Background: an optimization exercise with open tools, aiming at small area, a short achievable clock period and few clock cycles. Do not read the settings as production practice. Function was checked by simulation only, so behaviour that the tests miss may differ from the original. Not every run is shown, and edits may drop behaviour that the tests do not exercise. No activity file was given, so power comes from the tool's default toggle rates.

Fig. 1: run 1, supply voltage drop heat map
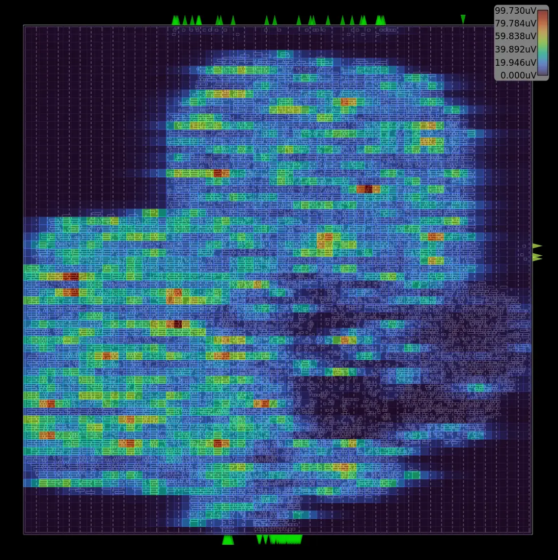
Fig. 2: run 1, supply network
Pins as bars on the die edge.
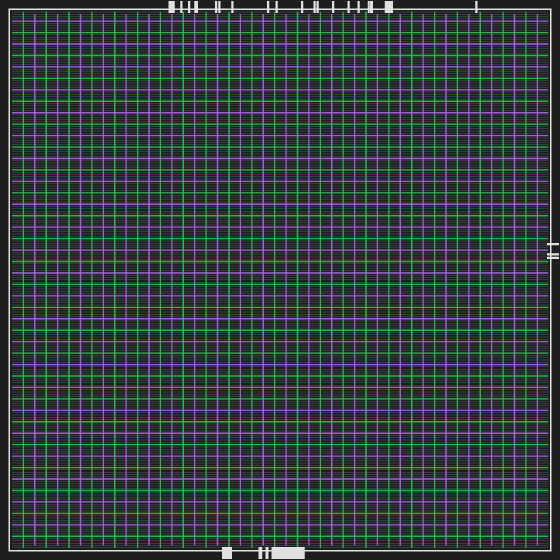
Fig. 3: run 1, signal metal coverage by tile
32 x 32 tiles, from dark blue (low) to red (high), scaled to the fullest tile. Values are wire area over tile area, all layers added.
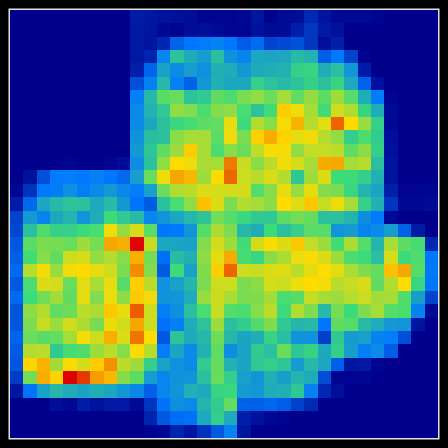
Fig. 4: run 1, signal wires by layer
Scale bar: 200 um.
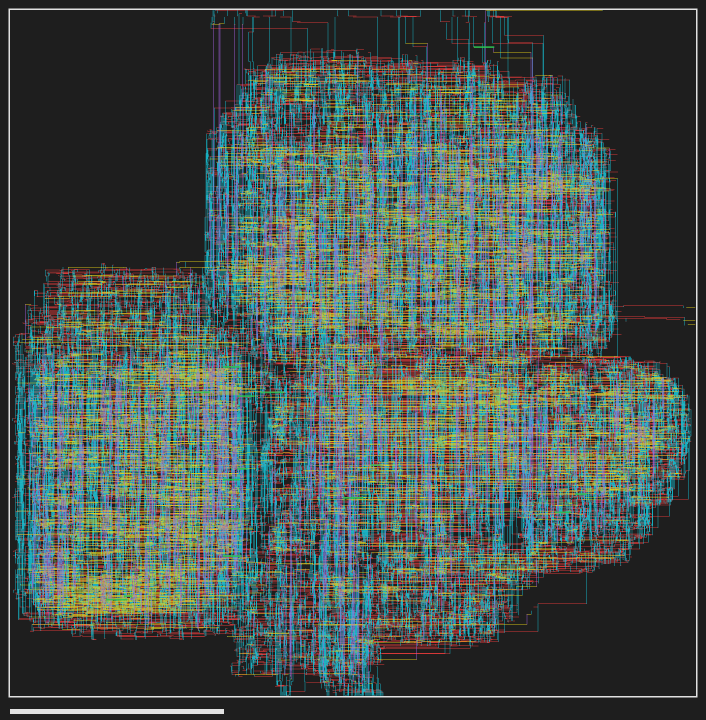
==> design.v <==
module REGFILE(
  input wire rst, 
  input wire rdy, 
  input wire clk, 
  input wire re1_ID_i,  
  input wire[4:0] raddr1_ID_i,  
  output reg[31:0] rdata1_ID_o, 
  input wire re2_ID_i, 
  input wire[4:0] raddr2_ID_i, 
  output reg[31:0] rdata2_ID_o, 
  input wire we_WB_i, 
  input wire[4:0] waddr_WB_i, 
  input wire[31:0] wdata_WB_i, 
  output wire[31:0] dbg_CPU_o
); 
  integer i;  
  reg[31:0] regs[31:0]; 
	assign dbg_CPU_o = regs[1];  
  always @ (*) begin 
    if (rst == 1'b1) begin  
      rdata1_ID_o = 32'b0;
    end else if (re1_ID_i == 1'b1) begin  
      if (raddr1_ID_i == 5'b0) begin  
        rdata1_ID_o = 32'b0; 
      end else if (we_WB_i == 1'b1 && raddr1_ID_i == waddr_WB_i) begin  
        rdata1_ID_o = wdata_WB_i; 
      end else begin  
        rdata1_ID_o = regs[raddr1_ID_i]; 
      end 
    end else begin  
      rdata1_ID_o = 32'b0; 
    end 
  end 
  always @ (*) begin 
    if (rst == 1'b1) begin  
      rdata2_ID_o = 32'b0;
    end else if (re2_ID_i == 1'b1) begin  
      if (raddr2_ID_i == 5'b0) begin  
        rdata2_ID_o = 32'b0; 
      end else if (we_WB_i == 1'b1 && raddr2_ID_i == waddr_WB_i) begin  
        rdata2_ID_o = wdata_WB_i; 
      end else begin  
        rdata2_ID_o = regs[raddr2_ID_i]; 
      end 
    end else begin  
      rdata2_ID_o = 32'b0; 
    end 
  end 
   always @ (posedge clk) begin 
     if (rst == 1'b1) begin 
       for(i = 0; i < 32; i = i+1) begin 
         regs[i] <= 32'b0; 
       end 
     end else if (rdy && we_WB_i == 1'b1) begin 
       regs[waddr_WB_i] <= wdata_WB_i; 
     end else begin 
     end 
   end 
endmodule 
module IF(
  input wire clk, 
  input wire rst, 
  input wire[1:0] stl_STALLER_i,
  output reg re_CACHE_o,
	output reg[31:0] addr_CACHE_o, 
  input wire[31:0] data_CACHE_i, 
  input wire miss_CACHE_i, 
  input wire JBje_ID_i,  
  input wire[31:0] JBtaraddr_ID_i, 
  output wire[31:0] inst_IFID_o,  
  output wire[31:0] pc_IFID_o  
); 
	reg[31:0] JBtaraddr_temp;  
   reg recover;  
 assign inst_IFID_o = (miss_CACHE_i || recover) ? 32'b0 : data_CACHE_i; 
  assign pc_IFID_o = (miss_CACHE_i || recover) ? 32'b0 : addr_CACHE_o; 
  always @ (posedge clk) begin 
    if (rst == 1'b1) begin 
			re_CACHE_o <= 1'b0; 
			 addr_CACHE_o <= 32'b0;
      JBtaraddr_temp <= 32'hffffffff; 
      recover <= 1'b0; 
    end else if (stl_STALLER_i == 2'b01) begin  
    end else begin 
      re_CACHE_o <= 1'b1; 
      if (JBje_ID_i) begin 
        if (miss_CACHE_i) begin  
          recover <= 1'b1; 
          JBtaraddr_temp <= JBtaraddr_ID_i; 
        end else if (recover) begin 
          recover <= 1'b0; 
          addr_CACHE_o <= JBtaraddr_ID_i;  
          JBtaraddr_temp <= 32'hffffffff;  
        end else begin 
          addr_CACHE_o <= JBtaraddr_ID_i; 
          JBtaraddr_temp <= 32'hffffffff;
        end 
      end else begin 
        if (miss_CACHE_i) begin 
          recover <= 1'b1;
        end else if (recover) begin 
          recover <= 1'b0; 
          addr_CACHE_o <= (JBtaraddr_temp == 32'hffffffff) ? addr_CACHE_o : JBtaraddr_temp; 
          JBtaraddr_temp <= 32'hffffffff;
        end else begin 
          addr_CACHE_o <= (re_CACHE_o) ? addr_CACHE_o + 32'h4 : addr_CACHE_o;  
        end 
      end 
    end 
  end 
endmodule 
module IF_ID(
  input wire clk, 
  input wire rst, 
  input wire[1:0] stl_STALLER_i, 
  input wire[31:0] inst_IF_i, 
  input wire[31:0] pc_IF_i, 
  output reg[31:0] inst_ID_o, 
  output reg[31:0] pc_ID_o  
); 
  always @ (posedge clk) begin 
    if (rst == 1'b1 || stl_STALLER_i == 2'b10) begin 
      inst_ID_o <= 32'b0; 
      pc_ID_o <= 32'b0; 
    end else begin 
      if (stl_STALLER_i == 2'b01) begin  
      end else begin 
        inst_ID_o <= inst_IF_i; 
        pc_ID_o <= pc_IF_i;
      end 
    end 
  end 
endmodule
module ID(
  input wire rst, 
  input wire[31:0] inst_IFID_i, 
  output reg re1_REGFILE_o, 
  output reg[4:0] raddr1_REGFILE_o, 
  input wire[31:0] rdata1_REGFILE_i, 
  output reg re2_REGFILE_o, 
  output reg[4:0] raddr2_REGFILE_o, 
  input wire[31:0] rdata2_REGFILE_i, 
  input wire fwreg_EX_i,
  input wire[4:0] fwaddr_EX_i, 
  input wire[31:0] fwdata_EX_i, 
  input wire fwreg_MEM_i,
  input wire[4:0] fwaddr_MEM_i, 
  input wire[31:0] fwdata_MEM_i, 
  input wire[6:0] faluop_EX_i,  
  input wire[31:0] pc_IFID_i, 
  output wire JBje_IF_o,  
  output reg[31:0] JBtaraddr_IF_o,  
  output reg[6:0] aluop_IDEX_o,  
  output reg[2:0] alusel_IDEX_o,  
  output reg[31:0] regdata1_IDEX_o,  
  output reg[31:0] regdata2_IDEX_o, 
  output reg wreg_IDEX_o,  
  output reg[4:0] waddr_IDEX_o,  
  output reg[31:0] SdataBoffset_IDEX_o,  
  output reg[1:0] rq_STALLER_o, 
  output reg[31:0] pc_IDEX_o 
); 
  wire[6:0] opcode = inst_IFID_i[6:0]; 
  wire[4:0] rs1 = inst_IFID_i[19:15]; 
  wire[4:0] rs2 = inst_IFID_i[24:20]; 
  wire[4:0] rd = inst_IFID_i[11:7]; 
  wire[2:0] funct3 = inst_IFID_i[14:12];
  wire[6:0] funct7 = inst_IFID_i[31:25]; 
  wire[31:0] I_imm = {{20{inst_IFID_i[31]}}, inst_IFID_i[31:20]};
  wire[31:0] S_imm = {{20{inst_IFID_i[31]}}, inst_IFID_i[31:25], inst_IFID_i[11:7]};
  wire[31:0] B_imm = {{20{inst_IFID_i[31]}}, inst_IFID_i[7], inst_IFID_i[30:25], inst_IFID_i[11:8], 1'b0};
  wire[31:0] U_imm = {inst_IFID_i[31:12], 12'h0};
  wire[31:0] J_imm = {{12{inst_IFID_i[31]}}, inst_IFID_i[19:12], inst_IFID_i[20], inst_IFID_i[30:21], 1'b0};
  reg[31:0] imm; 
  initial begin 
  end 
  always @ (*) begin 
    if (rst == 1'b1) begin  
      aluop_IDEX_o = 7'b0000000; 
      alusel_IDEX_o = 3'b000; 
      wreg_IDEX_o = 1'b0; 
    	re1_REGFILE_o = 1'b0; 
    	re2_REGFILE_o = 1'b0; 
    	raddr1_REGFILE_o = 5'b00000; 	 
			raddr2_REGFILE_o = 5'b00000; 	 
			imm = 32'b0; 								 
			waddr_IDEX_o = 5'b00000; 			 
      pc_IDEX_o = 32'b0;  
    end else begin  
      imm = 32'b0; 
      re1_REGFILE_o = 1'b1; 
      re2_REGFILE_o = 1'b1; 
      raddr1_REGFILE_o = rs1; 
      raddr2_REGFILE_o = rs2; 
      waddr_IDEX_o = rd; 
      wreg_IDEX_o = 1'b0;  
      aluop_IDEX_o = 7'b0000000; 
      alusel_IDEX_o = 3'b000; 
      pc_IDEX_o = pc_IFID_i;  
      case (opcode) 
        7'b0110111: begin 
          aluop_IDEX_o = 7'b0000001;
          alusel_IDEX_o = 3'b001; 
          wreg_IDEX_o = 1'b1; 
          re1_REGFILE_o = 1'b0; 
          re2_REGFILE_o = 1'b0; 
          imm = U_imm; 
        end 
        7'b0010111: begin 
          aluop_IDEX_o = 7'b0011100; 
          alusel_IDEX_o = 3'b010; 
          wreg_IDEX_o = 1'b1; 
          re1_REGFILE_o = 1'b0; 
          re2_REGFILE_o = 1'b0; 
          imm = U_imm; 
        end 
        7'b0010011: begin  
          wreg_IDEX_o = 1'b1; 
          re2_REGFILE_o = 1'b0;  
          imm = {{20{inst_IFID_i[31]}}, inst_IFID_i[31:20]};  
          case (funct3) 
            3'b111: begin 
              aluop_IDEX_o = 7'b0000010; 
              alusel_IDEX_o = 3'b001; 
            end 
            3'b100: begin 
              aluop_IDEX_o = 7'b0000100; 
              alusel_IDEX_o = 3'b001; 
            end 
            3'b110: begin 
              aluop_IDEX_o = 7'b0000011; 
              alusel_IDEX_o = 3'b001; 
            end 
            3'b000: begin 
              aluop_IDEX_o = 7'b0000101; 
              alusel_IDEX_o = 3'b010;
            end 
            3'b001: begin 
              imm = {27'b0, inst_IFID_i[24:20]}; 
              aluop_IDEX_o = 7'b0000111; 
              alusel_IDEX_o = 3'b011; 
            end 
            3'b101: begin 
              imm = {27'b0, inst_IFID_i[24:20]}; 
              case (funct7)
                 7'b0000000: begin 
                    aluop_IDEX_o = 7'b0001000; 
                    alusel_IDEX_o = 3'b011; 
                 end 
                 7'b0100000: begin 
                    aluop_IDEX_o = 7'b0001001;
                    alusel_IDEX_o = 3'b011;  
                 end 
                 default: begin 
                  $display("id encounter undefined SRLI_SRAI_FNT3 %b", inst_IFID_i);
                 end 
							 endcase  
            end 
            3'b010: begin 
              aluop_IDEX_o = 7'b0001010; 
              alusel_IDEX_o = 3'b001; 
            end 
            3'b011: begin 
              aluop_IDEX_o = 7'b0001011; 
              alusel_IDEX_o = 3'b001; 
            end 
            default: begin end 
          endcase  
        end 
        7'b0110011: begin 
          wreg_IDEX_o = 1'b1; 
          case (funct3)
            3'b111: begin 
              aluop_IDEX_o = 7'b0000010; 
              alusel_IDEX_o = 3'b001; 
            end 
            3'b100: begin 
              aluop_IDEX_o = 7'b0000100; 
              alusel_IDEX_o = 3'b001; 
            end 
            3'b110: begin 
              aluop_IDEX_o = 7'b0000011; 
              alusel_IDEX_o = 3'b001; 
            end 
            3'b000: begin 
              case (funct7)
                7'b0000000: begin 
                  aluop_IDEX_o = 7'b0000101; 
                  alusel_IDEX_o = 3'b010; 
                end 
                7'b0100000: begin 
                  aluop_IDEX_o = 7'b0000110; 
                  alusel_IDEX_o = 3'b010; 
                end 
                default: begin
                  $display("undefined ADD_SUB_FNT7, simply disable wreg"); 
                end
              endcase 
            end 
            3'b001: begin 
              aluop_IDEX_o = 7'b0000111; 
              alusel_IDEX_o = 3'b011; 
            end 
            3'b101: begin 
              case (funct7)
                 7'b0000000: begin 
                    aluop_IDEX_o = 7'b0001000; 
                    alusel_IDEX_o = 3'b011; 
                 end 
                 7'b0100000: begin 
                    aluop_IDEX_o = 7'b0001001;
                    alusel_IDEX_o = 3'b011;  
                 end 
                 default: begin 
                  $display("id encounter undefined SRL_SRA_FNT3 %b", inst_IFID_i);
                 end 
              endcase
            end 
            3'b010: begin 
              aluop_IDEX_o = 7'b0001010; 
              alusel_IDEX_o = 3'b001; 
            end 
            3'b011: begin 
              aluop_IDEX_o = 7'b0001011; 
              alusel_IDEX_o = 3'b001; 
            end 
						default: begin 
              $display("id encounter undefined LOGIC_REGS_OP %b", inst_IFID_i);
            end 
          endcase  
        end
        7'b0000011: begin  
          wreg_IDEX_o = 1'b1; 
          re2_REGFILE_o = 1'b0; 
          imm = {{20{inst_IFID_i[31]}}, inst_IFID_i[31:20]};  
          alusel_IDEX_o = 3'b010; 
          case (funct3)  
            3'b000: begin 
              aluop_IDEX_o = 7'b0001100; 
            end 
            3'b001: begin 
              aluop_IDEX_o = 7'b0001101; 
            end 
            3'b010: begin 
              aluop_IDEX_o = 7'b0001110; 
            end 
            3'b100: begin 
              aluop_IDEX_o = 7'b0001111; 
            end 
            3'b101: begin 
              aluop_IDEX_o = 7'b0010000; 
            end 
            default: begin end  
          endcase 
        end 
        7'b0100011: begin  
          wreg_IDEX_o = 1'b0; 
          imm = {{20{inst_IFID_i[31]}}, inst_IFID_i[31:25], inst_IFID_i[11:7]};  
          alusel_IDEX_o = 3'b010; 
          case (funct3)  
            3'b000: begin 
              aluop_IDEX_o = 7'b0010001; 
            end 
            3'b001: begin 
              aluop_IDEX_o = 7'b0010010; 
            end 
            3'b010: begin 
              aluop_IDEX_o = 7'b0010011; 
            end 
            default: begin end  
          endcase 
        end 
        7'b1101111: begin  
          aluop_IDEX_o = 7'b0010100; 
          wreg_IDEX_o = 1'b1; 
          alusel_IDEX_o = 3'b010; 
          imm = {{12{inst_IFID_i[31]}}, inst_IFID_i[19:12], inst_IFID_i[20], inst_IFID_i[30:21], 1'b0};  
          re1_REGFILE_o = 1'b0; 
          re2_REGFILE_o = 1'b0;       
        end 
        7'b1100111: begin  
          aluop_IDEX_o = 7'b0010101; 
          wreg_IDEX_o = 1'b1; 
          alusel_IDEX_o = 3'b010; 
          imm = I_imm; 
          re2_REGFILE_o = 1'b0; 
        end 
        7'b1100011: begin
          alusel_IDEX_o = 3'b000; 
          imm = B_imm; 
          case (funct3) 
            3'b000: begin 
              aluop_IDEX_o = 7'b0010110; 
            end 
            3'b001: begin 
              aluop_IDEX_o = 7'b0010111; 
            end 
            3'b100: begin 
              aluop_IDEX_o = 7'b0011000; 
            end 
            3'b101: begin 
              aluop_IDEX_o = 7'b0011001; 
            end 
            3'b110: begin 
              aluop_IDEX_o = 7'b0011010; 
            end 
            3'b111: begin 
              aluop_IDEX_o = 7'b0011011; 
            end 
            default: begin  
            end 
          endcase
        end 
        7'b0000000: begin  
        end 
        default: begin 
 					imm = 32'b0; 		 
				end
      endcase 
    end 
  end 
  wire pre_inst_is_load; 
  assign pre_inst_is_load = (faluop_EX_i == 7'b0001100 || 
                             faluop_EX_i == 7'b0001101 || 
                             faluop_EX_i == 7'b0001110 || 
                             faluop_EX_i == 7'b0001111 || 
                             faluop_EX_i == 7'b0010000); 
  reg[31:0] regdata1_fwrded; 
  reg[31:0] regdata2_fwrded; 
  always @ (*) begin  
    regdata1_fwrded = rdata1_REGFILE_i; 
  	if (re1_REGFILE_o == 1'b1) begin 
			if (fwreg_EX_i == 1'b1 && raddr1_REGFILE_o == fwaddr_EX_i && fwaddr_EX_i != 5'b0) begin  
				regdata1_fwrded = fwdata_EX_i; 
			end else if (fwreg_MEM_i == 1'b1 && raddr1_REGFILE_o == fwaddr_MEM_i && fwaddr_MEM_i != 5'b0) begin  
				regdata1_fwrded = fwdata_MEM_i; 
			end else begin  
				regdata1_fwrded = rdata1_REGFILE_i;
			end 
		end else begin end 
  end 
  always @ (*) begin  
    regdata2_fwrded = rdata2_REGFILE_i; 
		if (re2_REGFILE_o == 1'b1) begin 
			if (fwreg_EX_i == 1'b1 && raddr2_REGFILE_o == fwaddr_EX_i && fwaddr_EX_i != 5'b0) begin  
				regdata2_fwrded = fwdata_EX_i; 
			end else if (fwreg_MEM_i == 1'b1 && raddr2_REGFILE_o == fwaddr_MEM_i && fwaddr_MEM_i != 5'b0) begin  
				regdata2_fwrded = fwdata_MEM_i; 
			end else begin  
				regdata2_fwrded = rdata2_REGFILE_i;
			end 
		end else begin end 
  end 
  always @ (*) begin 
    if (rst == 1'b1) begin  
      regdata1_IDEX_o = 32'b0; 
      SdataBoffset_IDEX_o = 32'b0; 
    end else if (re1_REGFILE_o == 1'b1) begin  
      regdata1_IDEX_o = regdata1_fwrded;
      if (opcode == 7'b0100011) begin 
        SdataBoffset_IDEX_o = regdata2_fwrded;  
      end else if (opcode == 7'b1100011) begin
        SdataBoffset_IDEX_o = imm; 
      end else begin 
        SdataBoffset_IDEX_o = 32'b0; 
      end 
    end else begin  
      regdata1_IDEX_o = imm; 
      SdataBoffset_IDEX_o = 32'b0; 
    end 
  end 
  always @ (*) begin 
    if (rst == 1'b1) begin  
      regdata2_IDEX_o = 32'b0; 
    end else if (re2_REGFILE_o == 1'b1) begin  
      if (opcode == 7'b0100011) begin 
        regdata2_IDEX_o = imm; 
      end else begin 
        regdata2_IDEX_o = regdata2_fwrded;
      end 
    end else begin  
      regdata2_IDEX_o = imm; 
    end 
  end 
  always @ (*) begin 
    if (pre_inst_is_load == 1'b1 && (raddr1_REGFILE_o == fwaddr_EX_i || raddr2_REGFILE_o == fwaddr_EX_i)) begin 
      rq_STALLER_o = 2'b10; 
    end else if (JBje_IF_o == 1'b1) begin 
      rq_STALLER_o = 2'b01; 
    end else begin 
      rq_STALLER_o = 2'b00; 
    end 
  end 
  assign JBje_IF_o = (aluop_IDEX_o == 7'b0010100    ||  
                         aluop_IDEX_o == 7'b0010101   || 
                         ((aluop_IDEX_o == 7'b0010110)   && (regdata1_IDEX_o == regdata2_IDEX_o))                      || 
                         ((aluop_IDEX_o == 7'b0010111)   && (regdata1_IDEX_o != regdata2_IDEX_o))                      || 
                         ((aluop_IDEX_o == 7'b0011000)   && ($signed(regdata1_IDEX_o)   < $signed(regdata2_IDEX_o)))   || 
                         ((aluop_IDEX_o == 7'b0011010)  && ($unsigned(regdata1_IDEX_o) < $unsigned(regdata2_IDEX_o))) || 
                         ((aluop_IDEX_o == 7'b0011001)   && ($signed(regdata1_IDEX_o)   >= $signed(regdata2_IDEX_o)))   || 
                         ((aluop_IDEX_o == 7'b0011011)  && ($unsigned(regdata1_IDEX_o) >= $unsigned(regdata2_IDEX_o)))); 
  always @ (*) begin 
    if (rst == 1'b1) begin 
      JBtaraddr_IF_o <= 32'b0;  
    end else begin 
      case (aluop_IDEX_o)
        7'b0010100: begin  
          JBtaraddr_IF_o = pc_IFID_i + regdata1_IDEX_o;  
        end 
        7'b0010101: begin  
          JBtaraddr_IF_o = regdata1_IDEX_o + regdata2_IDEX_o; 
        end 
        7'b0010110, 7'b0010111, 7'b0011000, 
        7'b0011010, 7'b0011001, 7'b0011011: begin 
          JBtaraddr_IF_o = pc_IFID_i + SdataBoffset_IDEX_o;
        end
        default: begin 
          JBtaraddr_IF_o = 32'b0;
        end 
      endcase 
    end 
  end 
endmodule 
module ID_EX(
  input wire rst, 
  input wire clk, 
  input wire[6:0] aluop_ID_i, 
  input wire[2:0] alusel_ID_i,
  input wire[31:0] regdata1_ID_i, 
  input wire[31:0] regdata2_ID_i, 
  input wire wreg_ID_i, 
  input wire[4:0] waddr_ID_i,
  input wire[31:0] SdataBoffset_ID_i, 
  input wire[1:0] stl_STALLER_i, 
  input wire[31:0] pc_ID_i, 
  output reg[6:0] aluop_EX_o, 
  output reg[2:0] alusel_EX_o,
  output reg[31:0] regdata1_EX_o, 
  output reg[31:0] regdata2_EX_o, 
  output reg wreg_EX_o, 
  output reg[4:0] waddr_EX_o, 
  output reg[31:0] SdataBoffset_EX_o, 
  output reg[31:0] pc_EX_o  
); 
  always @ (posedge clk) begin 
    if (rst == 1'b1 || stl_STALLER_i == 2'b10) begin 
      aluop_EX_o <= 7'b0000000;
      alusel_EX_o <= 3'b000; 
      regdata1_EX_o <= 32'b0;
      regdata2_EX_o <= 32'b0;
      wreg_EX_o <= 1'b0; 
      waddr_EX_o <= 5'b0; 
      SdataBoffset_EX_o <= 32'b0;
      pc_EX_o <= 32'b0;  
    end else if (stl_STALLER_i == 2'b01) begin  
    end else begin
      aluop_EX_o <= aluop_ID_i;
      alusel_EX_o <= alusel_ID_i; 
      regdata1_EX_o <= regdata1_ID_i;
      regdata2_EX_o <= regdata2_ID_i;
      wreg_EX_o <= wreg_ID_i; 
      waddr_EX_o <= waddr_ID_i; 
      SdataBoffset_EX_o <= SdataBoffset_ID_i; 
      pc_EX_o <= pc_ID_i; 
    end 
  end 
endmodule 
module EX(
  input wire rst, 
  input wire[6:0] aluop_IDEX_i, 
  input wire[2:0] alusel_IDEX_i, 
  input wire[31:0] regdata1_IDEX_i, 
  input wire[31:0] regdata2_IDEX_i, 
  input wire wreg_IDEX_i, 
  input wire[4:0] waddr_IDEX_i,
  input wire[31:0] SdataBoffset_IDEX_i, 
  input wire[31:0] pc_IDEX_i, 
  output reg[6:0] aluop_EXMEM_o,  
  output reg wreg_EXMEM_o, 
  output reg[4:0] waddr_EXMEM_o, 
  output reg[31:0] alurslt_EXMEM_o, 
  output reg[31:0] SdataBoffset_EXMEM_o
);
  reg[31:0] arith_rslt; 
  reg[31:0] logic_rslt; 
  reg[31:0] shift_rslt; 
	initial begin 
  end 
  always @ (*) begin 
    arith_rslt = 32'b0; 
    logic_rslt = 32'b0; 
    shift_rslt = 32'b0; 
    case (aluop_IDEX_i)
      7'b0000001: begin 
        logic_rslt = regdata1_IDEX_i; 
      end 
      7'b0000010: begin 
        logic_rslt = regdata1_IDEX_i & regdata2_IDEX_i; 
      end 
      7'b0000011: begin
        logic_rslt = regdata1_IDEX_i | regdata2_IDEX_i; 
      end 
      7'b0000100: begin 
        logic_rslt = regdata1_IDEX_i ^ regdata2_IDEX_i; 
      end 
      7'b0000101: begin 
        arith_rslt = regdata1_IDEX_i + regdata2_IDEX_i; 
      end 
      7'b0011100: begin 
        arith_rslt = regdata1_IDEX_i + pc_IDEX_i; 
      end 
      7'b0000110: begin 
        arith_rslt = regdata1_IDEX_i - regdata2_IDEX_i;
      end 
      7'b0000111: begin 
        shift_rslt = regdata1_IDEX_i << regdata2_IDEX_i[4:0]; 
      end 
      7'b0001000: begin 
        shift_rslt = regdata1_IDEX_i >> regdata2_IDEX_i[4:0]; 
      end 
      7'b0001001: begin 
        shift_rslt = ($signed(regdata1_IDEX_i)) >>> regdata2_IDEX_i[4:0]; 
      end 
      7'b0001010: begin 
        if ($signed(regdata1_IDEX_i) < $signed(regdata2_IDEX_i)) begin 
          logic_rslt = 32'b1; 
        end else begin 
          logic_rslt = 32'b0; 
        end 
      end 
      7'b0001011: begin 
        if (regdata1_IDEX_i < regdata2_IDEX_i) begin 
          logic_rslt = 32'b1; 
        end else begin 
          logic_rslt = 32'b0; 
        end 
      end 
      7'b0001100, 7'b0001101, 7'b0001110, 7'b0001111, 7'b0010000, 
      7'b0010001, 7'b0010010, 7'b0010011: begin  
        arith_rslt = regdata1_IDEX_i + regdata2_IDEX_i; 
      end 
      7'b0010100: begin  
        arith_rslt = pc_IDEX_i + 32'h4; 
      end 
      7'b0010101: begin  
        arith_rslt = pc_IDEX_i + 32'h4; 
      end 
      7'b0010110, 7'b0010111, 7'b0011000, 
      7'b0011010, 7'b0011001, 7'b0011011, 
      7'b0000000: begin  
      end 
      default: begin 
      end 
    endcase 
  end 
  always @ (*) begin 
    if (rst == 1'b1) begin 
      aluop_EXMEM_o = 7'b0000000; 
      wreg_EXMEM_o = 1'b0; 
      waddr_EXMEM_o = 5'b00000; 
      alurslt_EXMEM_o = 32'b0; 
      SdataBoffset_EXMEM_o = 32'b0; 
    end else begin 
      aluop_EXMEM_o = aluop_IDEX_i; 
      wreg_EXMEM_o = wreg_IDEX_i; 
      waddr_EXMEM_o = waddr_IDEX_i; 
      SdataBoffset_EXMEM_o = SdataBoffset_IDEX_i; 
      alurslt_EXMEM_o = 5'b00000; 	 
      case (alusel_IDEX_i) 
        3'b000: begin 
          alurslt_EXMEM_o = 32'b0; 
        end
        3'b010: begin 
          alurslt_EXMEM_o = arith_rslt; 
        end 
        3'b001: begin 
          alurslt_EXMEM_o = logic_rslt; 
        end 
        3'b011: begin 
          alurslt_EXMEM_o = shift_rslt; 
        end 
        default: begin end 
      endcase 
    end
  end 
endmodule 
module EX_MEM(
  input wire rst, 
  input wire clk, 
  input wire[6:0] aluop_EX_i, 
  input wire wreg_EX_i, 
  input wire[4:0] waddr_EX_i, 
  input wire[31:0] alurslt_EX_i, 
  input wire[31:0] SdataBoffset_EX_i, 
  input wire[1:0] stl_STALLER_i, 
  output reg[6:0] aluop_MEM_o, 
  output reg wreg_MEM_o, 
  output reg[4:0] waddr_MEM_o, 
  output reg[31:0] alurslt_MEM_o, 
  output reg[31:0] SdataBoffset_MEM_o
);
  always @ (posedge clk) begin 
    if (rst == 1'b1 || stl_STALLER_i == 2'b10) begin 
      aluop_MEM_o <= 7'b0000000; 
      wreg_MEM_o <= 1'b0; 
      waddr_MEM_o <= 5'b00000;
      alurslt_MEM_o <= 32'b0; 
      SdataBoffset_MEM_o <= 32'b0; 
    end else if (stl_STALLER_i == 2'b01) begin  
    end else begin 
      aluop_MEM_o <= aluop_EX_i; 
      wreg_MEM_o <= wreg_EX_i; 
      waddr_MEM_o <= waddr_EX_i; 
      alurslt_MEM_o <= alurslt_EX_i; 
      SdataBoffset_MEM_o <= SdataBoffset_EX_i; 
    end 
  end   
endmodule 
module MEM(
	input wire rst, 
	input wire clk, 
	input wire[1:0] stl_CTRL_i,
	input wire[6:0] aluop_EXMEM_i, 
	input wire wreg_EXMEM_i, 
	input wire[4:0] waddr_EXMEM_i, 
	input wire[31:0] alurslt_EXMEM_i, 
	input wire[31:0] SdataBoffset_EXMEM_i,  
  output wire re_CTRL_o, 
	output reg[31:0] addr_CTRL_o, 
	input wire[7:0] rdata_RAM_i,
  output wire we_CTRL_o, 
	output reg[7:0] wdata_CTRL_o, 
	output wire wreg_MEMWB_o, 
	output wire[4:0] waddr_MEMWB_o, 
	output reg[31:0] wdata_MEMWB_o 
); 
  wire load = (aluop_EXMEM_i == 7'b0001100)   || (aluop_EXMEM_i == 7'b0001101)  || 
              (aluop_EXMEM_i == 7'b0001111)  || (aluop_EXMEM_i == 7'b0010000) || 
              (aluop_EXMEM_i == 7'b0001110); 
  wire store = (aluop_EXMEM_i == 7'b0010001)  || (aluop_EXMEM_i == 7'b0010010) || 
               (aluop_EXMEM_i == 7'b0010011); 
  wire MEM_ACS = load || store; 
  reg finish;  
  always @ (*) begin 
    if (rst == 1'b1 || (MEM_ACS && !finish)) begin 
      wdata_MEMWB_o = 32'b0; 
    end else if (load && finish) begin 
      wdata_MEMWB_o = load_buffer; 
    end else if (store && finish) begin 
      wdata_MEMWB_o = 32'b0;
    end else begin 
      wdata_MEMWB_o = alurslt_EXMEM_i; 
    end 
  end 
  assign wreg_MEMWB_o = (!rst && (!MEM_ACS || (MEM_ACS && finish))) ? wreg_EXMEM_i : 1'b0; 
  assign waddr_MEMWB_o = (!rst && (!MEM_ACS || (MEM_ACS && finish))) ? waddr_EXMEM_i : 1'b0; 
  assign re_CTRL_o = (load && !finish); 
  assign we_CTRL_o = (store && !finish); 
  reg[31:0] load_buffer;  
  reg[1:0] btsel_flag;  
  always @ (*) begin 
    if (!finish && MEM_ACS) begin 
      case (btsel_flag)
        2'h0: begin 
          addr_CTRL_o = alurslt_EXMEM_i; 
          wdata_CTRL_o = SdataBoffset_EXMEM_i[7:0];  
        end 
        2'h1: begin 
          addr_CTRL_o = alurslt_EXMEM_i + 32'h1; 
          wdata_CTRL_o = SdataBoffset_EXMEM_i[15:8];  
        end 
        2'h2: begin 
          addr_CTRL_o = alurslt_EXMEM_i + 32'h2; 
          wdata_CTRL_o = SdataBoffset_EXMEM_i[23:16];  
        end 
        2'h3: begin 
          addr_CTRL_o = alurslt_EXMEM_i + 32'h3; 
          wdata_CTRL_o = SdataBoffset_EXMEM_i[31:24];  
        end 
        default: begin 
          addr_CTRL_o = 32'b0; 
          wdata_CTRL_o = 8'b0; 
        end 
      endcase 
    end else begin 
      addr_CTRL_o = 32'b0; 
      wdata_CTRL_o = 8'b0; 
    end 
  end 
  wire load_byte = (aluop_EXMEM_i == 7'b0001100 || aluop_EXMEM_i == 7'b0001111); 
  wire load_halfword = (aluop_EXMEM_i == 7'b0001101 || aluop_EXMEM_i == 7'b0010000); 
  wire signed_ext = (aluop_EXMEM_i == 7'b0001101 || aluop_EXMEM_i == 7'b0001100); 
  wire unsigned_ext = (aluop_EXMEM_i == 7'b0010000 || aluop_EXMEM_i == 7'b0001111); 
  reg[4:0] FSM; 
  always @ (posedge clk) begin 
    if (rst == 1'b1) begin
      finish = 1'b0; 
      FSM = 5'b00000; 
      load_buffer = 32'b0; 
      btsel_flag = 2'h0; 
    end else if (stl_CTRL_i == 2'b01) begin 
    end else begin  
      case (FSM) 
        5'b00000: begin  
          if (load == 1'b1 && !finish) begin 
            FSM = 5'b00001;  
          end else if (store == 1'b1 && !finish) begin 
            FSM = 5'b10001; 
          end else begin  
          end 
          finish = 1'b0; 
          load_buffer = 32'b0; 
          btsel_flag = 2'h0; 
        end 
        5'b00001: begin  
          FSM = 5'b00010; 
        end 
        5'b00010: begin  
          load_buffer[7:0] = rdata_RAM_i; 
          if (load_byte == 1'b1) begin 
            load_buffer[31:8] = (signed_ext == 1'b1) ? {24{load_buffer[7]}} : 24'b0; 
            finish = 1'b1; 
            btsel_flag = 2'h0; 
            FSM = 5'b00000; 
          end else begin 
            btsel_flag = 2'h1; 
            FSM = 5'b00011; 
          end 
        end 
        5'b00011: begin 
          FSM = 5'b00100; 
        end 
        5'b00100: begin 
          load_buffer[15:8] = rdata_RAM_i; 
          if (load_halfword == 1'b1) begin 
            load_buffer[31:16] = (signed_ext == 1'b1) ? {16{load_buffer[15]}} : 16'b0; 
            finish = 1'b1; 
            btsel_flag = 2'h0; 
            FSM = 5'b00000; 
          end else begin 
            btsel_flag = 2'h2; 
            FSM = 5'b00101; 
          end 
        end 
        5'b00101: begin 
          FSM = 5'b00110; 
        end 
        5'b00110: begin 
          load_buffer[23:16] = rdata_RAM_i;
          btsel_flag = 2'h3; 
          FSM = 5'b00111; 
        end   
        5'b00111: begin
          FSM = 5'b01000; 
        end 
        5'b01000: begin 
          load_buffer[31:24] = rdata_RAM_i;
          finish = 1'b1; 
          btsel_flag = 2'h0; 
          FSM = 5'b00000; 
        end 
        5'b10001: begin 
          if (aluop_EXMEM_i == 7'b0010001) begin 
            finish = 1'b1;
            btsel_flag = 2'h0; 
            FSM = 5'b00000; 
          end else begin 
            btsel_flag = 2'h1; 
            FSM = 5'b10010; 
          end 
        end 
        5'b10010: begin 
          if (aluop_EXMEM_i == 7'b0010010) begin 
            finish = 1'b1; 
            btsel_flag = 2'h0; 
            FSM = 5'b00000; 
          end else begin 
            btsel_flag = 2'h2; 
            FSM = 5'b10011; 
          end
        end 
        5'b10011: begin 
          btsel_flag = 2'h3; 
          FSM = 5'b10100; 
        end 
        5'b10100: begin 
          finish = 1'b1; 
          btsel_flag = 2'h0; 
          FSM = 5'b00000; 
        end 
        default: begin 
        end 
      endcase 
    end
  end 
endmodule 
module MEM_WB(
  input wire rst, 
  input wire rdy, 
  input wire clk, 
  input wire wreg_MEM_i, 
  input wire[4:0] waddr_MEM_i, 
  input wire[31:0] wdata_MEM_i, 
  output reg wreg_REGFILE_o, 
  output reg[4:0] waddr_REGFILE_o, 
  output reg[31:0] wdata_REGFILE_o 
);
  always @ (posedge clk) begin 
    if (rst == 1'b1) begin 
      wreg_REGFILE_o <= 1'b0; 
      waddr_REGFILE_o <= 5'b00000;
      wdata_REGFILE_o <= 32'b0; 
    end else if (rdy) begin 
      wreg_REGFILE_o <= wreg_MEM_i; 
      waddr_REGFILE_o <= waddr_MEM_i; 
      wdata_REGFILE_o <= wdata_MEM_i; 
    end 
  end 
endmodule 
module ICACHE
#(
	parameter INSTSEL_BIT = 2,  
	parameter ROW_BIT = 2, 
	parameter SET_BIT = 1
)
(
	input wire clk, 
	input wire rst, 
	input wire rdy, 
	input wire re_IF_i, 
	input wire[31:0] addr_IF_i, 
	output reg[31:0] data_IF_o, 
	output wire miss_IF_o,  
	output reg re_CTRL_o,  
	output reg[31:0] addr_CTRL_o, 
	input wire[7:0] data_RAM_i, 
  input wire stl_CTRL_i
); 
	localparam TAG_BIT = 17 - 2 - INSTSEL_BIT - ROW_BIT;  
	localparam ROW_NUM = 1 << ROW_BIT; 
	localparam SET_NUM 	= 1 << SET_BIT;
	localparam INST_NUM = 1 << INSTSEL_BIT; 
	reg[31:0] 									data[ROW_NUM-1:0][SET_NUM-1:0][INST_NUM-1:0];
	reg[TAG_BIT-1:0] 						tag[ROW_NUM-1:0][SET_NUM-1:0]; 
	reg  												valid[ROW_NUM-1:0][SET_NUM-1:0];
	reg 												rectuse[ROW_NUM-1:0];
	wire[INSTSEL_BIT-1:0] 		rinst 	= addr_IF_i[INSTSEL_BIT+2 - 1:2]; 	 
	wire[ROW_BIT-1:0] 				rrow 	= addr_IF_i[ROW_BIT+(INSTSEL_BIT+2) - 1:INSTSEL_BIT+2]; 				 
	wire[TAG_BIT-1:0]				  rtag 		= addr_IF_i[TAG_BIT+(ROW_BIT+INSTSEL_BIT+2) - 1:ROW_BIT+INSTSEL_BIT+2];  
	wire miss; 
	wire[SET_NUM-1:0] miss_in_set;  
	assign miss = &miss_in_set; 
	assign miss_IF_o = miss;  
	generate 
		genvar i; 
		for (i = 0; i < SET_NUM; i = i+1) begin 
			assign miss_in_set[i] =  re_IF_i && (!valid[rrow][i] || tag[rrow][i] != rtag); 
		end 
	endgenerate 
	localparam STATE_INIT 				= 5'h0; 
	localparam STATE_RAM_ACCESS 	= 5'h1; 
	localparam STATE_FINISH       = 5'h2; 
	integer rt, st;  
	reg[4:0] FSM; 
	reg[SET_BIT-1:0] 	      tar_set; 
  reg[31:0] tar_addr;  
  wire[INSTSEL_BIT+1:0]   tar_pos = tar_addr[INSTSEL_BIT+1:0];  
	wire[INSTSEL_BIT-1:0] 	tar_inst = tar_addr[INSTSEL_BIT+1:2]; 
	wire[1:0] 					    tar_byte = tar_addr[1:0]; 
	wire[INSTSEL_BIT+1:0]   saturate_pos = {(INSTSEL_BIT+2){1'b1}}; 
	wire[INSTSEL_BIT+1:0] lowCTRLaddr_pos = addr_CTRL_o[INSTSEL_BIT+1:0]; 
	reg wait_flag; 
	always @ (posedge clk) begin 
		if (rst == 1'b1) begin 			 
			for (rt = 0; rt < ROW_NUM; rt = rt+1)
				for (st = 0; st < SET_NUM; st = st+1) begin 
					valid[rt][st] <= 1'b0; 
					rectuse[rt] <= 1'b0; 
				end 
			re_CTRL_o <= 1'b0; 
			addr_CTRL_o <= 32'b0; 
			tar_set <= 'b0; 
			FSM <= STATE_INIT; 
		end else if (!rdy) begin 
		end else begin 
			case (FSM)
				STATE_INIT: begin 
					if (miss) begin 
						addr_CTRL_o[31:INSTSEL_BIT+2] <= addr_IF_i[31:INSTSEL_BIT+2]; 
						addr_CTRL_o[INSTSEL_BIT+2-1:0] <= 'b0; 
						re_CTRL_o <= 1'b1; 
						tar_set <= ~rectuse[rrow]; 
						FSM <= STATE_RAM_ACCESS; 
						wait_flag <= 1'b1;  
					end else begin 
					end 
				end 
				STATE_RAM_ACCESS: begin  
          if (stl_CTRL_i) begin end 
          else if (wait_flag) begin 
            wait_flag <= 1'b0; 
            tar_addr <= addr_CTRL_o;  
            addr_CTRL_o <= addr_CTRL_o + 1; 
          end else begin 
            data[rrow][tar_set][tar_inst] = data[rrow][tar_set][tar_inst] >> 32'h8; 
						data[rrow][tar_set][tar_inst][31:24] = data_RAM_i; 
            if (lowCTRLaddr_pos != saturate_pos) begin 
							addr_CTRL_o 	<= addr_CTRL_o + 1; 
              tar_addr <= tar_addr + 1; 
           	end else begin  
              addr_CTRL_o 	<= 32'b0; 
							FSM						 	<= STATE_FINISH; 
              tar_addr <= tar_addr + 1;  
            end 
          end 
        end 
        STATE_FINISH: begin 
          data[rrow][tar_set][tar_inst] = data[rrow][tar_set][tar_inst] >> 32'h8; 
          data[rrow][tar_set][tar_inst][31:24] = data_RAM_i; 
          FSM <= STATE_INIT; 
          tag[rrow][tar_set] <= rtag; 
          valid[rrow][tar_set] <= 1'b1; 
          rectuse[rrow] <= tar_set; 
					re_CTRL_o 		<= 1'b0; 
        end 
        default: begin end 
      endcase 
    end 
	end 
	always @ (*) begin 
		if (rst == 1'b1) begin 
			data_IF_o = 32'b0; 
		end else if (!miss_IF_o && re_IF_i) begin 
			data_IF_o = (miss_in_set[0]) ? data[rrow][1][rinst] : data[rrow][0][rinst];
		end else begin 
			data_IF_o = 32'b0; 
		end 
	end 
endmodule 
module CTRL(
  input wire rst, 
  input wire clk, 
  input wire re_CACHE_i, 
  input wire[31:0] addr_CACHE_i, 
  input wire re_MEM_i, 
	input wire[31:0] addr_MEM_i,
  input wire we_MEM_i, 
	input wire[7:0] wdata_MEM_i,
  output reg wr_RAM_o,  
  output reg[31:0] addr_RAM_o, 
  output reg[7:0] wdata_RAM_o, 
  input wire rdy, 
  input wire[1:0] rq_ID_i,  
  input wire[1:0] rq_MEM_i, 
  output reg[1:0] stl_IF_o,  
  output reg[1:0] stl_IFID_o, 
  output reg[1:0] stl_IDEX_o, 
  output reg[1:0] stl_EXMEM_o, 
  output reg[1:0] stl_MEM_o, 
  output reg[1:0] stl_CACHE_o
);
  localparam NOP_ACS = 2'h0; 
  localparam CACHE_ACS = 2'h1; 
  localparam MEM_ACS = 2'h2; 
  reg[1:0] accessor; 
  reg[1:0] accessor_q;  
  always @ (posedge clk) begin 
    if (rst == 1'b1) begin 
      accessor_q <= NOP_ACS; 
    end else if (rdy) begin 
      accessor_q <= accessor; 
    end 
  end 
  localparam NOP_HAZARD = 2'h0; 
  localparam CACHE_BLOCK_MEM = 2'h1; 
  localparam MEM_BLOCK_CACHE = 2'h2; 
  reg[1:0] ramctrl_hazard; 
  wire compete = re_CACHE_i && (re_MEM_i || we_MEM_i);  
  always @ (*) begin 
    wr_RAM_o = 1'b0; 
    addr_RAM_o = 32'b0; 
    wdata_RAM_o = 8'b0; 
    accessor = accessor_q; 
    ramctrl_hazard = NOP_HAZARD; 
    if (rst == 1'b1) begin 
      accessor = NOP_ACS; 
      ramctrl_hazard = NOP_HAZARD; 
    end else if (!compete) begin  
      ramctrl_hazard = NOP_HAZARD;  
      if (we_MEM_i) begin 
        wr_RAM_o = 1'b1; 
        addr_RAM_o = addr_MEM_i; 
        wdata_RAM_o = wdata_MEM_i; 
        accessor = MEM_ACS; 
      end else if (re_MEM_i) begin 
        wr_RAM_o = 1'b0; 
        addr_RAM_o = addr_MEM_i; 
        wdata_RAM_o = 8'b0; 
        accessor = MEM_ACS; 
      end else if (re_CACHE_i) begin 
        wr_RAM_o = 1'b0; 
        addr_RAM_o = addr_CACHE_i; 
        wdata_RAM_o = 8'b0; 
        accessor = CACHE_ACS; 
      end else begin 
        wr_RAM_o = 1'b0; 
        addr_RAM_o = 32'b0; 
        wdata_RAM_o = 8'b0; 
        accessor = NOP_ACS; 
      end 
    end else begin  
      if (accessor == NOP_ACS) begin  
        accessor = MEM_ACS; 
      end 
      if (accessor == MEM_ACS) begin 
        ramctrl_hazard = MEM_BLOCK_CACHE; 
        if (re_MEM_i) begin 
          wr_RAM_o = 1'b0; 
          addr_RAM_o = addr_MEM_i; 
          wdata_RAM_o = 8'b0; 
        end else begin  
          wr_RAM_o = 1'b1; 
          addr_RAM_o = addr_MEM_i; 
          wdata_RAM_o = wdata_MEM_i; 
        end 
      end else begin  
        ramctrl_hazard = CACHE_BLOCK_MEM; 
        wr_RAM_o = 1'b0; 
        addr_RAM_o = addr_CACHE_i; 
        wdata_RAM_o = 8'b0; 
      end 
    end 
  end 
  always @ (*) begin 
    if (rdy == 1'b0) begin 
      stl_IF_o    = 2'b01; 
      stl_CACHE_o = 2'b01; 
      stl_IFID_o  = 2'b01;  
      stl_IDEX_o  = 2'b01;  
      stl_EXMEM_o = 2'b01;  
      stl_MEM_o   = 2'b01; 
    end else if (accessor == MEM_ACS || ramctrl_hazard == MEM_BLOCK_CACHE) begin 
      stl_IF_o    = 2'b01; 
      stl_CACHE_o = 2'b01; 
      stl_IFID_o  = 2'b01; 
      stl_IDEX_o  = 2'b01;   
      stl_EXMEM_o = 2'b01; 
      stl_MEM_o   = 2'b00;  
    end else if (ramctrl_hazard == CACHE_BLOCK_MEM) begin 
      stl_IF_o    = 2'b01; 
      stl_CACHE_o = 2'b00; 
      stl_IFID_o  = 2'b01; 
      stl_IDEX_o  = 2'b01;   
      stl_EXMEM_o = 2'b01; 
      stl_MEM_o   = 2'b01;  
    end else if (rq_ID_i == 2'b01) begin 
      stl_IF_o    = 2'b00;  
      stl_CACHE_o = 2'b00; 
      stl_IFID_o  = 2'b10;  
      stl_IDEX_o  = 2'b00;  
      stl_EXMEM_o = 2'b00; 
      stl_MEM_o   = 2'b00;  
    end else if (rq_ID_i == 2'b10) begin 
      stl_IF_o    = 2'b01; 
      stl_CACHE_o = 2'b00; 
      stl_IFID_o  = 2'b01; 
      stl_IDEX_o  = 2'b10; 
      stl_EXMEM_o = 2'b00; 
      stl_MEM_o   = 2'b00; 
    end else begin 
      stl_IF_o    = 2'b00; 
      stl_CACHE_o = 2'b00; 
      stl_IFID_o  = 2'b00;  
      stl_IDEX_o  = 2'b00;   
      stl_EXMEM_o = 2'b00; 
      stl_MEM_o   = 2'b00;   
    end 
  end
endmodule 
module cpu(
  input  wire                 clk_in,			 
  input  wire                 rst_in,			 
  input  wire			 		        rdy_in,			 
  input  wire [ 7:0]          mem_din,		 
  output wire [ 7:0]          mem_dout,		 
  output wire [31:0]          mem_a,			 
  output wire                 mem_wr,			 
	output wire [31:0]			dbgreg_dout		 
);
reg rdy_q;
reg[7:0] din_hold;
always @(posedge clk_in) begin
  rdy_q <= rdy_in;
  if (rdy_q) din_hold <= mem_din;
end
wire[7:0] din_eff = rdy_q ? mem_din : din_hold;
wire wr_CTRL_o;
assign mem_wr = wr_CTRL_o & rdy_in;
wire[1:0] stl_IF_i;  
wire re_IF_o;  
wire[31:0] addr_IF_o;  
wire[31:0] data_IF_i; 
wire miss_IF_i; 
wire JBjeID_IF_i; 
wire[31:0] JBtaraddrID_IF_i;
wire[31:0] inst_IF_o; 
wire[31:0] pc_IF_o; 
IF IF0(.clk(clk_in),  
       .rst(rst_in),
       .stl_STALLER_i(stl_IF_i),
       .re_CACHE_o(re_IF_o), 
       .addr_CACHE_o(addr_IF_o), 
       .data_CACHE_i(data_IF_i), 
       .miss_CACHE_i(miss_IF_i), 
       .JBje_ID_i(JBjeID_IF_i), 
       .JBtaraddr_ID_i(JBtaraddrID_IF_i), 
       .inst_IFID_o(inst_IF_o), 
       .pc_IFID_o(pc_IF_o));  
wire[31:0] inst_IFID_i; 
wire[1:0] stl_IFID_i; 
wire[31:0] pc_IFID_i; 
assign pc_IFID_i = pc_IF_o; 
assign inst_IFID_i = inst_IF_o; 
wire[31:0] inst_IFID_o; 
wire[31:0] pc_IFID_o; 
IF_ID IF_ID0(.clk(clk_in),  
             .rst(rst_in), 
             .stl_STALLER_i(stl_IFID_i),  
             .inst_IF_i(inst_IFID_i), 
             .pc_IF_i(pc_IFID_i),  
             .inst_ID_o(inst_IFID_o),  
             .pc_ID_o(pc_IFID_o)); 
wire[31:0] inst_ID_i; 
assign inst_ID_i = inst_IFID_o; 
wire re1_ID_o; 
wire[4:0] raddr1_ID_o; 
wire[31:0] rdata1_ID_i; 
wire re2_ID_o; 
wire[4:0] raddr2_ID_o; 
wire[31:0] rdata2_ID_i; 
wire[6:0] aluop_ID_o; 
wire[2:0] alusel_ID_o; 
wire[31:0] regdata1_ID_o; 
wire[31:0] regdata2_ID_o; 
wire wreg_ID_o; 
wire[4:0] waddr_ID_o; 
wire[31:0] SdataBoffset_ID_o; 
wire[1:0] rq_ID_o; 
wire[31:0] rdata1_REGFILE_o; 
wire[31:0] rdata2_REGFILE_o;
assign rdata1_ID_i = rdata1_REGFILE_o; 
assign rdata2_ID_i = rdata2_REGFILE_o; 
wire fwregEX_ID_i;
wire[4:0] fwaddrEX_ID_i;
wire[31:0] fwdataEX_ID_i;
wire fwregMEM_ID_i;
wire[4:0] fwaddrMEM_ID_i;
wire[31:0] fwdataMEM_ID_i;
wire[6:0] faluopEX_ID_i; 
wire[31:0] pc_ID_i; 
wire[31:0] JBtaraddr_ID_o;  
wire JBje_ID_o; 
wire[31:0] pc_ID_o; 
assign JBjeID_IF_i = JBje_ID_o; 
assign JBtaraddrID_IF_i = JBtaraddr_ID_o; 
assign pc_ID_i = pc_IFID_o;  
ID ID0(.rst(rst_in),  
       .inst_IFID_i(inst_ID_i),  
       .re1_REGFILE_o(re1_ID_o),  
       .raddr1_REGFILE_o(raddr1_ID_o), 
       .rdata1_REGFILE_i(rdata1_ID_i), 
       .re2_REGFILE_o(re2_ID_o), 
       .raddr2_REGFILE_o(raddr2_ID_o), 
       .rdata2_REGFILE_i(rdata2_ID_i), 
       .fwreg_EX_i(fwregEX_ID_i),  
       .fwaddr_EX_i(fwaddrEX_ID_i), 
       .fwdata_EX_i(fwdataEX_ID_i), 
       .fwreg_MEM_i(fwregMEM_ID_i),
       .fwaddr_MEM_i(fwaddrMEM_ID_i), 
       .fwdata_MEM_i(fwdataMEM_ID_i), 
       .faluop_EX_i(faluopEX_ID_i), 
       .pc_IFID_i(pc_ID_i), 
       .JBje_IF_o(JBje_ID_o), 
       .JBtaraddr_IF_o(JBtaraddr_ID_o),  
       .aluop_IDEX_o(aluop_ID_o),  
       .alusel_IDEX_o(alusel_ID_o), 
       .regdata1_IDEX_o(regdata1_ID_o), 
       .regdata2_IDEX_o(regdata2_ID_o), 
       .wreg_IDEX_o(wreg_ID_o), 
       .waddr_IDEX_o(waddr_ID_o), 
       .SdataBoffset_IDEX_o(SdataBoffset_ID_o), 
       .rq_STALLER_o(rq_ID_o), 
       .pc_IDEX_o(pc_ID_o)); 
wire[6:0] aluop_IDEX_i; 
wire[2:0] alusel_IDEX_i; 
wire[31:0] regdata1_IDEX_i; 
wire[31:0] regdata2_IDEX_i; 
wire wreg_IDEX_i; 
wire[4:0] waddr_IDEX_i;
wire[31:0] SdataBoffset_IDEX_i; 
wire[1:0] stl_IDEX_i; 
wire[31:0] pc_IDEX_i;
assign pc_IDEX_i = pc_ID_o; 
assign aluop_IDEX_i = aluop_ID_o; 
assign alusel_IDEX_i = alusel_ID_o; 
assign regdata1_IDEX_i = regdata1_ID_o; 
assign regdata2_IDEX_i = regdata2_ID_o; 
assign wreg_IDEX_i = wreg_ID_o; 
assign waddr_IDEX_i = waddr_ID_o; 
assign SdataBoffset_IDEX_i = SdataBoffset_ID_o; 
wire[6:0] aluop_IDEX_o; 
wire[2:0] alusel_IDEX_o; 
wire[31:0] regdata1_IDEX_o; 
wire[31:0] regdata2_IDEX_o; 
wire wreg_IDEX_o; 
wire[4:0] waddr_IDEX_o; 
wire[31:0] SdataBoffset_IDEX_o; 
wire[31:0] pc_IDEX_o;  
ID_EX ID_EX0(.rst(rst_in),  
             .clk(clk_in), 
             .aluop_ID_i(aluop_IDEX_i),  
             .alusel_ID_i(alusel_IDEX_i),
             .regdata1_ID_i(regdata1_IDEX_i), 
             .regdata2_ID_i(regdata2_IDEX_i), 
             .wreg_ID_i(wreg_IDEX_i), 
             .waddr_ID_i(waddr_IDEX_i),
             .SdataBoffset_ID_i(SdataBoffset_IDEX_i),
             .stl_STALLER_i(stl_IDEX_i), 
             .pc_ID_i(pc_IDEX_i), 
             .aluop_EX_o(aluop_IDEX_o),  
             .alusel_EX_o(alusel_IDEX_o), 
             .regdata1_EX_o(regdata1_IDEX_o), 
             .regdata2_EX_o(regdata2_IDEX_o), 
             .wreg_EX_o(wreg_IDEX_o), 
             .waddr_EX_o(waddr_IDEX_o), 
             .SdataBoffset_EX_o(SdataBoffset_IDEX_o), 
             .pc_EX_o(pc_IDEX_o)); 
wire[6:0] aluop_EX_i;  
wire[2:0] alusel_EX_i;  
wire[31:0] regdata1_EX_i;  
wire[31:0] regdata2_EX_i; 
wire wreg_EX_i; 
wire[4:0] waddr_EX_i; 
wire[31:0] SdataBoffset_EX_i; 
wire[31:0] pc_EX_i; 
assign pc_EX_i = pc_IDEX_o; 
assign aluop_EX_i = aluop_IDEX_o; 
assign alusel_EX_i = alusel_IDEX_o; 
assign regdata1_EX_i = regdata1_IDEX_o; 
assign regdata2_EX_i = regdata2_IDEX_o; 
assign wreg_EX_i = wreg_IDEX_o; 
assign waddr_EX_i = waddr_IDEX_o; 
assign SdataBoffset_EX_i = SdataBoffset_IDEX_o; 
wire wreg_EX_o;  
wire[4:0] waddr_EX_o; 
wire[31:0] alurslt_EX_o; 
wire[31:0] SdataBoffset_EX_o; 
wire[6:0] aluop_EX_o; 
assign fwregEX_ID_i = wreg_EX_o;  
assign fwaddrEX_ID_i = waddr_EX_o;
assign fwdataEX_ID_i = alurslt_EX_o;
assign faluopEX_ID_i = aluop_EX_o; 
EX EX0(.rst(rst_in),  
       .aluop_IDEX_i(aluop_EX_i),  
       .alusel_IDEX_i(alusel_EX_i), 
       .regdata1_IDEX_i(regdata1_EX_i), 
       .regdata2_IDEX_i(regdata2_EX_i), 
       .wreg_IDEX_i(wreg_EX_i),
       .waddr_IDEX_i(waddr_EX_i),
       .SdataBoffset_IDEX_i(SdataBoffset_EX_i),
       .pc_IDEX_i(pc_EX_i),   
       .aluop_EXMEM_o(aluop_EX_o),  
       .wreg_EXMEM_o(wreg_EX_o),
       .waddr_EXMEM_o(waddr_EX_o), 
       .alurslt_EXMEM_o(alurslt_EX_o), 
       .SdataBoffset_EXMEM_o(SdataBoffset_EX_o)); 
wire[6:0] aluop_EXMEM_i; 
wire wreg_EXMEM_i; 
wire[4:0] waddr_EXMEM_i; 
wire[31:0] alurslt_EXMEM_i;
wire[31:0] SdataBoffset_EXMEM_i; 
wire[1:0] stl_EXMEM_i; 
assign aluop_EXMEM_i = aluop_EX_o; 
assign wreg_EXMEM_i = wreg_EX_o;  
assign waddr_EXMEM_i = waddr_EX_o; 
assign alurslt_EXMEM_i = alurslt_EX_o; 
assign SdataBoffset_EXMEM_i = SdataBoffset_EX_o; 
wire[6:0] aluop_EXMEM_o; 
wire wreg_EXMEM_o;
wire[4:0] waddr_EXMEM_o; 
wire[31:0] alurslt_EXMEM_o; 
wire[31:0] SdataBoffset_EXMEM_o; 
EX_MEM EX_MEM0(.rst(rst_in),  
               .clk(clk_in), 
               .aluop_EX_i(aluop_EXMEM_i), 
               .wreg_EX_i(wreg_EXMEM_i),  
               .waddr_EX_i(waddr_EXMEM_i), 
               .alurslt_EX_i(alurslt_EXMEM_i),
               .SdataBoffset_EX_i(SdataBoffset_EXMEM_i), 
               .stl_STALLER_i(stl_EXMEM_i), 
               .aluop_MEM_o(aluop_EXMEM_o),  
               .wreg_MEM_o(wreg_EXMEM_o), 
               .waddr_MEM_o(waddr_EXMEM_o), 
               .alurslt_MEM_o(alurslt_EXMEM_o), 
               .SdataBoffset_MEM_o(SdataBoffset_EXMEM_o)); 
wire[6:0] aluop_MEM_i; 
wire wreg_MEM_i; 
wire[4:0] waddr_MEM_i; 
wire[31:0] alurslt_MEM_i; 
wire[31:0] SdataBoffset_MEM_i; 
assign aluop_MEM_i = aluop_EXMEM_o; 
assign wreg_MEM_i = wreg_EXMEM_o; 
assign waddr_MEM_i = waddr_EXMEM_o; 
assign alurslt_MEM_i = alurslt_EXMEM_o; 
assign SdataBoffset_MEM_i = SdataBoffset_EXMEM_o; 
wire re_MEM_o; 
wire[31:0] addr_MEM_o; 
wire[7:0] raddr_MEM_i; 
wire we_MEM_o; 
wire[7:0] wdata_MEM_o; 
wire wreg_MEM_o; 
wire[4:0] wbaddr_MEM_o; 
wire[31:0] wbdata_MEM_o;
wire[1:0]  stl_MEM_i; 
assign fwregMEM_ID_i = wreg_EXMEM_o; 
assign fwaddrMEM_ID_i = waddr_EXMEM_o; 
assign fwdataMEM_ID_i = wbdata_MEM_o; 
MEM MEM0(.rst(rst_in),  
         .clk(clk_in), 
         .stl_CTRL_i(stl_MEM_i), 
         .aluop_EXMEM_i(aluop_MEM_i),  
         .wreg_EXMEM_i(wreg_MEM_i), 
         .waddr_EXMEM_i(waddr_MEM_i), 
         .alurslt_EXMEM_i(alurslt_MEM_i), 
         .SdataBoffset_EXMEM_i(SdataBoffset_MEM_i), 
         .re_CTRL_o(re_MEM_o), 
         .addr_CTRL_o(addr_MEM_o), 
         .rdata_RAM_i(din_eff), 
         .we_CTRL_o(we_MEM_o), 
         .wdata_CTRL_o(wdata_MEM_o), 
         .wreg_MEMWB_o(wreg_MEM_o), 
         .waddr_MEMWB_o(wbaddr_MEM_o), 
         .wdata_MEMWB_o(wbdata_MEM_o));
wire wreg_MEMWB_i; 
wire[4:0] waddr_MEMWB_i; 
wire[31:0] wdata_MEMWB_i; 
assign wreg_MEMWB_i = wreg_MEM_o; 
assign waddr_MEMWB_i = wbaddr_MEM_o; 
assign wdata_MEMWB_i = wbdata_MEM_o; 
wire wreg_MEMWB_o; 
wire[4:0] waddr_MEMWB_o; 
wire[31:0] wdata_MEMWB_o; 
MEM_WB MEM_WB0(.rst(rst_in),  
               .rdy(rdy_in), 
							 .clk(clk_in), 
               .wreg_MEM_i(wreg_MEMWB_i),  
               .waddr_MEM_i(waddr_MEMWB_i), 
               .wdata_MEM_i(wdata_MEMWB_i), 
               .wreg_REGFILE_o(wreg_MEMWB_o),  
               .waddr_REGFILE_o(waddr_MEMWB_o), 
               .wdata_REGFILE_o(wdata_MEMWB_o));
wire re1_REGFILE_i;  
wire[4:0] raddr1_REGFILE_i;  
wire re2_REGFILE_i;
wire[4:0] raddr2_REGFILE_i;
assign re1_REGFILE_i = re1_ID_o; 
assign raddr1_REGFILE_i = raddr1_ID_o; 
assign re2_REGFILE_i = re2_ID_o; 
assign raddr2_REGFILE_i = raddr2_ID_o; 
wire we_REGFILE_i; 
wire[4:0] waddr_REGFILE_i; 
wire[31:0] wdata_REGFILE_i; 
wire[31:0] dbg_REGFILE_o;  
assign we_REGFILE_i = wreg_MEMWB_o; 
assign waddr_REGFILE_i = waddr_MEMWB_o; 
assign wdata_REGFILE_i = wdata_MEMWB_o; 
REGFILE REGFILE0(.rst(rst_in),  
                 .rdy(rdy_in), 
                 .clk(clk_in), 
                 .re1_ID_i(re1_REGFILE_i),  
                 .raddr1_ID_i(raddr1_REGFILE_i), 
                 .rdata1_ID_o(rdata1_REGFILE_o), 
                 .re2_ID_i(re2_REGFILE_i), 
                 .raddr2_ID_i(raddr2_REGFILE_i),
                 .rdata2_ID_o(rdata2_REGFILE_o), 
                 .we_WB_i(we_REGFILE_i),  
                 .waddr_WB_i(waddr_REGFILE_i), 
                 .wdata_WB_i(wdata_REGFILE_i), 
                 .dbg_CPU_o(dbg_REGFILE_o)); 
wire re_CACHE_i; 
wire[31:0] addr_CACHE_i; 
wire[31:0] data_CACHE_o; 
wire miss_CACHE_o;
assign re_CACHE_i = re_IF_o; 
assign addr_CACHE_i = addr_IF_o; 
assign data_IF_i = data_CACHE_o; 
assign miss_IF_i = miss_CACHE_o; 
wire re_CACHE_o; 
wire[31:0] addr_CACHE_o; 
wire[1:0] stl_CACHE_i; 
ICACHE ICACHE0(  
			 .clk(clk_in), 
			 .rst(rst_in), 
			 .rdy(rdy_in), 
			 .re_IF_i(re_CACHE_i), 
			 .addr_IF_i(addr_CACHE_i), 
			 .data_IF_o(data_CACHE_o), 
			 .miss_IF_o(miss_CACHE_o), 
			 .re_CTRL_o(re_CACHE_o), 
			 .addr_CTRL_o(addr_CACHE_o), 
			 .data_RAM_i(din_eff), 
       .stl_CTRL_i(stl_CACHE_i)
); 
wire re_cache_CTRL_i; 
wire[31:0] addr_cache_CTRL_i; 
assign re_cache_CTRL_i = re_CACHE_o; 
assign addr_cache_CTRL_i = addr_CACHE_o; 
wire re_mem_CTRL_i; 
wire we_mem_CTRL_i; 
wire[31:0] addr_mem_CTRL_i; 
wire[7:0] wdata_mem_CTRL_i;
assign re_mem_CTRL_i = re_MEM_o; 
assign we_mem_CTRL_i = we_MEM_o; 
assign addr_mem_CTRL_i = addr_MEM_o; 
assign wdata_mem_CTRL_i = wdata_MEM_o; 
CTRL CTRL0(.rst(rst_in), 
           .clk(clk_in), 
           .re_CACHE_i(re_cache_CTRL_i),  
           .addr_CACHE_i(addr_cache_CTRL_i),
           .re_MEM_i(re_mem_CTRL_i),  
           .addr_MEM_i(addr_mem_CTRL_i), 
           .we_MEM_i(we_mem_CTRL_i), 
           .wdata_MEM_i(wdata_mem_CTRL_i), 
           .wr_RAM_o(wr_CTRL_o), 
           .addr_RAM_o(mem_a), 
           .wdata_RAM_o(mem_dout), 
           .rdy(rdy_in),  
           .rq_ID_i(rq_ID_o), 
           .stl_IF_o(stl_IF_i), 
           .stl_IFID_o(stl_IFID_i), 
           .stl_IDEX_o(stl_IDEX_i), 
           .stl_EXMEM_o(stl_EXMEM_i), 
           .stl_MEM_o(stl_MEM_i), 
           .stl_CACHE_o(stl_CACHE_i)
); 
assign dbgreg_dout = dbg_REGFILE_o;  
always @(posedge clk_in)
  begin
    if (rst_in)
      begin
      end
    else if (!rdy_in)
      begin
      end
    else
      begin
      end
  end
endmodule
==> run.sh <==
#!/bin/bash
# synth_recipe.tcl (not shown) runs the flow's synth.tcl, then flattens the netlist and writes it again
# the make line also repeats each setting of config.mk as NAME=value (left out here)
make -C /OpenROAD-flow-scripts/flow DESIGN_CONFIG=/design/flow/config.mk WORK_HOME=/design/flow/orfs CLKGATE_MAP_FILE= SYNTH_SCRIPT=/design/flow/synth_recipe.tcl finish
==> config.mk <==
export PLATFORM = sky130hd
export DESIGN_NAME = cpu
export DESIGN_NICKNAME = cpu
export VERILOG_FILES = /design/flow/design.v
export SDC_FILE = /design/flow/constraint.sdc
export NUM_CORES = 8
export LEC_CHECK = 0
export CAP_MARGIN = 20
export CORE_MARGIN = 2
export CORE_UTILIZATION = 35
export SLEW_MARGIN = 20
==> constraint.sdc <==
create_clock -name core_clock -period 14.0 [get_ports {clk_in}]
set_input_delay 2.8000 -clock core_clock [delete_from_list [all_inputs] [get_ports {clk_in}]]
set_output_delay 2.8000 -clock core_clock [all_outputs]
set_load 0.01 [all_outputs]
==> reports/metrics.csv, run 1 <==
metric,value,unit
drtAntennaViolNets,0,
areaGrowthSynthToFinish,12.7,%
rrSetupSlack,2.15,ns
max_freq,0.0844,GHz
io_buffers,83,
die_h,642,um
crit_type,flip-flop to flip-flop,
grt_setup_unrepaired,no,
power_per_cell_area,116,nW/um^2
yosysMostFrequentCell,edfxtp_1,
ctsHoldBuffers,0,
drive_gt1_share,14.3,%
ys_top_cells_by_area,"edfxtp_1, dfxtp_1, mux4_2, and2_1, nand2_1",
synthDistinctLibCells,108,
ys_seq_area_share,52.0,%
min_period,11.85,ns
setup_violations,0,
stdcell_count,18100,
outcome,"complete, no violations",
finClkSkew,0.121,ns
clkLatencyLatePin,0.98,ns
place_hpwl,400000,um
cap_violations,0,
cts.repair.resized,0,
crit_path_max_incr_delay,0.96,ns
grt_pass1_wl,903000,um
initial_utilization,35.1,%
routed_wl,662000,um
place.gp.congestion,1.06,
synth-xor-area-share,1.43,%
synthSimpleGateAreaFrac,14.0,%
dp.cells,17500,
async_reset_ff_share,0,%
r2r_cells,28,
synthMuxAreaShare,9.34,%
worst_setup_path_end_kind,flip-flop,
drc,0,
grt_antenna_before_repair,61,
yosysTopAreaCellShare,45.3,%
die_width,642,um
Testbench counts for the RTL of run 1, summed over its fixed seeds: cycles 176,847.
-- Fig. 1 (at the start) --
P_int: 13.8 mW
total power: 18.6 mW

-- Fig. 2 (at the start) --
purple -> VDD
green -> VSS
met4 straps = 46
rows = 234
met5 straps = 46
met1 rails = 235
signal pins = 84

-- Fig. 3 (at the start) --
mean over tiles = 0.29
tiles over half the peak = 34%
nearly empty tiles = 27%
emptiest ninth of the die = upper left
densest ninth of the die = center
fullest tile = 0.86

-- Fig. 4 (at the start) --
purple -> M4  # wire length 51.5 mm
yellow -> M3  # wire length 94.4 mm
cyan -> M2  # wire length 278 mm
green -> M5  # wire length 242 um
red -> M1  # wire length 238 mm

run 1: layout make-up:
class / count / area, um^2 / share of cell area, %
Antenna cell: 37 / 92.6 / 0.0577
Clock buffer: 374 / 7980 / 4.98
Clock inverter: 163 / 1840 / 1.15
Inverter: 236 / 893 / 0.557
Multi-Input combinational cell: 8667 / 64200 / 40.0
Sequential cell: 2625 / 74100 / 46.2
Tap cell: 5428 / 6790 / 4.24
Timing Repair Buffer: 547 / 4530 / 2.83
run 1: power breakdown:
part | leakage (nW) | switching [mW] | internal (mW)
Sequential | 23.9 | 0.170 | 8.70
Clock | 4.77 | 3.46 | 4.64
Combinational | 23.6 | 1.11 | 0.489
run 1: per-layer routing:
layer	global-route usage (%)	share of wire, %	up-vias
li1	-	-	48400
met1	39.6	36	59400
met2	45.2	42	10200
met3	9.76	14	2521
met4	19.8	7.8	34
met5	0.106	0.036	-
run 1: cells in the final DEF, fill, tap and decap left out, drive strengths merged, types with 249 or more instances in the layout:
master / n
edfxtp: 2145
nand2: 1033
and2: 995
a21oi: 721
nor2: 652
o21ai: 511
a22oi: 489
dfxtp: 480
buf: 466
mux4: 391
clkbuf: 374
a221oi: 349
nand3: 328
nor3: 260
a22o: 249
--- run 2 (changed files replaced; the others as in run 1) ---
==> design.v <==
module cpu(
  input  wire        clk_in,
  input  wire        rst_in,
  input  wire        rdy_in,
  input  wire [ 7:0] mem_din,
  output wire [ 7:0] mem_dout,
  output wire [31:0] mem_a,
  output wire        mem_wr,
  output wire [31:0] dbgreg_dout
);
  reg [1:0] ph;
  wire ph0 = (ph == 2'd0);
  wire ph1 = (ph == 2'd1);
  wire ph2 = (ph == 2'd2);
  wire ph3 = (ph == 2'd3);
  reg fEX, fLWB, fSWB, fCPY;       
  reg [31:0] ir;                    
  reg [31:0] irn;                   
  reg        irn_full;
  localparam B_NONE = 2'd0, B_FETCH = 2'd1, B_LOAD = 2'd2, B_STORE = 2'd3;
  reg [1:0]  bk;                    
  reg [1:0]  dk;                    
  reg [1:0]  st_sz;
  reg        last_fetch;            
  reg        need_tf;               
  reg        spec_q;                
  reg        go_q;                  
  reg [17:0] ma;                    
  reg        mw;                    
  reg [ 7:0] md;                    
  reg [17:2] ra;                    
  reg [31:0] P;                     
  reg [31:0] T;                     
  reg [15:0] ar;                    
  reg [ 4:0] sh;                    
  reg        sgn_s;                 
  reg        lsgn;                  
  reg        ac, pc_c, cb_q, eq_q;  
  reg [ 7:0] res_q;                 
  reg        we_q;
  reg [ 4:0] rdq;
  reg [31:0] x1;
  wire [4:0] opc = ir[6:2];
  wire iJAL   =  opc[4] &  opc[1];
  wire iJALR  =  opc[4] & ~opc[1] &  opc[0];
  wire iBR    =  opc[4] & ~opc[1] & ~opc[0];
  wire iLD    = ~opc[4] & ~opc[2] & ~opc[3];
  wire iST    = ~opc[4] & ~opc[2] &  opc[3];
  wire iOPI   = ~opc[4] &  opc[2] & ~opc[3] & ~opc[0];
  wire iAUIPC = ~opc[4] &  opc[2] & ~opc[3] &  opc[0];
  wire iOP    = ~opc[4] &  opc[2] &  opc[3] & ~opc[0];
  wire iLUI   = ~opc[4] &  opc[2] &  opc[3] &  opc[0];
  wire [2:0] f3 = ir[14:12];
  wire f7b5 = ir[30];
  wire [4:0] rd  = ir[11:7];
  wire [4:0] rs1 = ir[19:15];
  wire [4:0] rs2 = ir[24:20];
  wire iALU   = iOP | iOPI;
  wire isShift = iALU & (f3[1:0] == 2'b01);
  wire isSLT   = iALU & (f3[2:1] == 2'b01);
  wire rdnz    = (rd != 5'd0);
  reg [31:0] imm;
  always @(*) begin
    if (iST)              imm = {{20{ir[31]}}, ir[31:25], ir[11:7]};
    else if (iBR)         imm = {{19{ir[31]}}, ir[31], ir[7], ir[30:25], ir[11:8], 1'b0};
    else if (iLUI|iAUIPC) imm = {ir[31:12], 12'b0};
    else if (iJAL)        imm = {{11{ir[31]}}, ir[31], ir[19:12], ir[20], ir[30:21], 1'b0};
    else                  imm = {{20{ir[31]}}, ir[31:20]};
  end
  wire [7:0] immb = ph0 ? imm[7:0] : ph1 ? imm[15:8] : ph2 ? imm[23:16] : imm[31:24];
  wire br4 = (ir[31:25] == 7'd0) & (ir[11:7] == 5'b00100);
  wire j4  = (ir[31:12] == 20'h00400);
  wire [7:0] rbyte [0:31];
  assign rbyte[0] = 8'd0;
  assign rbyte[1] = ph0 ? x1[7:0] : ph1 ? x1[15:8] : ph2 ? x1[23:16] : x1[31:24];
  wire [7:0] rd1 = rbyte[rs1];
  wire [7:0] rd2 = rbyte[rs2];
  wire [7:0] opA = (iAUIPC | iJAL | iBR) ? P[7:0] : (iLUI ? 8'd0 : rd1);
  wire [7:0] opB = iOP ? rd2 : immb;
  wire       sub = iOP & f7b5 & (f3 == 3'b000);
  wire [8:0] sum = {1'b0, opA} + {1'b0, opB ^ {8{sub}}} + {8'd0, ph0 ? sub : ac};
  reg  [7:0] aluo;
  always @(*) begin
    if (!iALU || f3 == 3'b000) aluo = sum[7:0];
    else case (f3)
      3'b100:  aluo = opA ^ opB;
      3'b110:  aluo = opA | opB;
      3'b111:  aluo = opA & opB;
      default: aluo = 8'd0;
    endcase
  end
  wire [7:0] cB = (iOP | iBR) ? rd2 : immb;
  wire [8:0] cdiff = {1'b0, rd1} - {1'b0, cB} - {8'd0, ph0 ? 1'b0 : cb_q};
  wire bo = cdiff[8];
  wire eqall = (ph0 | eq_q) & (rd1 == cB);
  wire uns = iBR ? f3[1] : f3[0];
  wire lt_fin = (uns || (rd1[7] == cB[7])) ? bo : rd1[7];
  wire [8:0] pca = {1'b0, P[7:0]} + {6'd0, ph0, 2'b00} + {8'd0, ~ph0 & pc_c};
  wire right = f3[2];
  wire [1:0] plo = right ? sh[4:3] : ~sh[4:3];
  wire [1:0] phi = plo + 2'd1;
  wire [7:0] tlo = (plo == 2'd0) ? T[7:0] : (plo == 2'd1) ? T[15:8] : (plo == 2'd2) ? T[23:16] : T[31:24];
  wire [7:0] thi = (phi == 2'd0) ? T[7:0] : (phi == 2'd1) ? T[15:8] : (phi == 2'd2) ? T[23:16] : T[31:24];
  wire [2:0] kq = {1'b0, ph} + {1'b0, sh[4:3]};
  wire lo_ok = right ? (kq <= 3'd3) : (ph > sh[4:3]);
  wire hi_ok = right ? (kq <= 3'd2) : (ph >= sh[4:3]);
  wire [7:0] fill = {8{right & f7b5 & sgn_s}};
  wire [15:0] win = {hi_ok ? thi : fill, lo_ok ? tlo : fill};
  wire [3:0] samt = right ? {1'b0, sh[2:0]} : (4'd8 - {1'b0, sh[2:0]});
  wire [15:0] wsh = win >> samt;
  wire [7:0] sh_out = wsh[7:0];
  wire lvalid = ph0 | (ph1 & (f3[1:0] != 2'b00)) | f3[1];
  wire [7:0] lwb = lvalid ? mem_din : {8{~f3[2] & lsgn}};
  wire brx   = fEX & iBR & ~br4;
  wire jmp   = fEX & ((iJAL & ~j4) | iJALR);
  wire early = ~f3[2] & ~eqall;                 
  wire pred  = f3[2] ? (ir[31] | f3[0]) : ~f3[0];
  wire spec  = early ? f3[0] : pred;
  wire taken_fin = f3[2] ? (lt_fin ^ f3[0]) : (eqall ^ f3[0]);
  wire taken = brx & taken_fin;
  wire ctrl_taken = jmp | taken;
  wire cancel = ph3 & brx & (spec_q ^ taken_fin);
  wire dk_f = (dk == B_FETCH);
  wire irn_busy = irn_full | dk_f;
  wire no_consume = fEX & (iLD | isShift);
  wire seqf_ok = go_q & ~(no_consume & irn_busy);
  wire ld_st = fEX & (iLD | iST);
  wire tf_alu = jmp | (brx & spec);
  wire [17:0] inc = ma + 18'd1;
  wire nf_LWB = fEX & iLD;
  wire nf_SWB = fEX & isShift;
  wire nf_CPY = ctrl_taken;
  wire ld_ir  = go_q & irn_busy & ~nf_LWB & ~nf_SWB;
  wire nf_EX  = ld_ir & ~nf_CPY;
  wire we_ex = fEX & (iLUI | iAUIPC | iJAL | iJALR | (iALU & ~isShift));
  wire we_now = (we_ex | fLWB | fSWB) & rdnz;
  wire [7:0] res_d = fLWB ? lwb : fSWB ? sh_out : (iJAL | iJALR) ? pca[7:0] : aluo;
  wire sltfix = fEX & ph3 & isSLT & rdnz;
  always @(posedge clk_in) begin
    irn <= {dk_f ? mem_din : irn[7:0], irn[31:8]};
    P   <= {rst_in ? 8'd0 : fEX ? pca[7:0] : fCPY ? {T[7:1], T[0] & ~ph0} : P[7:0],
            rst_in ? 8'd0 : P[31:24], P[23:8]};
    T   <= {(fEX & iST) ? rd2 : (fEX & isShift) ? rd1 : (fEX & (iJAL | iJALR | iBR)) ? aluo : T[7:0], T[31:8]};
    ar  <= {aluo, ar[15:8]};
    md  <= T[23:16];
    ac  <= sum[8];
    pc_c <= pca[8];
    cb_q <= bo;
    eq_q <= eqall;
    res_q <= res_d;
    rdq <= rd;
    if (fEX & isShift & ph0) sh <= iOP ? rd2[4:0] : ir[24:20];
    if (fEX & isShift & ph3) sgn_s <= rd1[7];
    if (fLWB & lvalid) lsgn <= mem_din[7];
    if (rst_in) begin
      ph <= 2'd3;
      fEX <= 1'b0; fLWB <= 1'b0; fSWB <= 1'b0; fCPY <= 1'b0;
      irn_full <= 1'b0;
      bk <= B_FETCH;
      dk <= B_NONE;
      last_fetch <= 1'b1;
      need_tf <= 1'b0;
      spec_q <= 1'b0;
      go_q <= 1'b0;
      ma <= 18'd0;
      mw <= 1'b0;
      we_q <= 1'b0;
    end else begin
      ph <= ph + 2'd1;
      we_q <= we_now;
      if (ph1) go_q <= rdy_in;
      if (ph2) begin
        spec_q <= brx & spec;
        if (ld_st) begin
          bk <= iLD ? B_LOAD : B_STORE;
          ma <= {aluo[1:0], ar};
          mw <= iST;
          st_sz <= f3[1:0];
          last_fetch <= 1'b0;
        end else if (tf_alu) begin
          bk <= B_FETCH;
          ma <= {aluo[1:0], ar[15:2], 2'b00};
          mw <= 1'b0;
          last_fetch <= 1'b1;
        end else if (need_tf) begin
          bk <= B_FETCH;
          ma <= {T[1:0], T[31:24], T[23:18], 2'b00};
          mw <= 1'b0;
          last_fetch <= 1'b1;
          need_tf <= 1'b0;
        end else if (seqf_ok) begin
          bk <= B_FETCH;
          ma <= last_fetch ? inc : {ra, 2'b00};
          mw <= 1'b0;
          last_fetch <= 1'b1;
        end else begin
          bk <= B_NONE;
          ma <= inc;
          mw <= 1'b0;
          last_fetch <= 1'b0;
        end
        if (last_fetch && !(!ld_st && !tf_alu && !need_tf && seqf_ok)) ra <= inc[17:2];
      end else begin
        ma <= inc;
        mw <= (bk == B_STORE) & (ph3 ? (st_sz != 2'b00) : st_sz[1]);
      end
      if (ph3) begin
        dk <= cancel ? B_NONE : bk;
        if (cancel) begin
          bk <= B_NONE;
          last_fetch <= 1'b0;
          if (!spec_q) need_tf <= 1'b1;
        end
        fEX  <= nf_EX;
        fLWB <= nf_LWB;
        fSWB <= nf_SWB;
        fCPY <= nf_CPY;
        irn_full <= (nf_CPY | nf_EX) ? 1'b0 : irn_busy;
        if (ld_ir) ir <= {irn_full ? irn[7:0] : mem_din, irn[31:8]};
      end
    end
  end
  always @(posedge clk_in) begin
    if (we_q && rdq == 5'd1) begin
      case (ph)
        2'd0: x1[31:24] <= res_q;
        2'd1: x1[ 7: 0] <= res_q;
        2'd2: x1[15: 8] <= res_q;
        default: x1[23:16] <= res_q;
      endcase
    end
    if (sltfix && rd == 5'd1) x1[0] <= lt_fin;
  end
  genvar g;
  generate
    for (g = 2; g < 32; g = g + 1) begin : R
      reg [31:0] q;
      wire wr = we_q & (rdq == g);
      wire fx = sltfix & (rd == g);
      always @(posedge clk_in) begin
        q[31:24] <= q[7:0];
        q[23:16] <= wr ? res_q : q[31:24];
        q[15: 8] <= q[23:16];
        q[ 7: 0] <= {q[15:9], fx ? lt_fin : q[8]};
      end
      assign rbyte[g] = q[7:0];
    end
  endgenerate
  assign mem_a = {14'd0, ma};
  assign mem_wr = mw;
  assign mem_dout = md;
  assign dbgreg_dout = x1;
endmodule
Fig. 5: run 2, supply voltage drop heat map
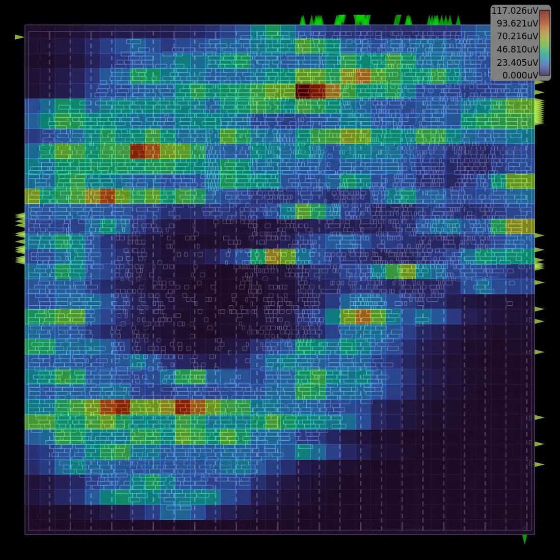
P_int: 5.44 mW
total power: 6.97 mW
Psw: 1.54 mW
P per Cell Area: 154 nW/um^2

==> run 2 against run 1 <==
Global-route usage decreased by 7.6 points. Die area fell by 72%. Synthesized cell count is 74% lower. Synthesized area down 72%. Total power is 62% lower. Largest cell class unchanged. Highest routed layer unchanged.
==> reports/metrics.csv, run 2 <==
metric,value,unit
yosysMostFrequentCell,dfxtp_1,
regArea,25100,um^2
grt_antenna_before_repair,6,
drive_gt1_share,16.1,%
drtAntennaViolNets,0,
place_hpwl,101000,um
ys_seq_area_share,64.0,%
maxPowerGroup,registers,
dp.cells,4678,
die_h,339,um
grt_setup_unrepaired,no,
initial_utilization,35.4,%
io_buffers,69,
routed_wl,137000,um
crit_path_max_incr_delay,0.89,ns
p_comb,265,uW
ctsHoldBuffers,0,
place.gp.congestion,1.01,
cap_violations,0,
crit_type,flip-flop to flip-flop,
finClkSkew,0.0509,ns
swShare,22.0,%
p_seq,3.61,mW
num-multi-input-gates,1785,
stdcell_count,4884,
yosysTopAreaCellShare,57.3,%
layout_commonest_cell,dfxtp_1,
setup_violations,0,
p_clk,3.10,mW
nFlopsAndLatches,1211,
multi_input_area_share,29.0,%
inverters,76,
largest_class,registers,
clkPwrFrac,44.4,%
grt_pass1_wl,193000,um
ys_top_cells_by_area,"dfxtp_1, mux2_2, edfxtp_1, a22oi_1, mux2i_1",
areaGrowthSynthToFinish,15.3,%
multiInputGateArea,13100,um^2
buf_share,2.35,%
worst_setup_path_end_kind,flip-flop,
max_freq,0.148,GHz
cts.repair.resized,0,
async_reset_ff_share,0,%
outcome,"complete, no violations",
Testbench counts for the RTL of run 2, summed over its fixed seeds: cycles 276,452.
Fig. 6: run 2, signal wires by layer
Scale bar: 100 um.
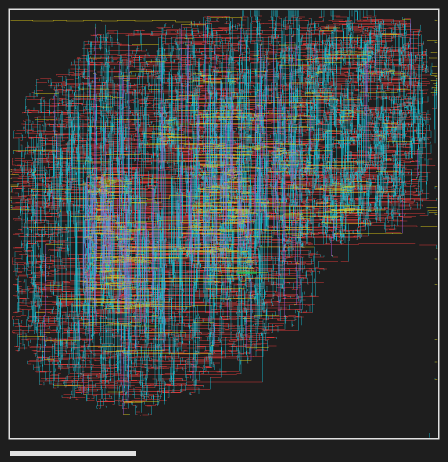
yellow -> M3  # wire length 8990 um
purple -> M4  # wire length 8660 um
red -> M1  # wire length 58.9 mm
green -> M5  # wire length 13.8 um
cyan -> M2  # wire length 60.7 mm

[run 2: cell count changes after synthesis, sizes merged, moves of 239 or more]
cell    previous run  this run
a21oi            721        85
mux4             391        17
nand2           1033       190
nor3             260        21
edfxtp          2145        87
nor2             652       191
o21ai            511       101
clkbuf           894       115
nand3            328        68
dfxtp            480      1124
and2             995        12
a221oi           349        29
a22oi            489       140
[run 2: cells by family (layout without fill, tap and decap cells)]
logic type,after synthesis,in the layout,synth area share (%)
DFF,1211,1211,64.0
and+or+nand+nor,726,726,9.23
AOI/OAI and AO/OA,584,584,10.5
muxes,368,368,10.8
buffers and inverters,256,398,2.85
adders and majority gates,51,51,1.68
xor gates and xnor gates,42,42,0.956
other,1,16,0.00955
[run 2: per-layer routing]
| layer | global-route usage (%) | part of all wire, % | vias to the layer above |
|---|---|---|---|
| met5 | 0 | 0.0095 | - |
| met2 | 36.4 | 44 | 1167 |
| met3 | 4.06 | 6.5 | 362 |
| met1 | 30.6 | 43 | 13000 |
| li1 | - | - | 11700 |
| met4 | 13.2 | 6.3 | 2 |
--- run 3 (changed files replaced; the others as in run 2) ---
removed: run.sh
==> design.v <==
module cpu(
  input  wire        clk_in,
  input  wire        rst_in,
  input  wire        rdy_in,
  input  wire [ 7:0] mem_din,
  output wire [ 7:0] mem_dout,
  output wire [31:0] mem_a,
  output wire        mem_wr,
  output wire [31:0] dbgreg_dout
);
  reg [1:0] ph;
  wire ph0 = (ph == 2'd0);
  wire ph1 = (ph == 2'd1);
  wire ph2 = (ph == 2'd2);
  wire ph3 = (ph == 2'd3);
  reg fEX, fLWB, fSWB, fCPY;       
  reg [31:0] ir;                    
  reg [31:0] irn;                   
  reg        irn_full;
  localparam B_NONE = 2'd0, B_FETCH = 2'd1, B_LOAD = 2'd2, B_STORE = 2'd3;
  reg [1:0]  bk;                    
  reg [1:0]  dk;                    
  reg [1:0]  st_sz;
  reg        last_fetch;            
  reg        need_tf;               
  reg        spec_q;                
  reg        go_q;                  
  reg [17:0] ma;                    
  reg        mw;                    
  reg [ 7:0] md;                    
  reg [17:2] ra;                    
  reg [31:0] P;                     
  reg [31:0] T;                     
  reg [15:0] ar;                    
  reg [ 4:0] sh;                    
  reg        sgn_s;                 
  reg        lsgn;                  
  reg        ac, pc_c, cb_q, eq_q;  
  reg [ 7:0] res_q;                 
  reg        we_q;
  reg [ 4:0] rdq;
  reg [31:0] x1;
  wire [4:0] opc = ir[6:2];
  wire iJAL   =  opc[4] &  opc[1];
  wire iJALR  =  opc[4] & ~opc[1] &  opc[0];
  wire iBR    =  opc[4] & ~opc[1] & ~opc[0];
  wire iLD    = ~opc[4] & ~opc[2] & ~opc[3];
  wire iST    = ~opc[4] & ~opc[2] &  opc[3];
  wire iOPI   = ~opc[4] &  opc[2] & ~opc[3] & ~opc[0];
  wire iAUIPC = ~opc[4] &  opc[2] & ~opc[3] &  opc[0];
  wire iOP    = ~opc[4] &  opc[2] &  opc[3] & ~opc[0];
  wire iLUI   = ~opc[4] &  opc[2] &  opc[3] &  opc[0];
  wire [2:0] f3 = ir[14:12];
  wire f7b5 = ir[30];
  wire [4:0] rd  = ir[11:7];
  wire [4:0] rs1 = ir[19:15];
  wire [4:0] rs2 = ir[24:20];
  wire iALU   = iOP | iOPI;
  wire isShift = iALU & (f3[1:0] == 2'b01);
  wire isSR    = isShift & f3[2];
  wire isSLT   = iALU & (f3[2:1] == 2'b01);
  wire rdnz    = (rd != 5'd0);
  reg [31:0] imm;
  always @(*) begin
    if (iST)              imm = {{20{ir[31]}}, ir[31:25], ir[11:7]};
    else if (iBR)         imm = {{19{ir[31]}}, ir[31], ir[7], ir[30:25], ir[11:8], 1'b0};
    else if (iLUI|iAUIPC) imm = {ir[31:12], 12'b0};
    else if (iJAL)        imm = {{11{ir[31]}}, ir[31], ir[19:12], ir[20], ir[30:21], 1'b0};
    else                  imm = {{20{ir[31]}}, ir[31:20]};
  end
  wire [7:0] immb = ph0 ? imm[7:0] : ph1 ? imm[15:8] : ph2 ? imm[23:16] : imm[31:24];
  wire br4 = (ir[31:25] == 7'd0) & (ir[11:7] == 5'b00100);
  wire j4  = (ir[31:12] == 20'h00400);
  wire [7:0] rbyte [0:31];
  assign rbyte[0] = 8'd0;
  assign rbyte[1] = ph3 ? x1[7:0] : ph0 ? x1[15:8] : ph1 ? x1[23:16] : x1[31:24];
  reg  [4:0] sel1, sel2;
  reg  [7:0] rd1, rd2;
  wire [7:0] opA = (iAUIPC | iJAL | iBR) ? P[7:0] : (iLUI ? 8'd0 : rd1);
  wire [7:0] opB = iOP ? rd2 : immb;
  wire       sub = iOP & f7b5 & (f3 == 3'b000);
  wire [8:0] sum = {1'b0, opA} + {1'b0, opB ^ {8{sub}}} + {8'd0, ph0 ? sub : ac};
  reg  [7:0] aluo;
  always @(*) begin
    if (!iALU || f3 == 3'b000) aluo = sum[7:0];
    else case (f3)
      3'b100:  aluo = opA ^ opB;
      3'b110:  aluo = opA | opB;
      3'b111:  aluo = opA & opB;
      default: aluo = 8'd0;
    endcase
  end
  wire [7:0] cB = (iOP | iBR) ? rd2 : immb;
  wire [8:0] cdiff = {1'b0, rd1} - {1'b0, cB} - {8'd0, ph0 ? 1'b0 : cb_q};
  wire bo = cdiff[8];
  wire eqall = (ph0 | eq_q) & (rd1 == cB);
  wire uns = iBR ? f3[1] : f3[0];
  wire lt_fin = (uns || (rd1[7] == cB[7])) ? bo : rd1[7];
  wire [8:0] pca = {1'b0, P[7:0]} + {6'd0, ph0, 2'b00} + {8'd0, ~ph0 & pc_c};
  wire right = f3[2];
  wire [4:0] amt = (fEX & ph0) ? (iOP ? rd2[4:0] : ir[24:20]) : sh;
  wire [1:0] q = amt[4:3];
  reg [7:0] thi, tlo;
  always @(*) begin
    if (right) begin
      case (q)
        2'd0: begin tlo = T[7:0];   thi = T[15:8];  end
        2'd1: begin tlo = T[15:8];  thi = T[23:16]; end
        2'd2: begin tlo = T[23:16]; thi = T[31:24]; end
        default: begin tlo = T[31:24]; thi = T[7:0]; end
      endcase
    end else begin
      case (q)
        2'd0: begin thi = rd1;      tlo = T[31:24]; end
        2'd1: begin thi = T[31:24]; tlo = T[23:16]; end
        2'd2: begin thi = T[23:16]; tlo = T[15:8];  end
        default: begin thi = T[15:8]; tlo = T[15:8]; end
      endcase
    end
  end
  wire [2:0] kq = {1'b0, ph} + {1'b0, q};
  wire lo_ok = right ? (kq <= 3'd3) : (ph > q);
  wire hi_ok = right ? (kq <= 3'd2) : (ph >= q);
  wire [7:0] fill = {8{right & f7b5 & sgn_s}};
  wire [15:0] win = {hi_ok ? thi : fill, lo_ok ? tlo : fill};
  wire [3:0] samt = right ? {1'b0, amt[2:0]} : (4'd8 - {1'b0, amt[2:0]});
  wire [15:0] wsh = win >> samt;
  wire [7:0] sh_out = wsh[7:0];
  wire lvalid = ph0 | (ph1 & (f3[1:0] != 2'b00)) | f3[1];
  wire [7:0] lwb = lvalid ? mem_din : {8{~f3[2] & lsgn}};
  wire brx   = fEX & iBR & ~br4;
  wire jmp   = fEX & ((iJAL & ~j4) | iJALR);
  wire early = ~f3[2] & ~eqall;                 
  wire pred  = f3[2] ? (ir[31] | f3[0]) : ~f3[0];
  wire spec  = early ? f3[0] : pred;
  wire taken_fin = f3[2] ? (lt_fin ^ f3[0]) : (eqall ^ f3[0]);
  wire taken = brx & taken_fin;
  wire ctrl_taken = jmp | taken;
  wire cancel = ph3 & brx & (spec_q ^ taken_fin);
  wire dk_f = (dk == B_FETCH);
  wire irn_busy = irn_full | dk_f;
  wire no_consume = fEX & (iLD | isSR);
  wire seqf_ok = go_q & ~(no_consume & irn_busy);
  wire ld_st = fEX & (iLD | iST);
  wire tf_alu = jmp | (brx & spec);
  wire [17:2] inc = ma[17:2] + 16'd1;
  wire data_b = bk[1];
  wire nf_LWB = fEX & iLD;
  wire nf_SWB = fEX & isSR;
  wire nf_CPY = ctrl_taken;
  wire ld_ir  = go_q & irn_busy & ~nf_LWB & ~nf_SWB;
  wire nf_EX  = ld_ir & ~nf_CPY;
  wire we_ex = fEX & (iLUI | iAUIPC | iJAL | iJALR | (iALU & ~isSR));
  wire we_now = (we_ex | fLWB | fSWB) & rdnz;
  wire [7:0] res_d = fLWB ? lwb : (fSWB | isShift) ? sh_out : (iJAL | iJALR) ? pca[7:0] : aluo;
  wire sltfix = fEX & ph3 & isSLT & rdnz;
  always @(posedge clk_in) begin
    irn <= {dk_f ? mem_din : irn[7:0], irn[31:8]};
    P   <= {rst_in ? 8'd0 : fEX ? pca[7:0] : fCPY ? {T[7:1], T[0] & ~ph0} : P[7:0],
            rst_in ? 8'd0 : P[31:24], P[23:8]};
    T   <= {(fEX & iST) ? rd2 : (fEX & isShift) ? rd1 : (fEX & (iJAL | iJALR | iBR)) ? aluo : T[7:0], T[31:8]};
    ar  <= {aluo, ar[15:8]};
    md  <= T[23:16];
    if (ph2) begin
      sel1 <= {irn[27:24], irn[23]};
      sel2 <= {irn_full ? irn[0] : mem_din[0], irn[31:28]};
    end
    rd1 <= {rbyte[sel1][7:1], (sltfix && sel1 == rd) ? lt_fin : rbyte[sel1][0]};
    rd2 <= {rbyte[sel2][7:1], (sltfix && sel2 == rd) ? lt_fin : rbyte[sel2][0]};
    ac  <= sum[8];
    pc_c <= pca[8];
    cb_q <= bo;
    eq_q <= eqall;
    res_q <= res_d;
    rdq <= rd;
    if (fEX & ph0) sh <= amt;
    if (fEX & isShift & ph3) sgn_s <= rd1[7];
    if (fLWB & lvalid) lsgn <= mem_din[7];
    if (rst_in) begin
      ph <= 2'd3;
      fEX <= 1'b0; fLWB <= 1'b0; fSWB <= 1'b0; fCPY <= 1'b0;
      irn_full <= 1'b0;
      bk <= B_FETCH;
      dk <= B_NONE;
      last_fetch <= 1'b1;
      need_tf <= 1'b0;
      spec_q <= 1'b0;
      go_q <= 1'b0;
      ma <= 18'd1;
      mw <= 1'b0;
      we_q <= 1'b0;
    end else begin
      ph <= ph + 2'd1;
      we_q <= we_now;
      if (ph1) go_q <= rdy_in;
      if (ph2) begin
        spec_q <= brx & spec;
        if (ld_st) begin
          bk <= iLD ? B_LOAD : B_STORE;
          ma <= {aluo[1:0], ar};
          mw <= iST;
          st_sz <= f3[1:0];
          last_fetch <= 1'b0;
        end else if (tf_alu) begin
          bk <= B_FETCH;
          ma <= {aluo[1:0], ar[15:2], 2'b01};
          mw <= 1'b0;
          last_fetch <= 1'b1;
        end else if (need_tf) begin
          bk <= B_FETCH;
          ma <= {T[1:0], T[31:24], T[23:18], 2'b01};
          mw <= 1'b0;
          last_fetch <= 1'b1;
          need_tf <= 1'b0;
        end else if (seqf_ok) begin
          bk <= B_FETCH;
          ma <= {last_fetch ? inc : ra, 2'b01};
          mw <= 1'b0;
          last_fetch <= 1'b1;
        end else begin
          bk <= B_NONE;
          ma <= {inc, 2'b01};
          mw <= 1'b0;
          last_fetch <= 1'b0;
        end
        if (last_fetch && !(!ld_st && !tf_alu && !need_tf && seqf_ok)) ra <= inc;
      end else begin
        ma <= {(data_b && ma[1:0] == 2'b11) ? inc : ma[17:2], ma[1:0] + 2'd1};
        mw <= (bk == B_STORE) & (ph3 ? (st_sz != 2'b00) : st_sz[1]);
      end
      if (ph3) begin
        dk <= cancel ? B_NONE : bk;
        if (cancel) begin
          bk <= B_NONE;
          last_fetch <= 1'b0;
          if (!spec_q) need_tf <= 1'b1;
        end
        fEX  <= nf_EX;
        fLWB <= nf_LWB;
        fSWB <= nf_SWB;
        fCPY <= nf_CPY;
        irn_full <= (nf_CPY | nf_EX) ? 1'b0 : irn_busy;
        if (ld_ir) ir <= {irn[31:8], irn_full ? irn[7:0] : mem_din};
      end
    end
  end
  always @(posedge clk_in) begin
    if (we_q && rdq == 5'd1) begin
      case (ph)
        2'd0: x1[31:24] <= res_q;
        2'd1: x1[ 7: 0] <= res_q;
        2'd2: x1[15: 8] <= res_q;
        default: x1[23:16] <= res_q;
      endcase
    end
    if (sltfix && rd == 5'd1) x1[0] <= lt_fin;
  end
  genvar g;
  generate
    for (g = 2; g < 32; g = g + 1) begin : R
      reg [31:0] q;
      wire wr = we_q & (rdq == g);
      wire fx = sltfix & (rd == g);
      always @(posedge clk_in) begin
        q[31:24] <= {q[7:1], fx ? lt_fin : q[0]};
        q[23:16] <= q[31:24];
        q[15: 8] <= wr ? res_q : q[23:16];
        q[ 7: 0] <= q[15:8];
      end
      assign rbyte[g] = q[7:0];
    end
  endgenerate
  assign mem_a = {14'd0, ma};
  assign mem_wr = mw;
  assign mem_dout = md;
  assign dbgreg_dout = x1;
endmodule
==> flow/run.sh <==
#!/bin/bash
# Standard ORFS layout, with timing repair aimed well below the clock period
# (the constraints are unchanged) so that the achieved period is pushed down.
set -euo pipefail
cat >> config.mk <<'EOC'
export SETUP_SLACK_MARGIN = 10
EOC
bash standard.sh > standard.log 2>&1
==> standard.sh <==
#!/bin/bash
# synth_recipe.tcl (not shown) runs the flow's synth.tcl, then flattens the netlist and writes it again
# the make line also repeats each setting of config.mk as NAME=value (left out here)
make -C /OpenROAD-flow-scripts/flow DESIGN_CONFIG=/design/flow/config.mk WORK_HOME=/design/flow/orfs CLKGATE_MAP_FILE= SYNTH_SCRIPT=/design/flow/synth_recipe.tcl "${@:-finish}"
==> config.mk <==
export PLATFORM = sky130hd
export DESIGN_NAME = cpu
export DESIGN_NICKNAME = cpu
export VERILOG_FILES = /design/flow/design.v
export SDC_FILE = /design/flow/constraint.sdc
export NUM_CORES = 8
export LEC_CHECK = 0
export CAP_MARGIN = 30
export CORE_MARGIN = 2
export CORE_UTILIZATION = 35
export SLEW_MARGIN = 20
export TNS_END_PERCENT = 5
export SETUP_SLACK_MARGIN = 10
Fig. 7: run 3, supply network
Pins as bars on the die edge.
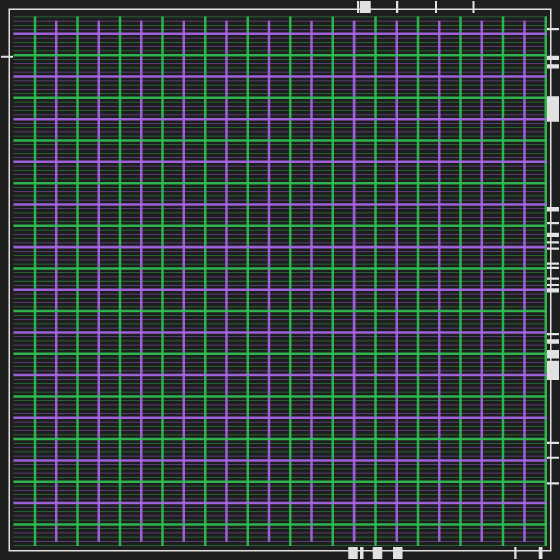
Die Span Y: 344 um
Die W: 344 um

==> run 3 against run 2 <==
Flip-flop and latch count rose by 26. Still clean. Final area increased by 8.1%. Highest routed layer unchanged. Critical path depth is 1 lower. Combinational power is 55% higher. Synthesized cell count up 5.0%. First-iteration DRC count is 37% higher. Total power is 6.2% higher. Register-to-register slack better by 2.4 ns. Synthesized area is 3.3% higher.
==> reports/metrics.csv, run 3 <==
metric,value,unit
outcome,"complete, no violations",
worst-path-buf-inv,5,
p_sw,1.70,mW
h-tree-depth,3,
synthCells,3400,
drt-initial-drc-count,3714,
layout_commonest_cell,dfxtp_1,
grt_setup_unrepaired,yes,
yosysMostFrequentCell,dfxtp_1,
grt_start_max_net_pins,38,
r2r_cells,21,
root_buffer,clkbuf_16,
drive_gt1_share,22.6,%
worst_setup_path_end_kind,flip-flop,
crit_path_start_kind,flip-flop,
routedWlPerCell,27.5,um
initial_utilization,35.4,%
rrSetupSlack,9.63,ns
p_clk,3.26,mW
ys_dominant_reg_cell,dfxtp_1,
io_buffers,69,
seq_power_share,50.4,%
yosysTopAreaCellShare,56.3,%
dp.cells,4921,
clk_pin_slew,0.07,ns
ys_top_cells_by_area,"dfxtp_1, mux2_2, edfxtp_1, nand2_1, a22oi_1",
comb_power_share,5.5,%
cap_violations,0,
grt_use_total,23.8,%
cts.repair.resized,218,
p_seq,3.73,mW
place_area,43300,um^2
holdWs,0.307,ns
maxPowerGroup,registers,
drtAntennaViolNets,0,
place_hpwl,102000,um
largest_reg_flops,960,
areaGrowthSynthToFinish,20.7,%
dr.pass1.iters,6,
async_reset_ff_share,0,%
max_freq,0.229,GHz
avgSynthCellArea,11.9,um^2
drc,0,
stdcell_count,5248,
routed_wl,144000,um
grt_antenna_before_repair,11,
clockBufferDepth,3,
clkPwrFrac,44.1,%
vias_per_cell,5.54,
die_area,119000,um^2
swShare,22.9,%
synthDistinctLibCells,87,
hold_viol,0,
min_period,4.37,ns
ctsHoldBuffers,0,
final_cell_mix,"dfxtp_1, mux2_2, nand2_1, buf_4, nor2_1",
place.gp.congestion,1.05,
crit_path_max_incr_delay,0.44,ns
hold_end,R[25].q[19],
grt_pass1_wl,202000,um
p_comb,410,uW
setup_violations,0,
postCtsSetupRepairBufs,92,
clkLatencyLatePin,0.71,ns
crit_type,flip-flop to flip-flop,
min_period_over_period,31.2,%
finClkSkew,0.0536,ns
ys_seq_area_share,63.5,%
p_leak,19.4,nW
fin_area,48900,um^2
Testbench counts for the RTL of run 3, summed over its fixed seeds: cycles 267,080.
Fig. 8: run 3, supply voltage drop heat map
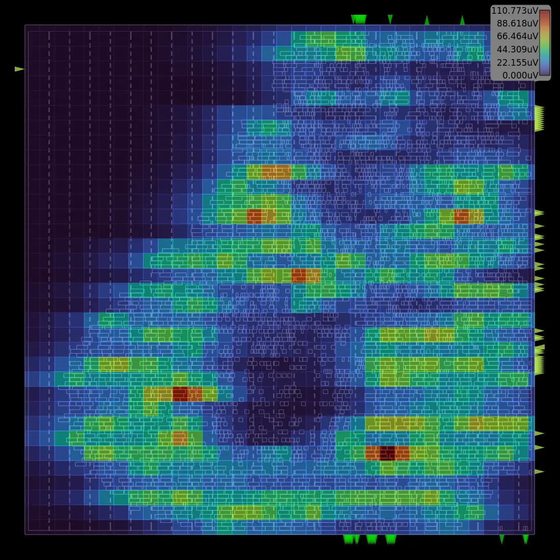
P_int: 5.71 mW
P per Cell Area: 151 nW/um^2
total power: 7.41 mW

run 3: changes by cell type in the layout (fill, tap and decap cells not counted), sizes merged, moves of 24 or more:
cell           previous run  this run
dlygate4sd2               0        59
nor3                     21        63
clkdlybuf4s50            69         9
a22oi                   140       116
mux2i                    89        51
a22o                     27        63
nand2                   190       239
a221oi                   29        65
buf                      49       212
run 3: logic make-up (layout without fill, tap and decap cells):
kind of cell    after synthesis  after routing  share of synthesized area (%)
compound gates              672            673                           12.2
xor+xnor                     59             59                           1.27
fa+ha+maj                    53             53                           1.69
buf+inv                     246            562                           2.58
flops                      1237           1237                           63.5
mux                         338            338                           9.38
other cells                   1             18                        0.00925
simple gates                794            796                           9.41
run 3: routing by layer:
layer | wire length, um | global-route usage, %
met1 | 65800 | 34.3
met2 | 58000 | 33.5
met3 | 14200 | 6.56
met4 | 6250 | 9.16
met5 | 27 | 0
run 3: layout make-up:
cell class	instances	area, um^2	area share, %
multi-input cells	1933	14500	29.6
diodes	4	10.0	0.0205
inverters	69	280	0.573
flip-flops and latches	1237	25800	52.7
clock inverters	40	532	1.09
repair buffers	282	2400	4.91
clock buffers	170	3530	7.23
well taps	1512	1890	3.87
repair inverters	1	5.00	0.0102
==> run 4, diff against run 3 <==
--- a/config.mk
+++ b/config.mk
@@ -5,9 +5,12 @@
 export SDC_FILE = /design/flow/constraint.sdc
 export NUM_CORES = 8
 export LEC_CHECK = 0
+export ABC_AREA = 1
 export CAP_MARGIN = 30
 export CORE_MARGIN = 2
 export CORE_UTILIZATION = 35
+export CTS_CLUSTER_DIAMETER = 60
+export CTS_CLUSTER_SIZE = 30
 export SLEW_MARGIN = 20
 export TNS_END_PERCENT = 5
 export SETUP_SLACK_MARGIN = 10
Fig. 9: run 4, supply voltage drop heat map
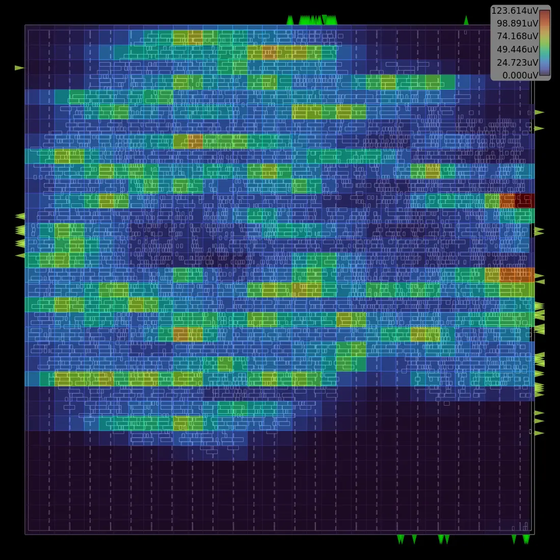
P_int: 4.93 mW
total power: 6.75 mW
P per Cell Area: 147 nW/um^2
Psw: 1.82 mW

==> run 4 against run 3 <==
Cell count up 13%. Flip-flop and latch count stayed put. Sequential power rose by 2%. Setup slack gained 0.088 ns. Die area down 0.51%. Largest power group unchanged.
==> reports/metrics.csv, run 4 <==
metric,value,unit
holdWs,0.312,ns
busiest_layer,met2,
synth_top_family_by_area,simple AND/OR/NAND/NOR gates,
worst_setup_path_end_kind,output pin,
min_period,4.29,ns
ctsHoldBuffers,0,
slew_headroom,22.3,%
seq_power_share,56.3,%
synthTopCellsByCount,"dfxtp_1, nand2_1, o21ai_0, inv_1, nor2_1",
dr.pass1.iters,8,
maxPowerGroup,registers,
min_period_over_period,30.6,%
grtUsageMet2,32.7,%
max_freq,0.233,GHz
synthSimpleGateAreaFrac,15.8,%
r2r_cells,8,
setup-tns-final,0,ns
grt_pass1_vias,28100,
grt_setup_unrepaired,yes,
p_seq,3.80,mW
wl_met3,9260,um
ys_dominant_reg_cell,dfxtp_1,
place.gp.congestion,1.01,
yosysMostFrequentCell,dfxtp_1,
drive_gt1_share,8.54,%
vias_per_cell,5.10,
async_reset_ff_share,0,%
largest_reg_flops,960,
drt-initial-drc-count,3344,
synth-adder-area-share,1.70,%
final_cell_mix,"dfxtp_1, nand2_1, o21ai_0, inv_1, nor2_1",
drc,0,
io_buffers,69,
root_buffer,clkbuf_16,
critPathTopFamily,flip-flops,
p_clk,2.46,mW
drtAntennaViolNets,0,
stdcell_count,5928,
hold_path_class,flip-flop to flip-flop,
syn_area,40300,um^2
swShare,27.0,%
clockBufferDepth,3,
yosysTopAreaCellShare,56.6,%
layout_commonest_cell,dfxtp_1,
p_comb,488,uW
cap_violations,0,
rrSetupSlack,9.91,ns
synthMuxAreaShare,0.0248,%
worst-path-buf-inv,1,
gr-usage-met1,28.6,%
clkPwrFrac,36.4,%
place_area,42500,um^2
irDropWorstVdd,0.0000985,V
crit_path_max_incr_delay,0.60,ns
synth_compound_area_share,11.8,%
h-tree-depth,3,
highest_layer,met5,
use_met3,3.80,%
synthDistinctLibCells,63,
dp.cells,5729,
die_area,118000,um^2
grt_start_max_net_pins,37,
path_depth,1,
outcome,"complete, no violations",
grt_pass1_wl,185000,um
synthCells,4262,
hold_viol,0,
p_leak,18.1,nW
ys_top_cells_by_area,"dfxtp_1, nand2_1, edfxtp_1, o21ai_0, inv_1",
crit_path_start_kind,flip-flop,
met1_length,55700,um
ys_seq_area_share,63.8,%
avgSynthCellArea,9.46,um^2
initial_utilization,35.3,%
finClkSkew,0.0683,ns
place_hpwl,91900,um
wl_met2,55700,um
grt_antenna_before_repair,8,
synth-xor-area-share,0.869,%
die_h,343,um
crit_chain,buf_2,
clkLatencyLatePin,0.69,ns
comb_power_share,7.2,%
fin_area,46100,um^2
areaGrowthSynthToFinish,14.2,%
clk_pin_slew,0.11,ns
die_width,343,um
crit_type,flip-flop to output pin,
setup_violations,0,
Fig. 10: run 4, signal metal coverage by tile
34 x 34 tiles, from dark blue (low) to red (high), scaled to the fullest tile. Values are wire area over tile area, all layers added.
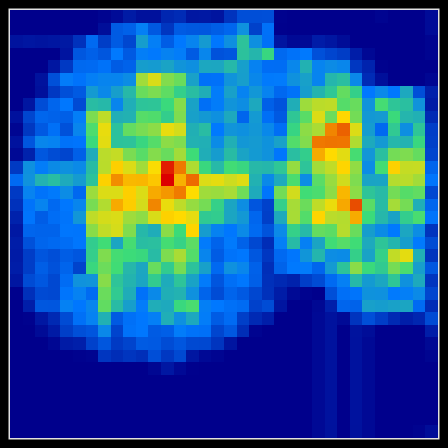
final WL: 127000 um
WL/cell: 21.4 um
GRT Util Overall: 21.0%
vias: 30300

==> run 4: cell types whose count changed after synthesis, sizes merged, moves of 33 or more <==
cell / delta
a22o: -58
inv: +360
o21ai: +385
nor2: +75
mux2: -283
mux2i: -50
nand2: +627
a221oi: -33
a211oi: -34
a22oi: -113
nand3: +158
o22ai: +122
==> run 4: path summary, 6_finish.rpt <==
| kind | start | end |
|---|---|---|
| worst max-delay path | x1[21] | dbgreg_dout[21] |
| worst min-delay path | R[4].q[13] | R[4].q[5] |
| worst max register to register | sel2[4] | rd2[7] |
| worst min register to register | R[4].q[13] | R[4].q[5] |
==> run 4: final cells by class <==
cell class,count,area [um^2]
fillers,11300,68300
flip-flops and latches,1237,25800
multi-input cells,2442,12600
well taps,1512,1890
clock buffers,77,1880
inverters,435,1680
repair buffers,168,1420
clock inverters,53,761
repair inverters,2,10.0
diodes,2,5.00
==> run 4: timing repair <==
action | in CTS | in global routing
buffers inserted | 29 | 31
endpoints found under the setup margin | 204 | 152
pin swaps | 9 | 33
gates resized for setup | 165 | 66
gates cloned | 4 | 2

[separate check: timing with driven ports]
The flow's constraints put no driver on any port. The routed layouts listed below were extracted and timed again, unchanged, in two steps.
Step 1: set_driving_cell puts a clkbuf_16 on clk_in and a buf_2 on each other input, an assumption about the parent block.
Step 2 adds t to the input delays and takes it off the output delays; t is the mean of the earliest and latest rising clock arrival at the registers after step 1. Input paths then give back, and output paths get back, about the clock's delay inside the block.
Slacks: ideal / step 1 / step 2; pairs: ideal / step 1.
run	t, ns	setup WS [ns]	worst setup path after step 2
run 1	1.048	2.155 / 2.155 / 1.770	input to register
run 2	0.762	7.259 / 7.259 / 7.259	register to register
run 3	0.756	9.626 / 9.626 / 9.125	input to register
run 4	0.727	9.714 / 9.645 / 9.398	input to register
After both steps every run listed still meets setup and hold. The setup slack of run 3, which loses most, moves by 0.000 ns with the drivers and by -0.501 ns with both steps.
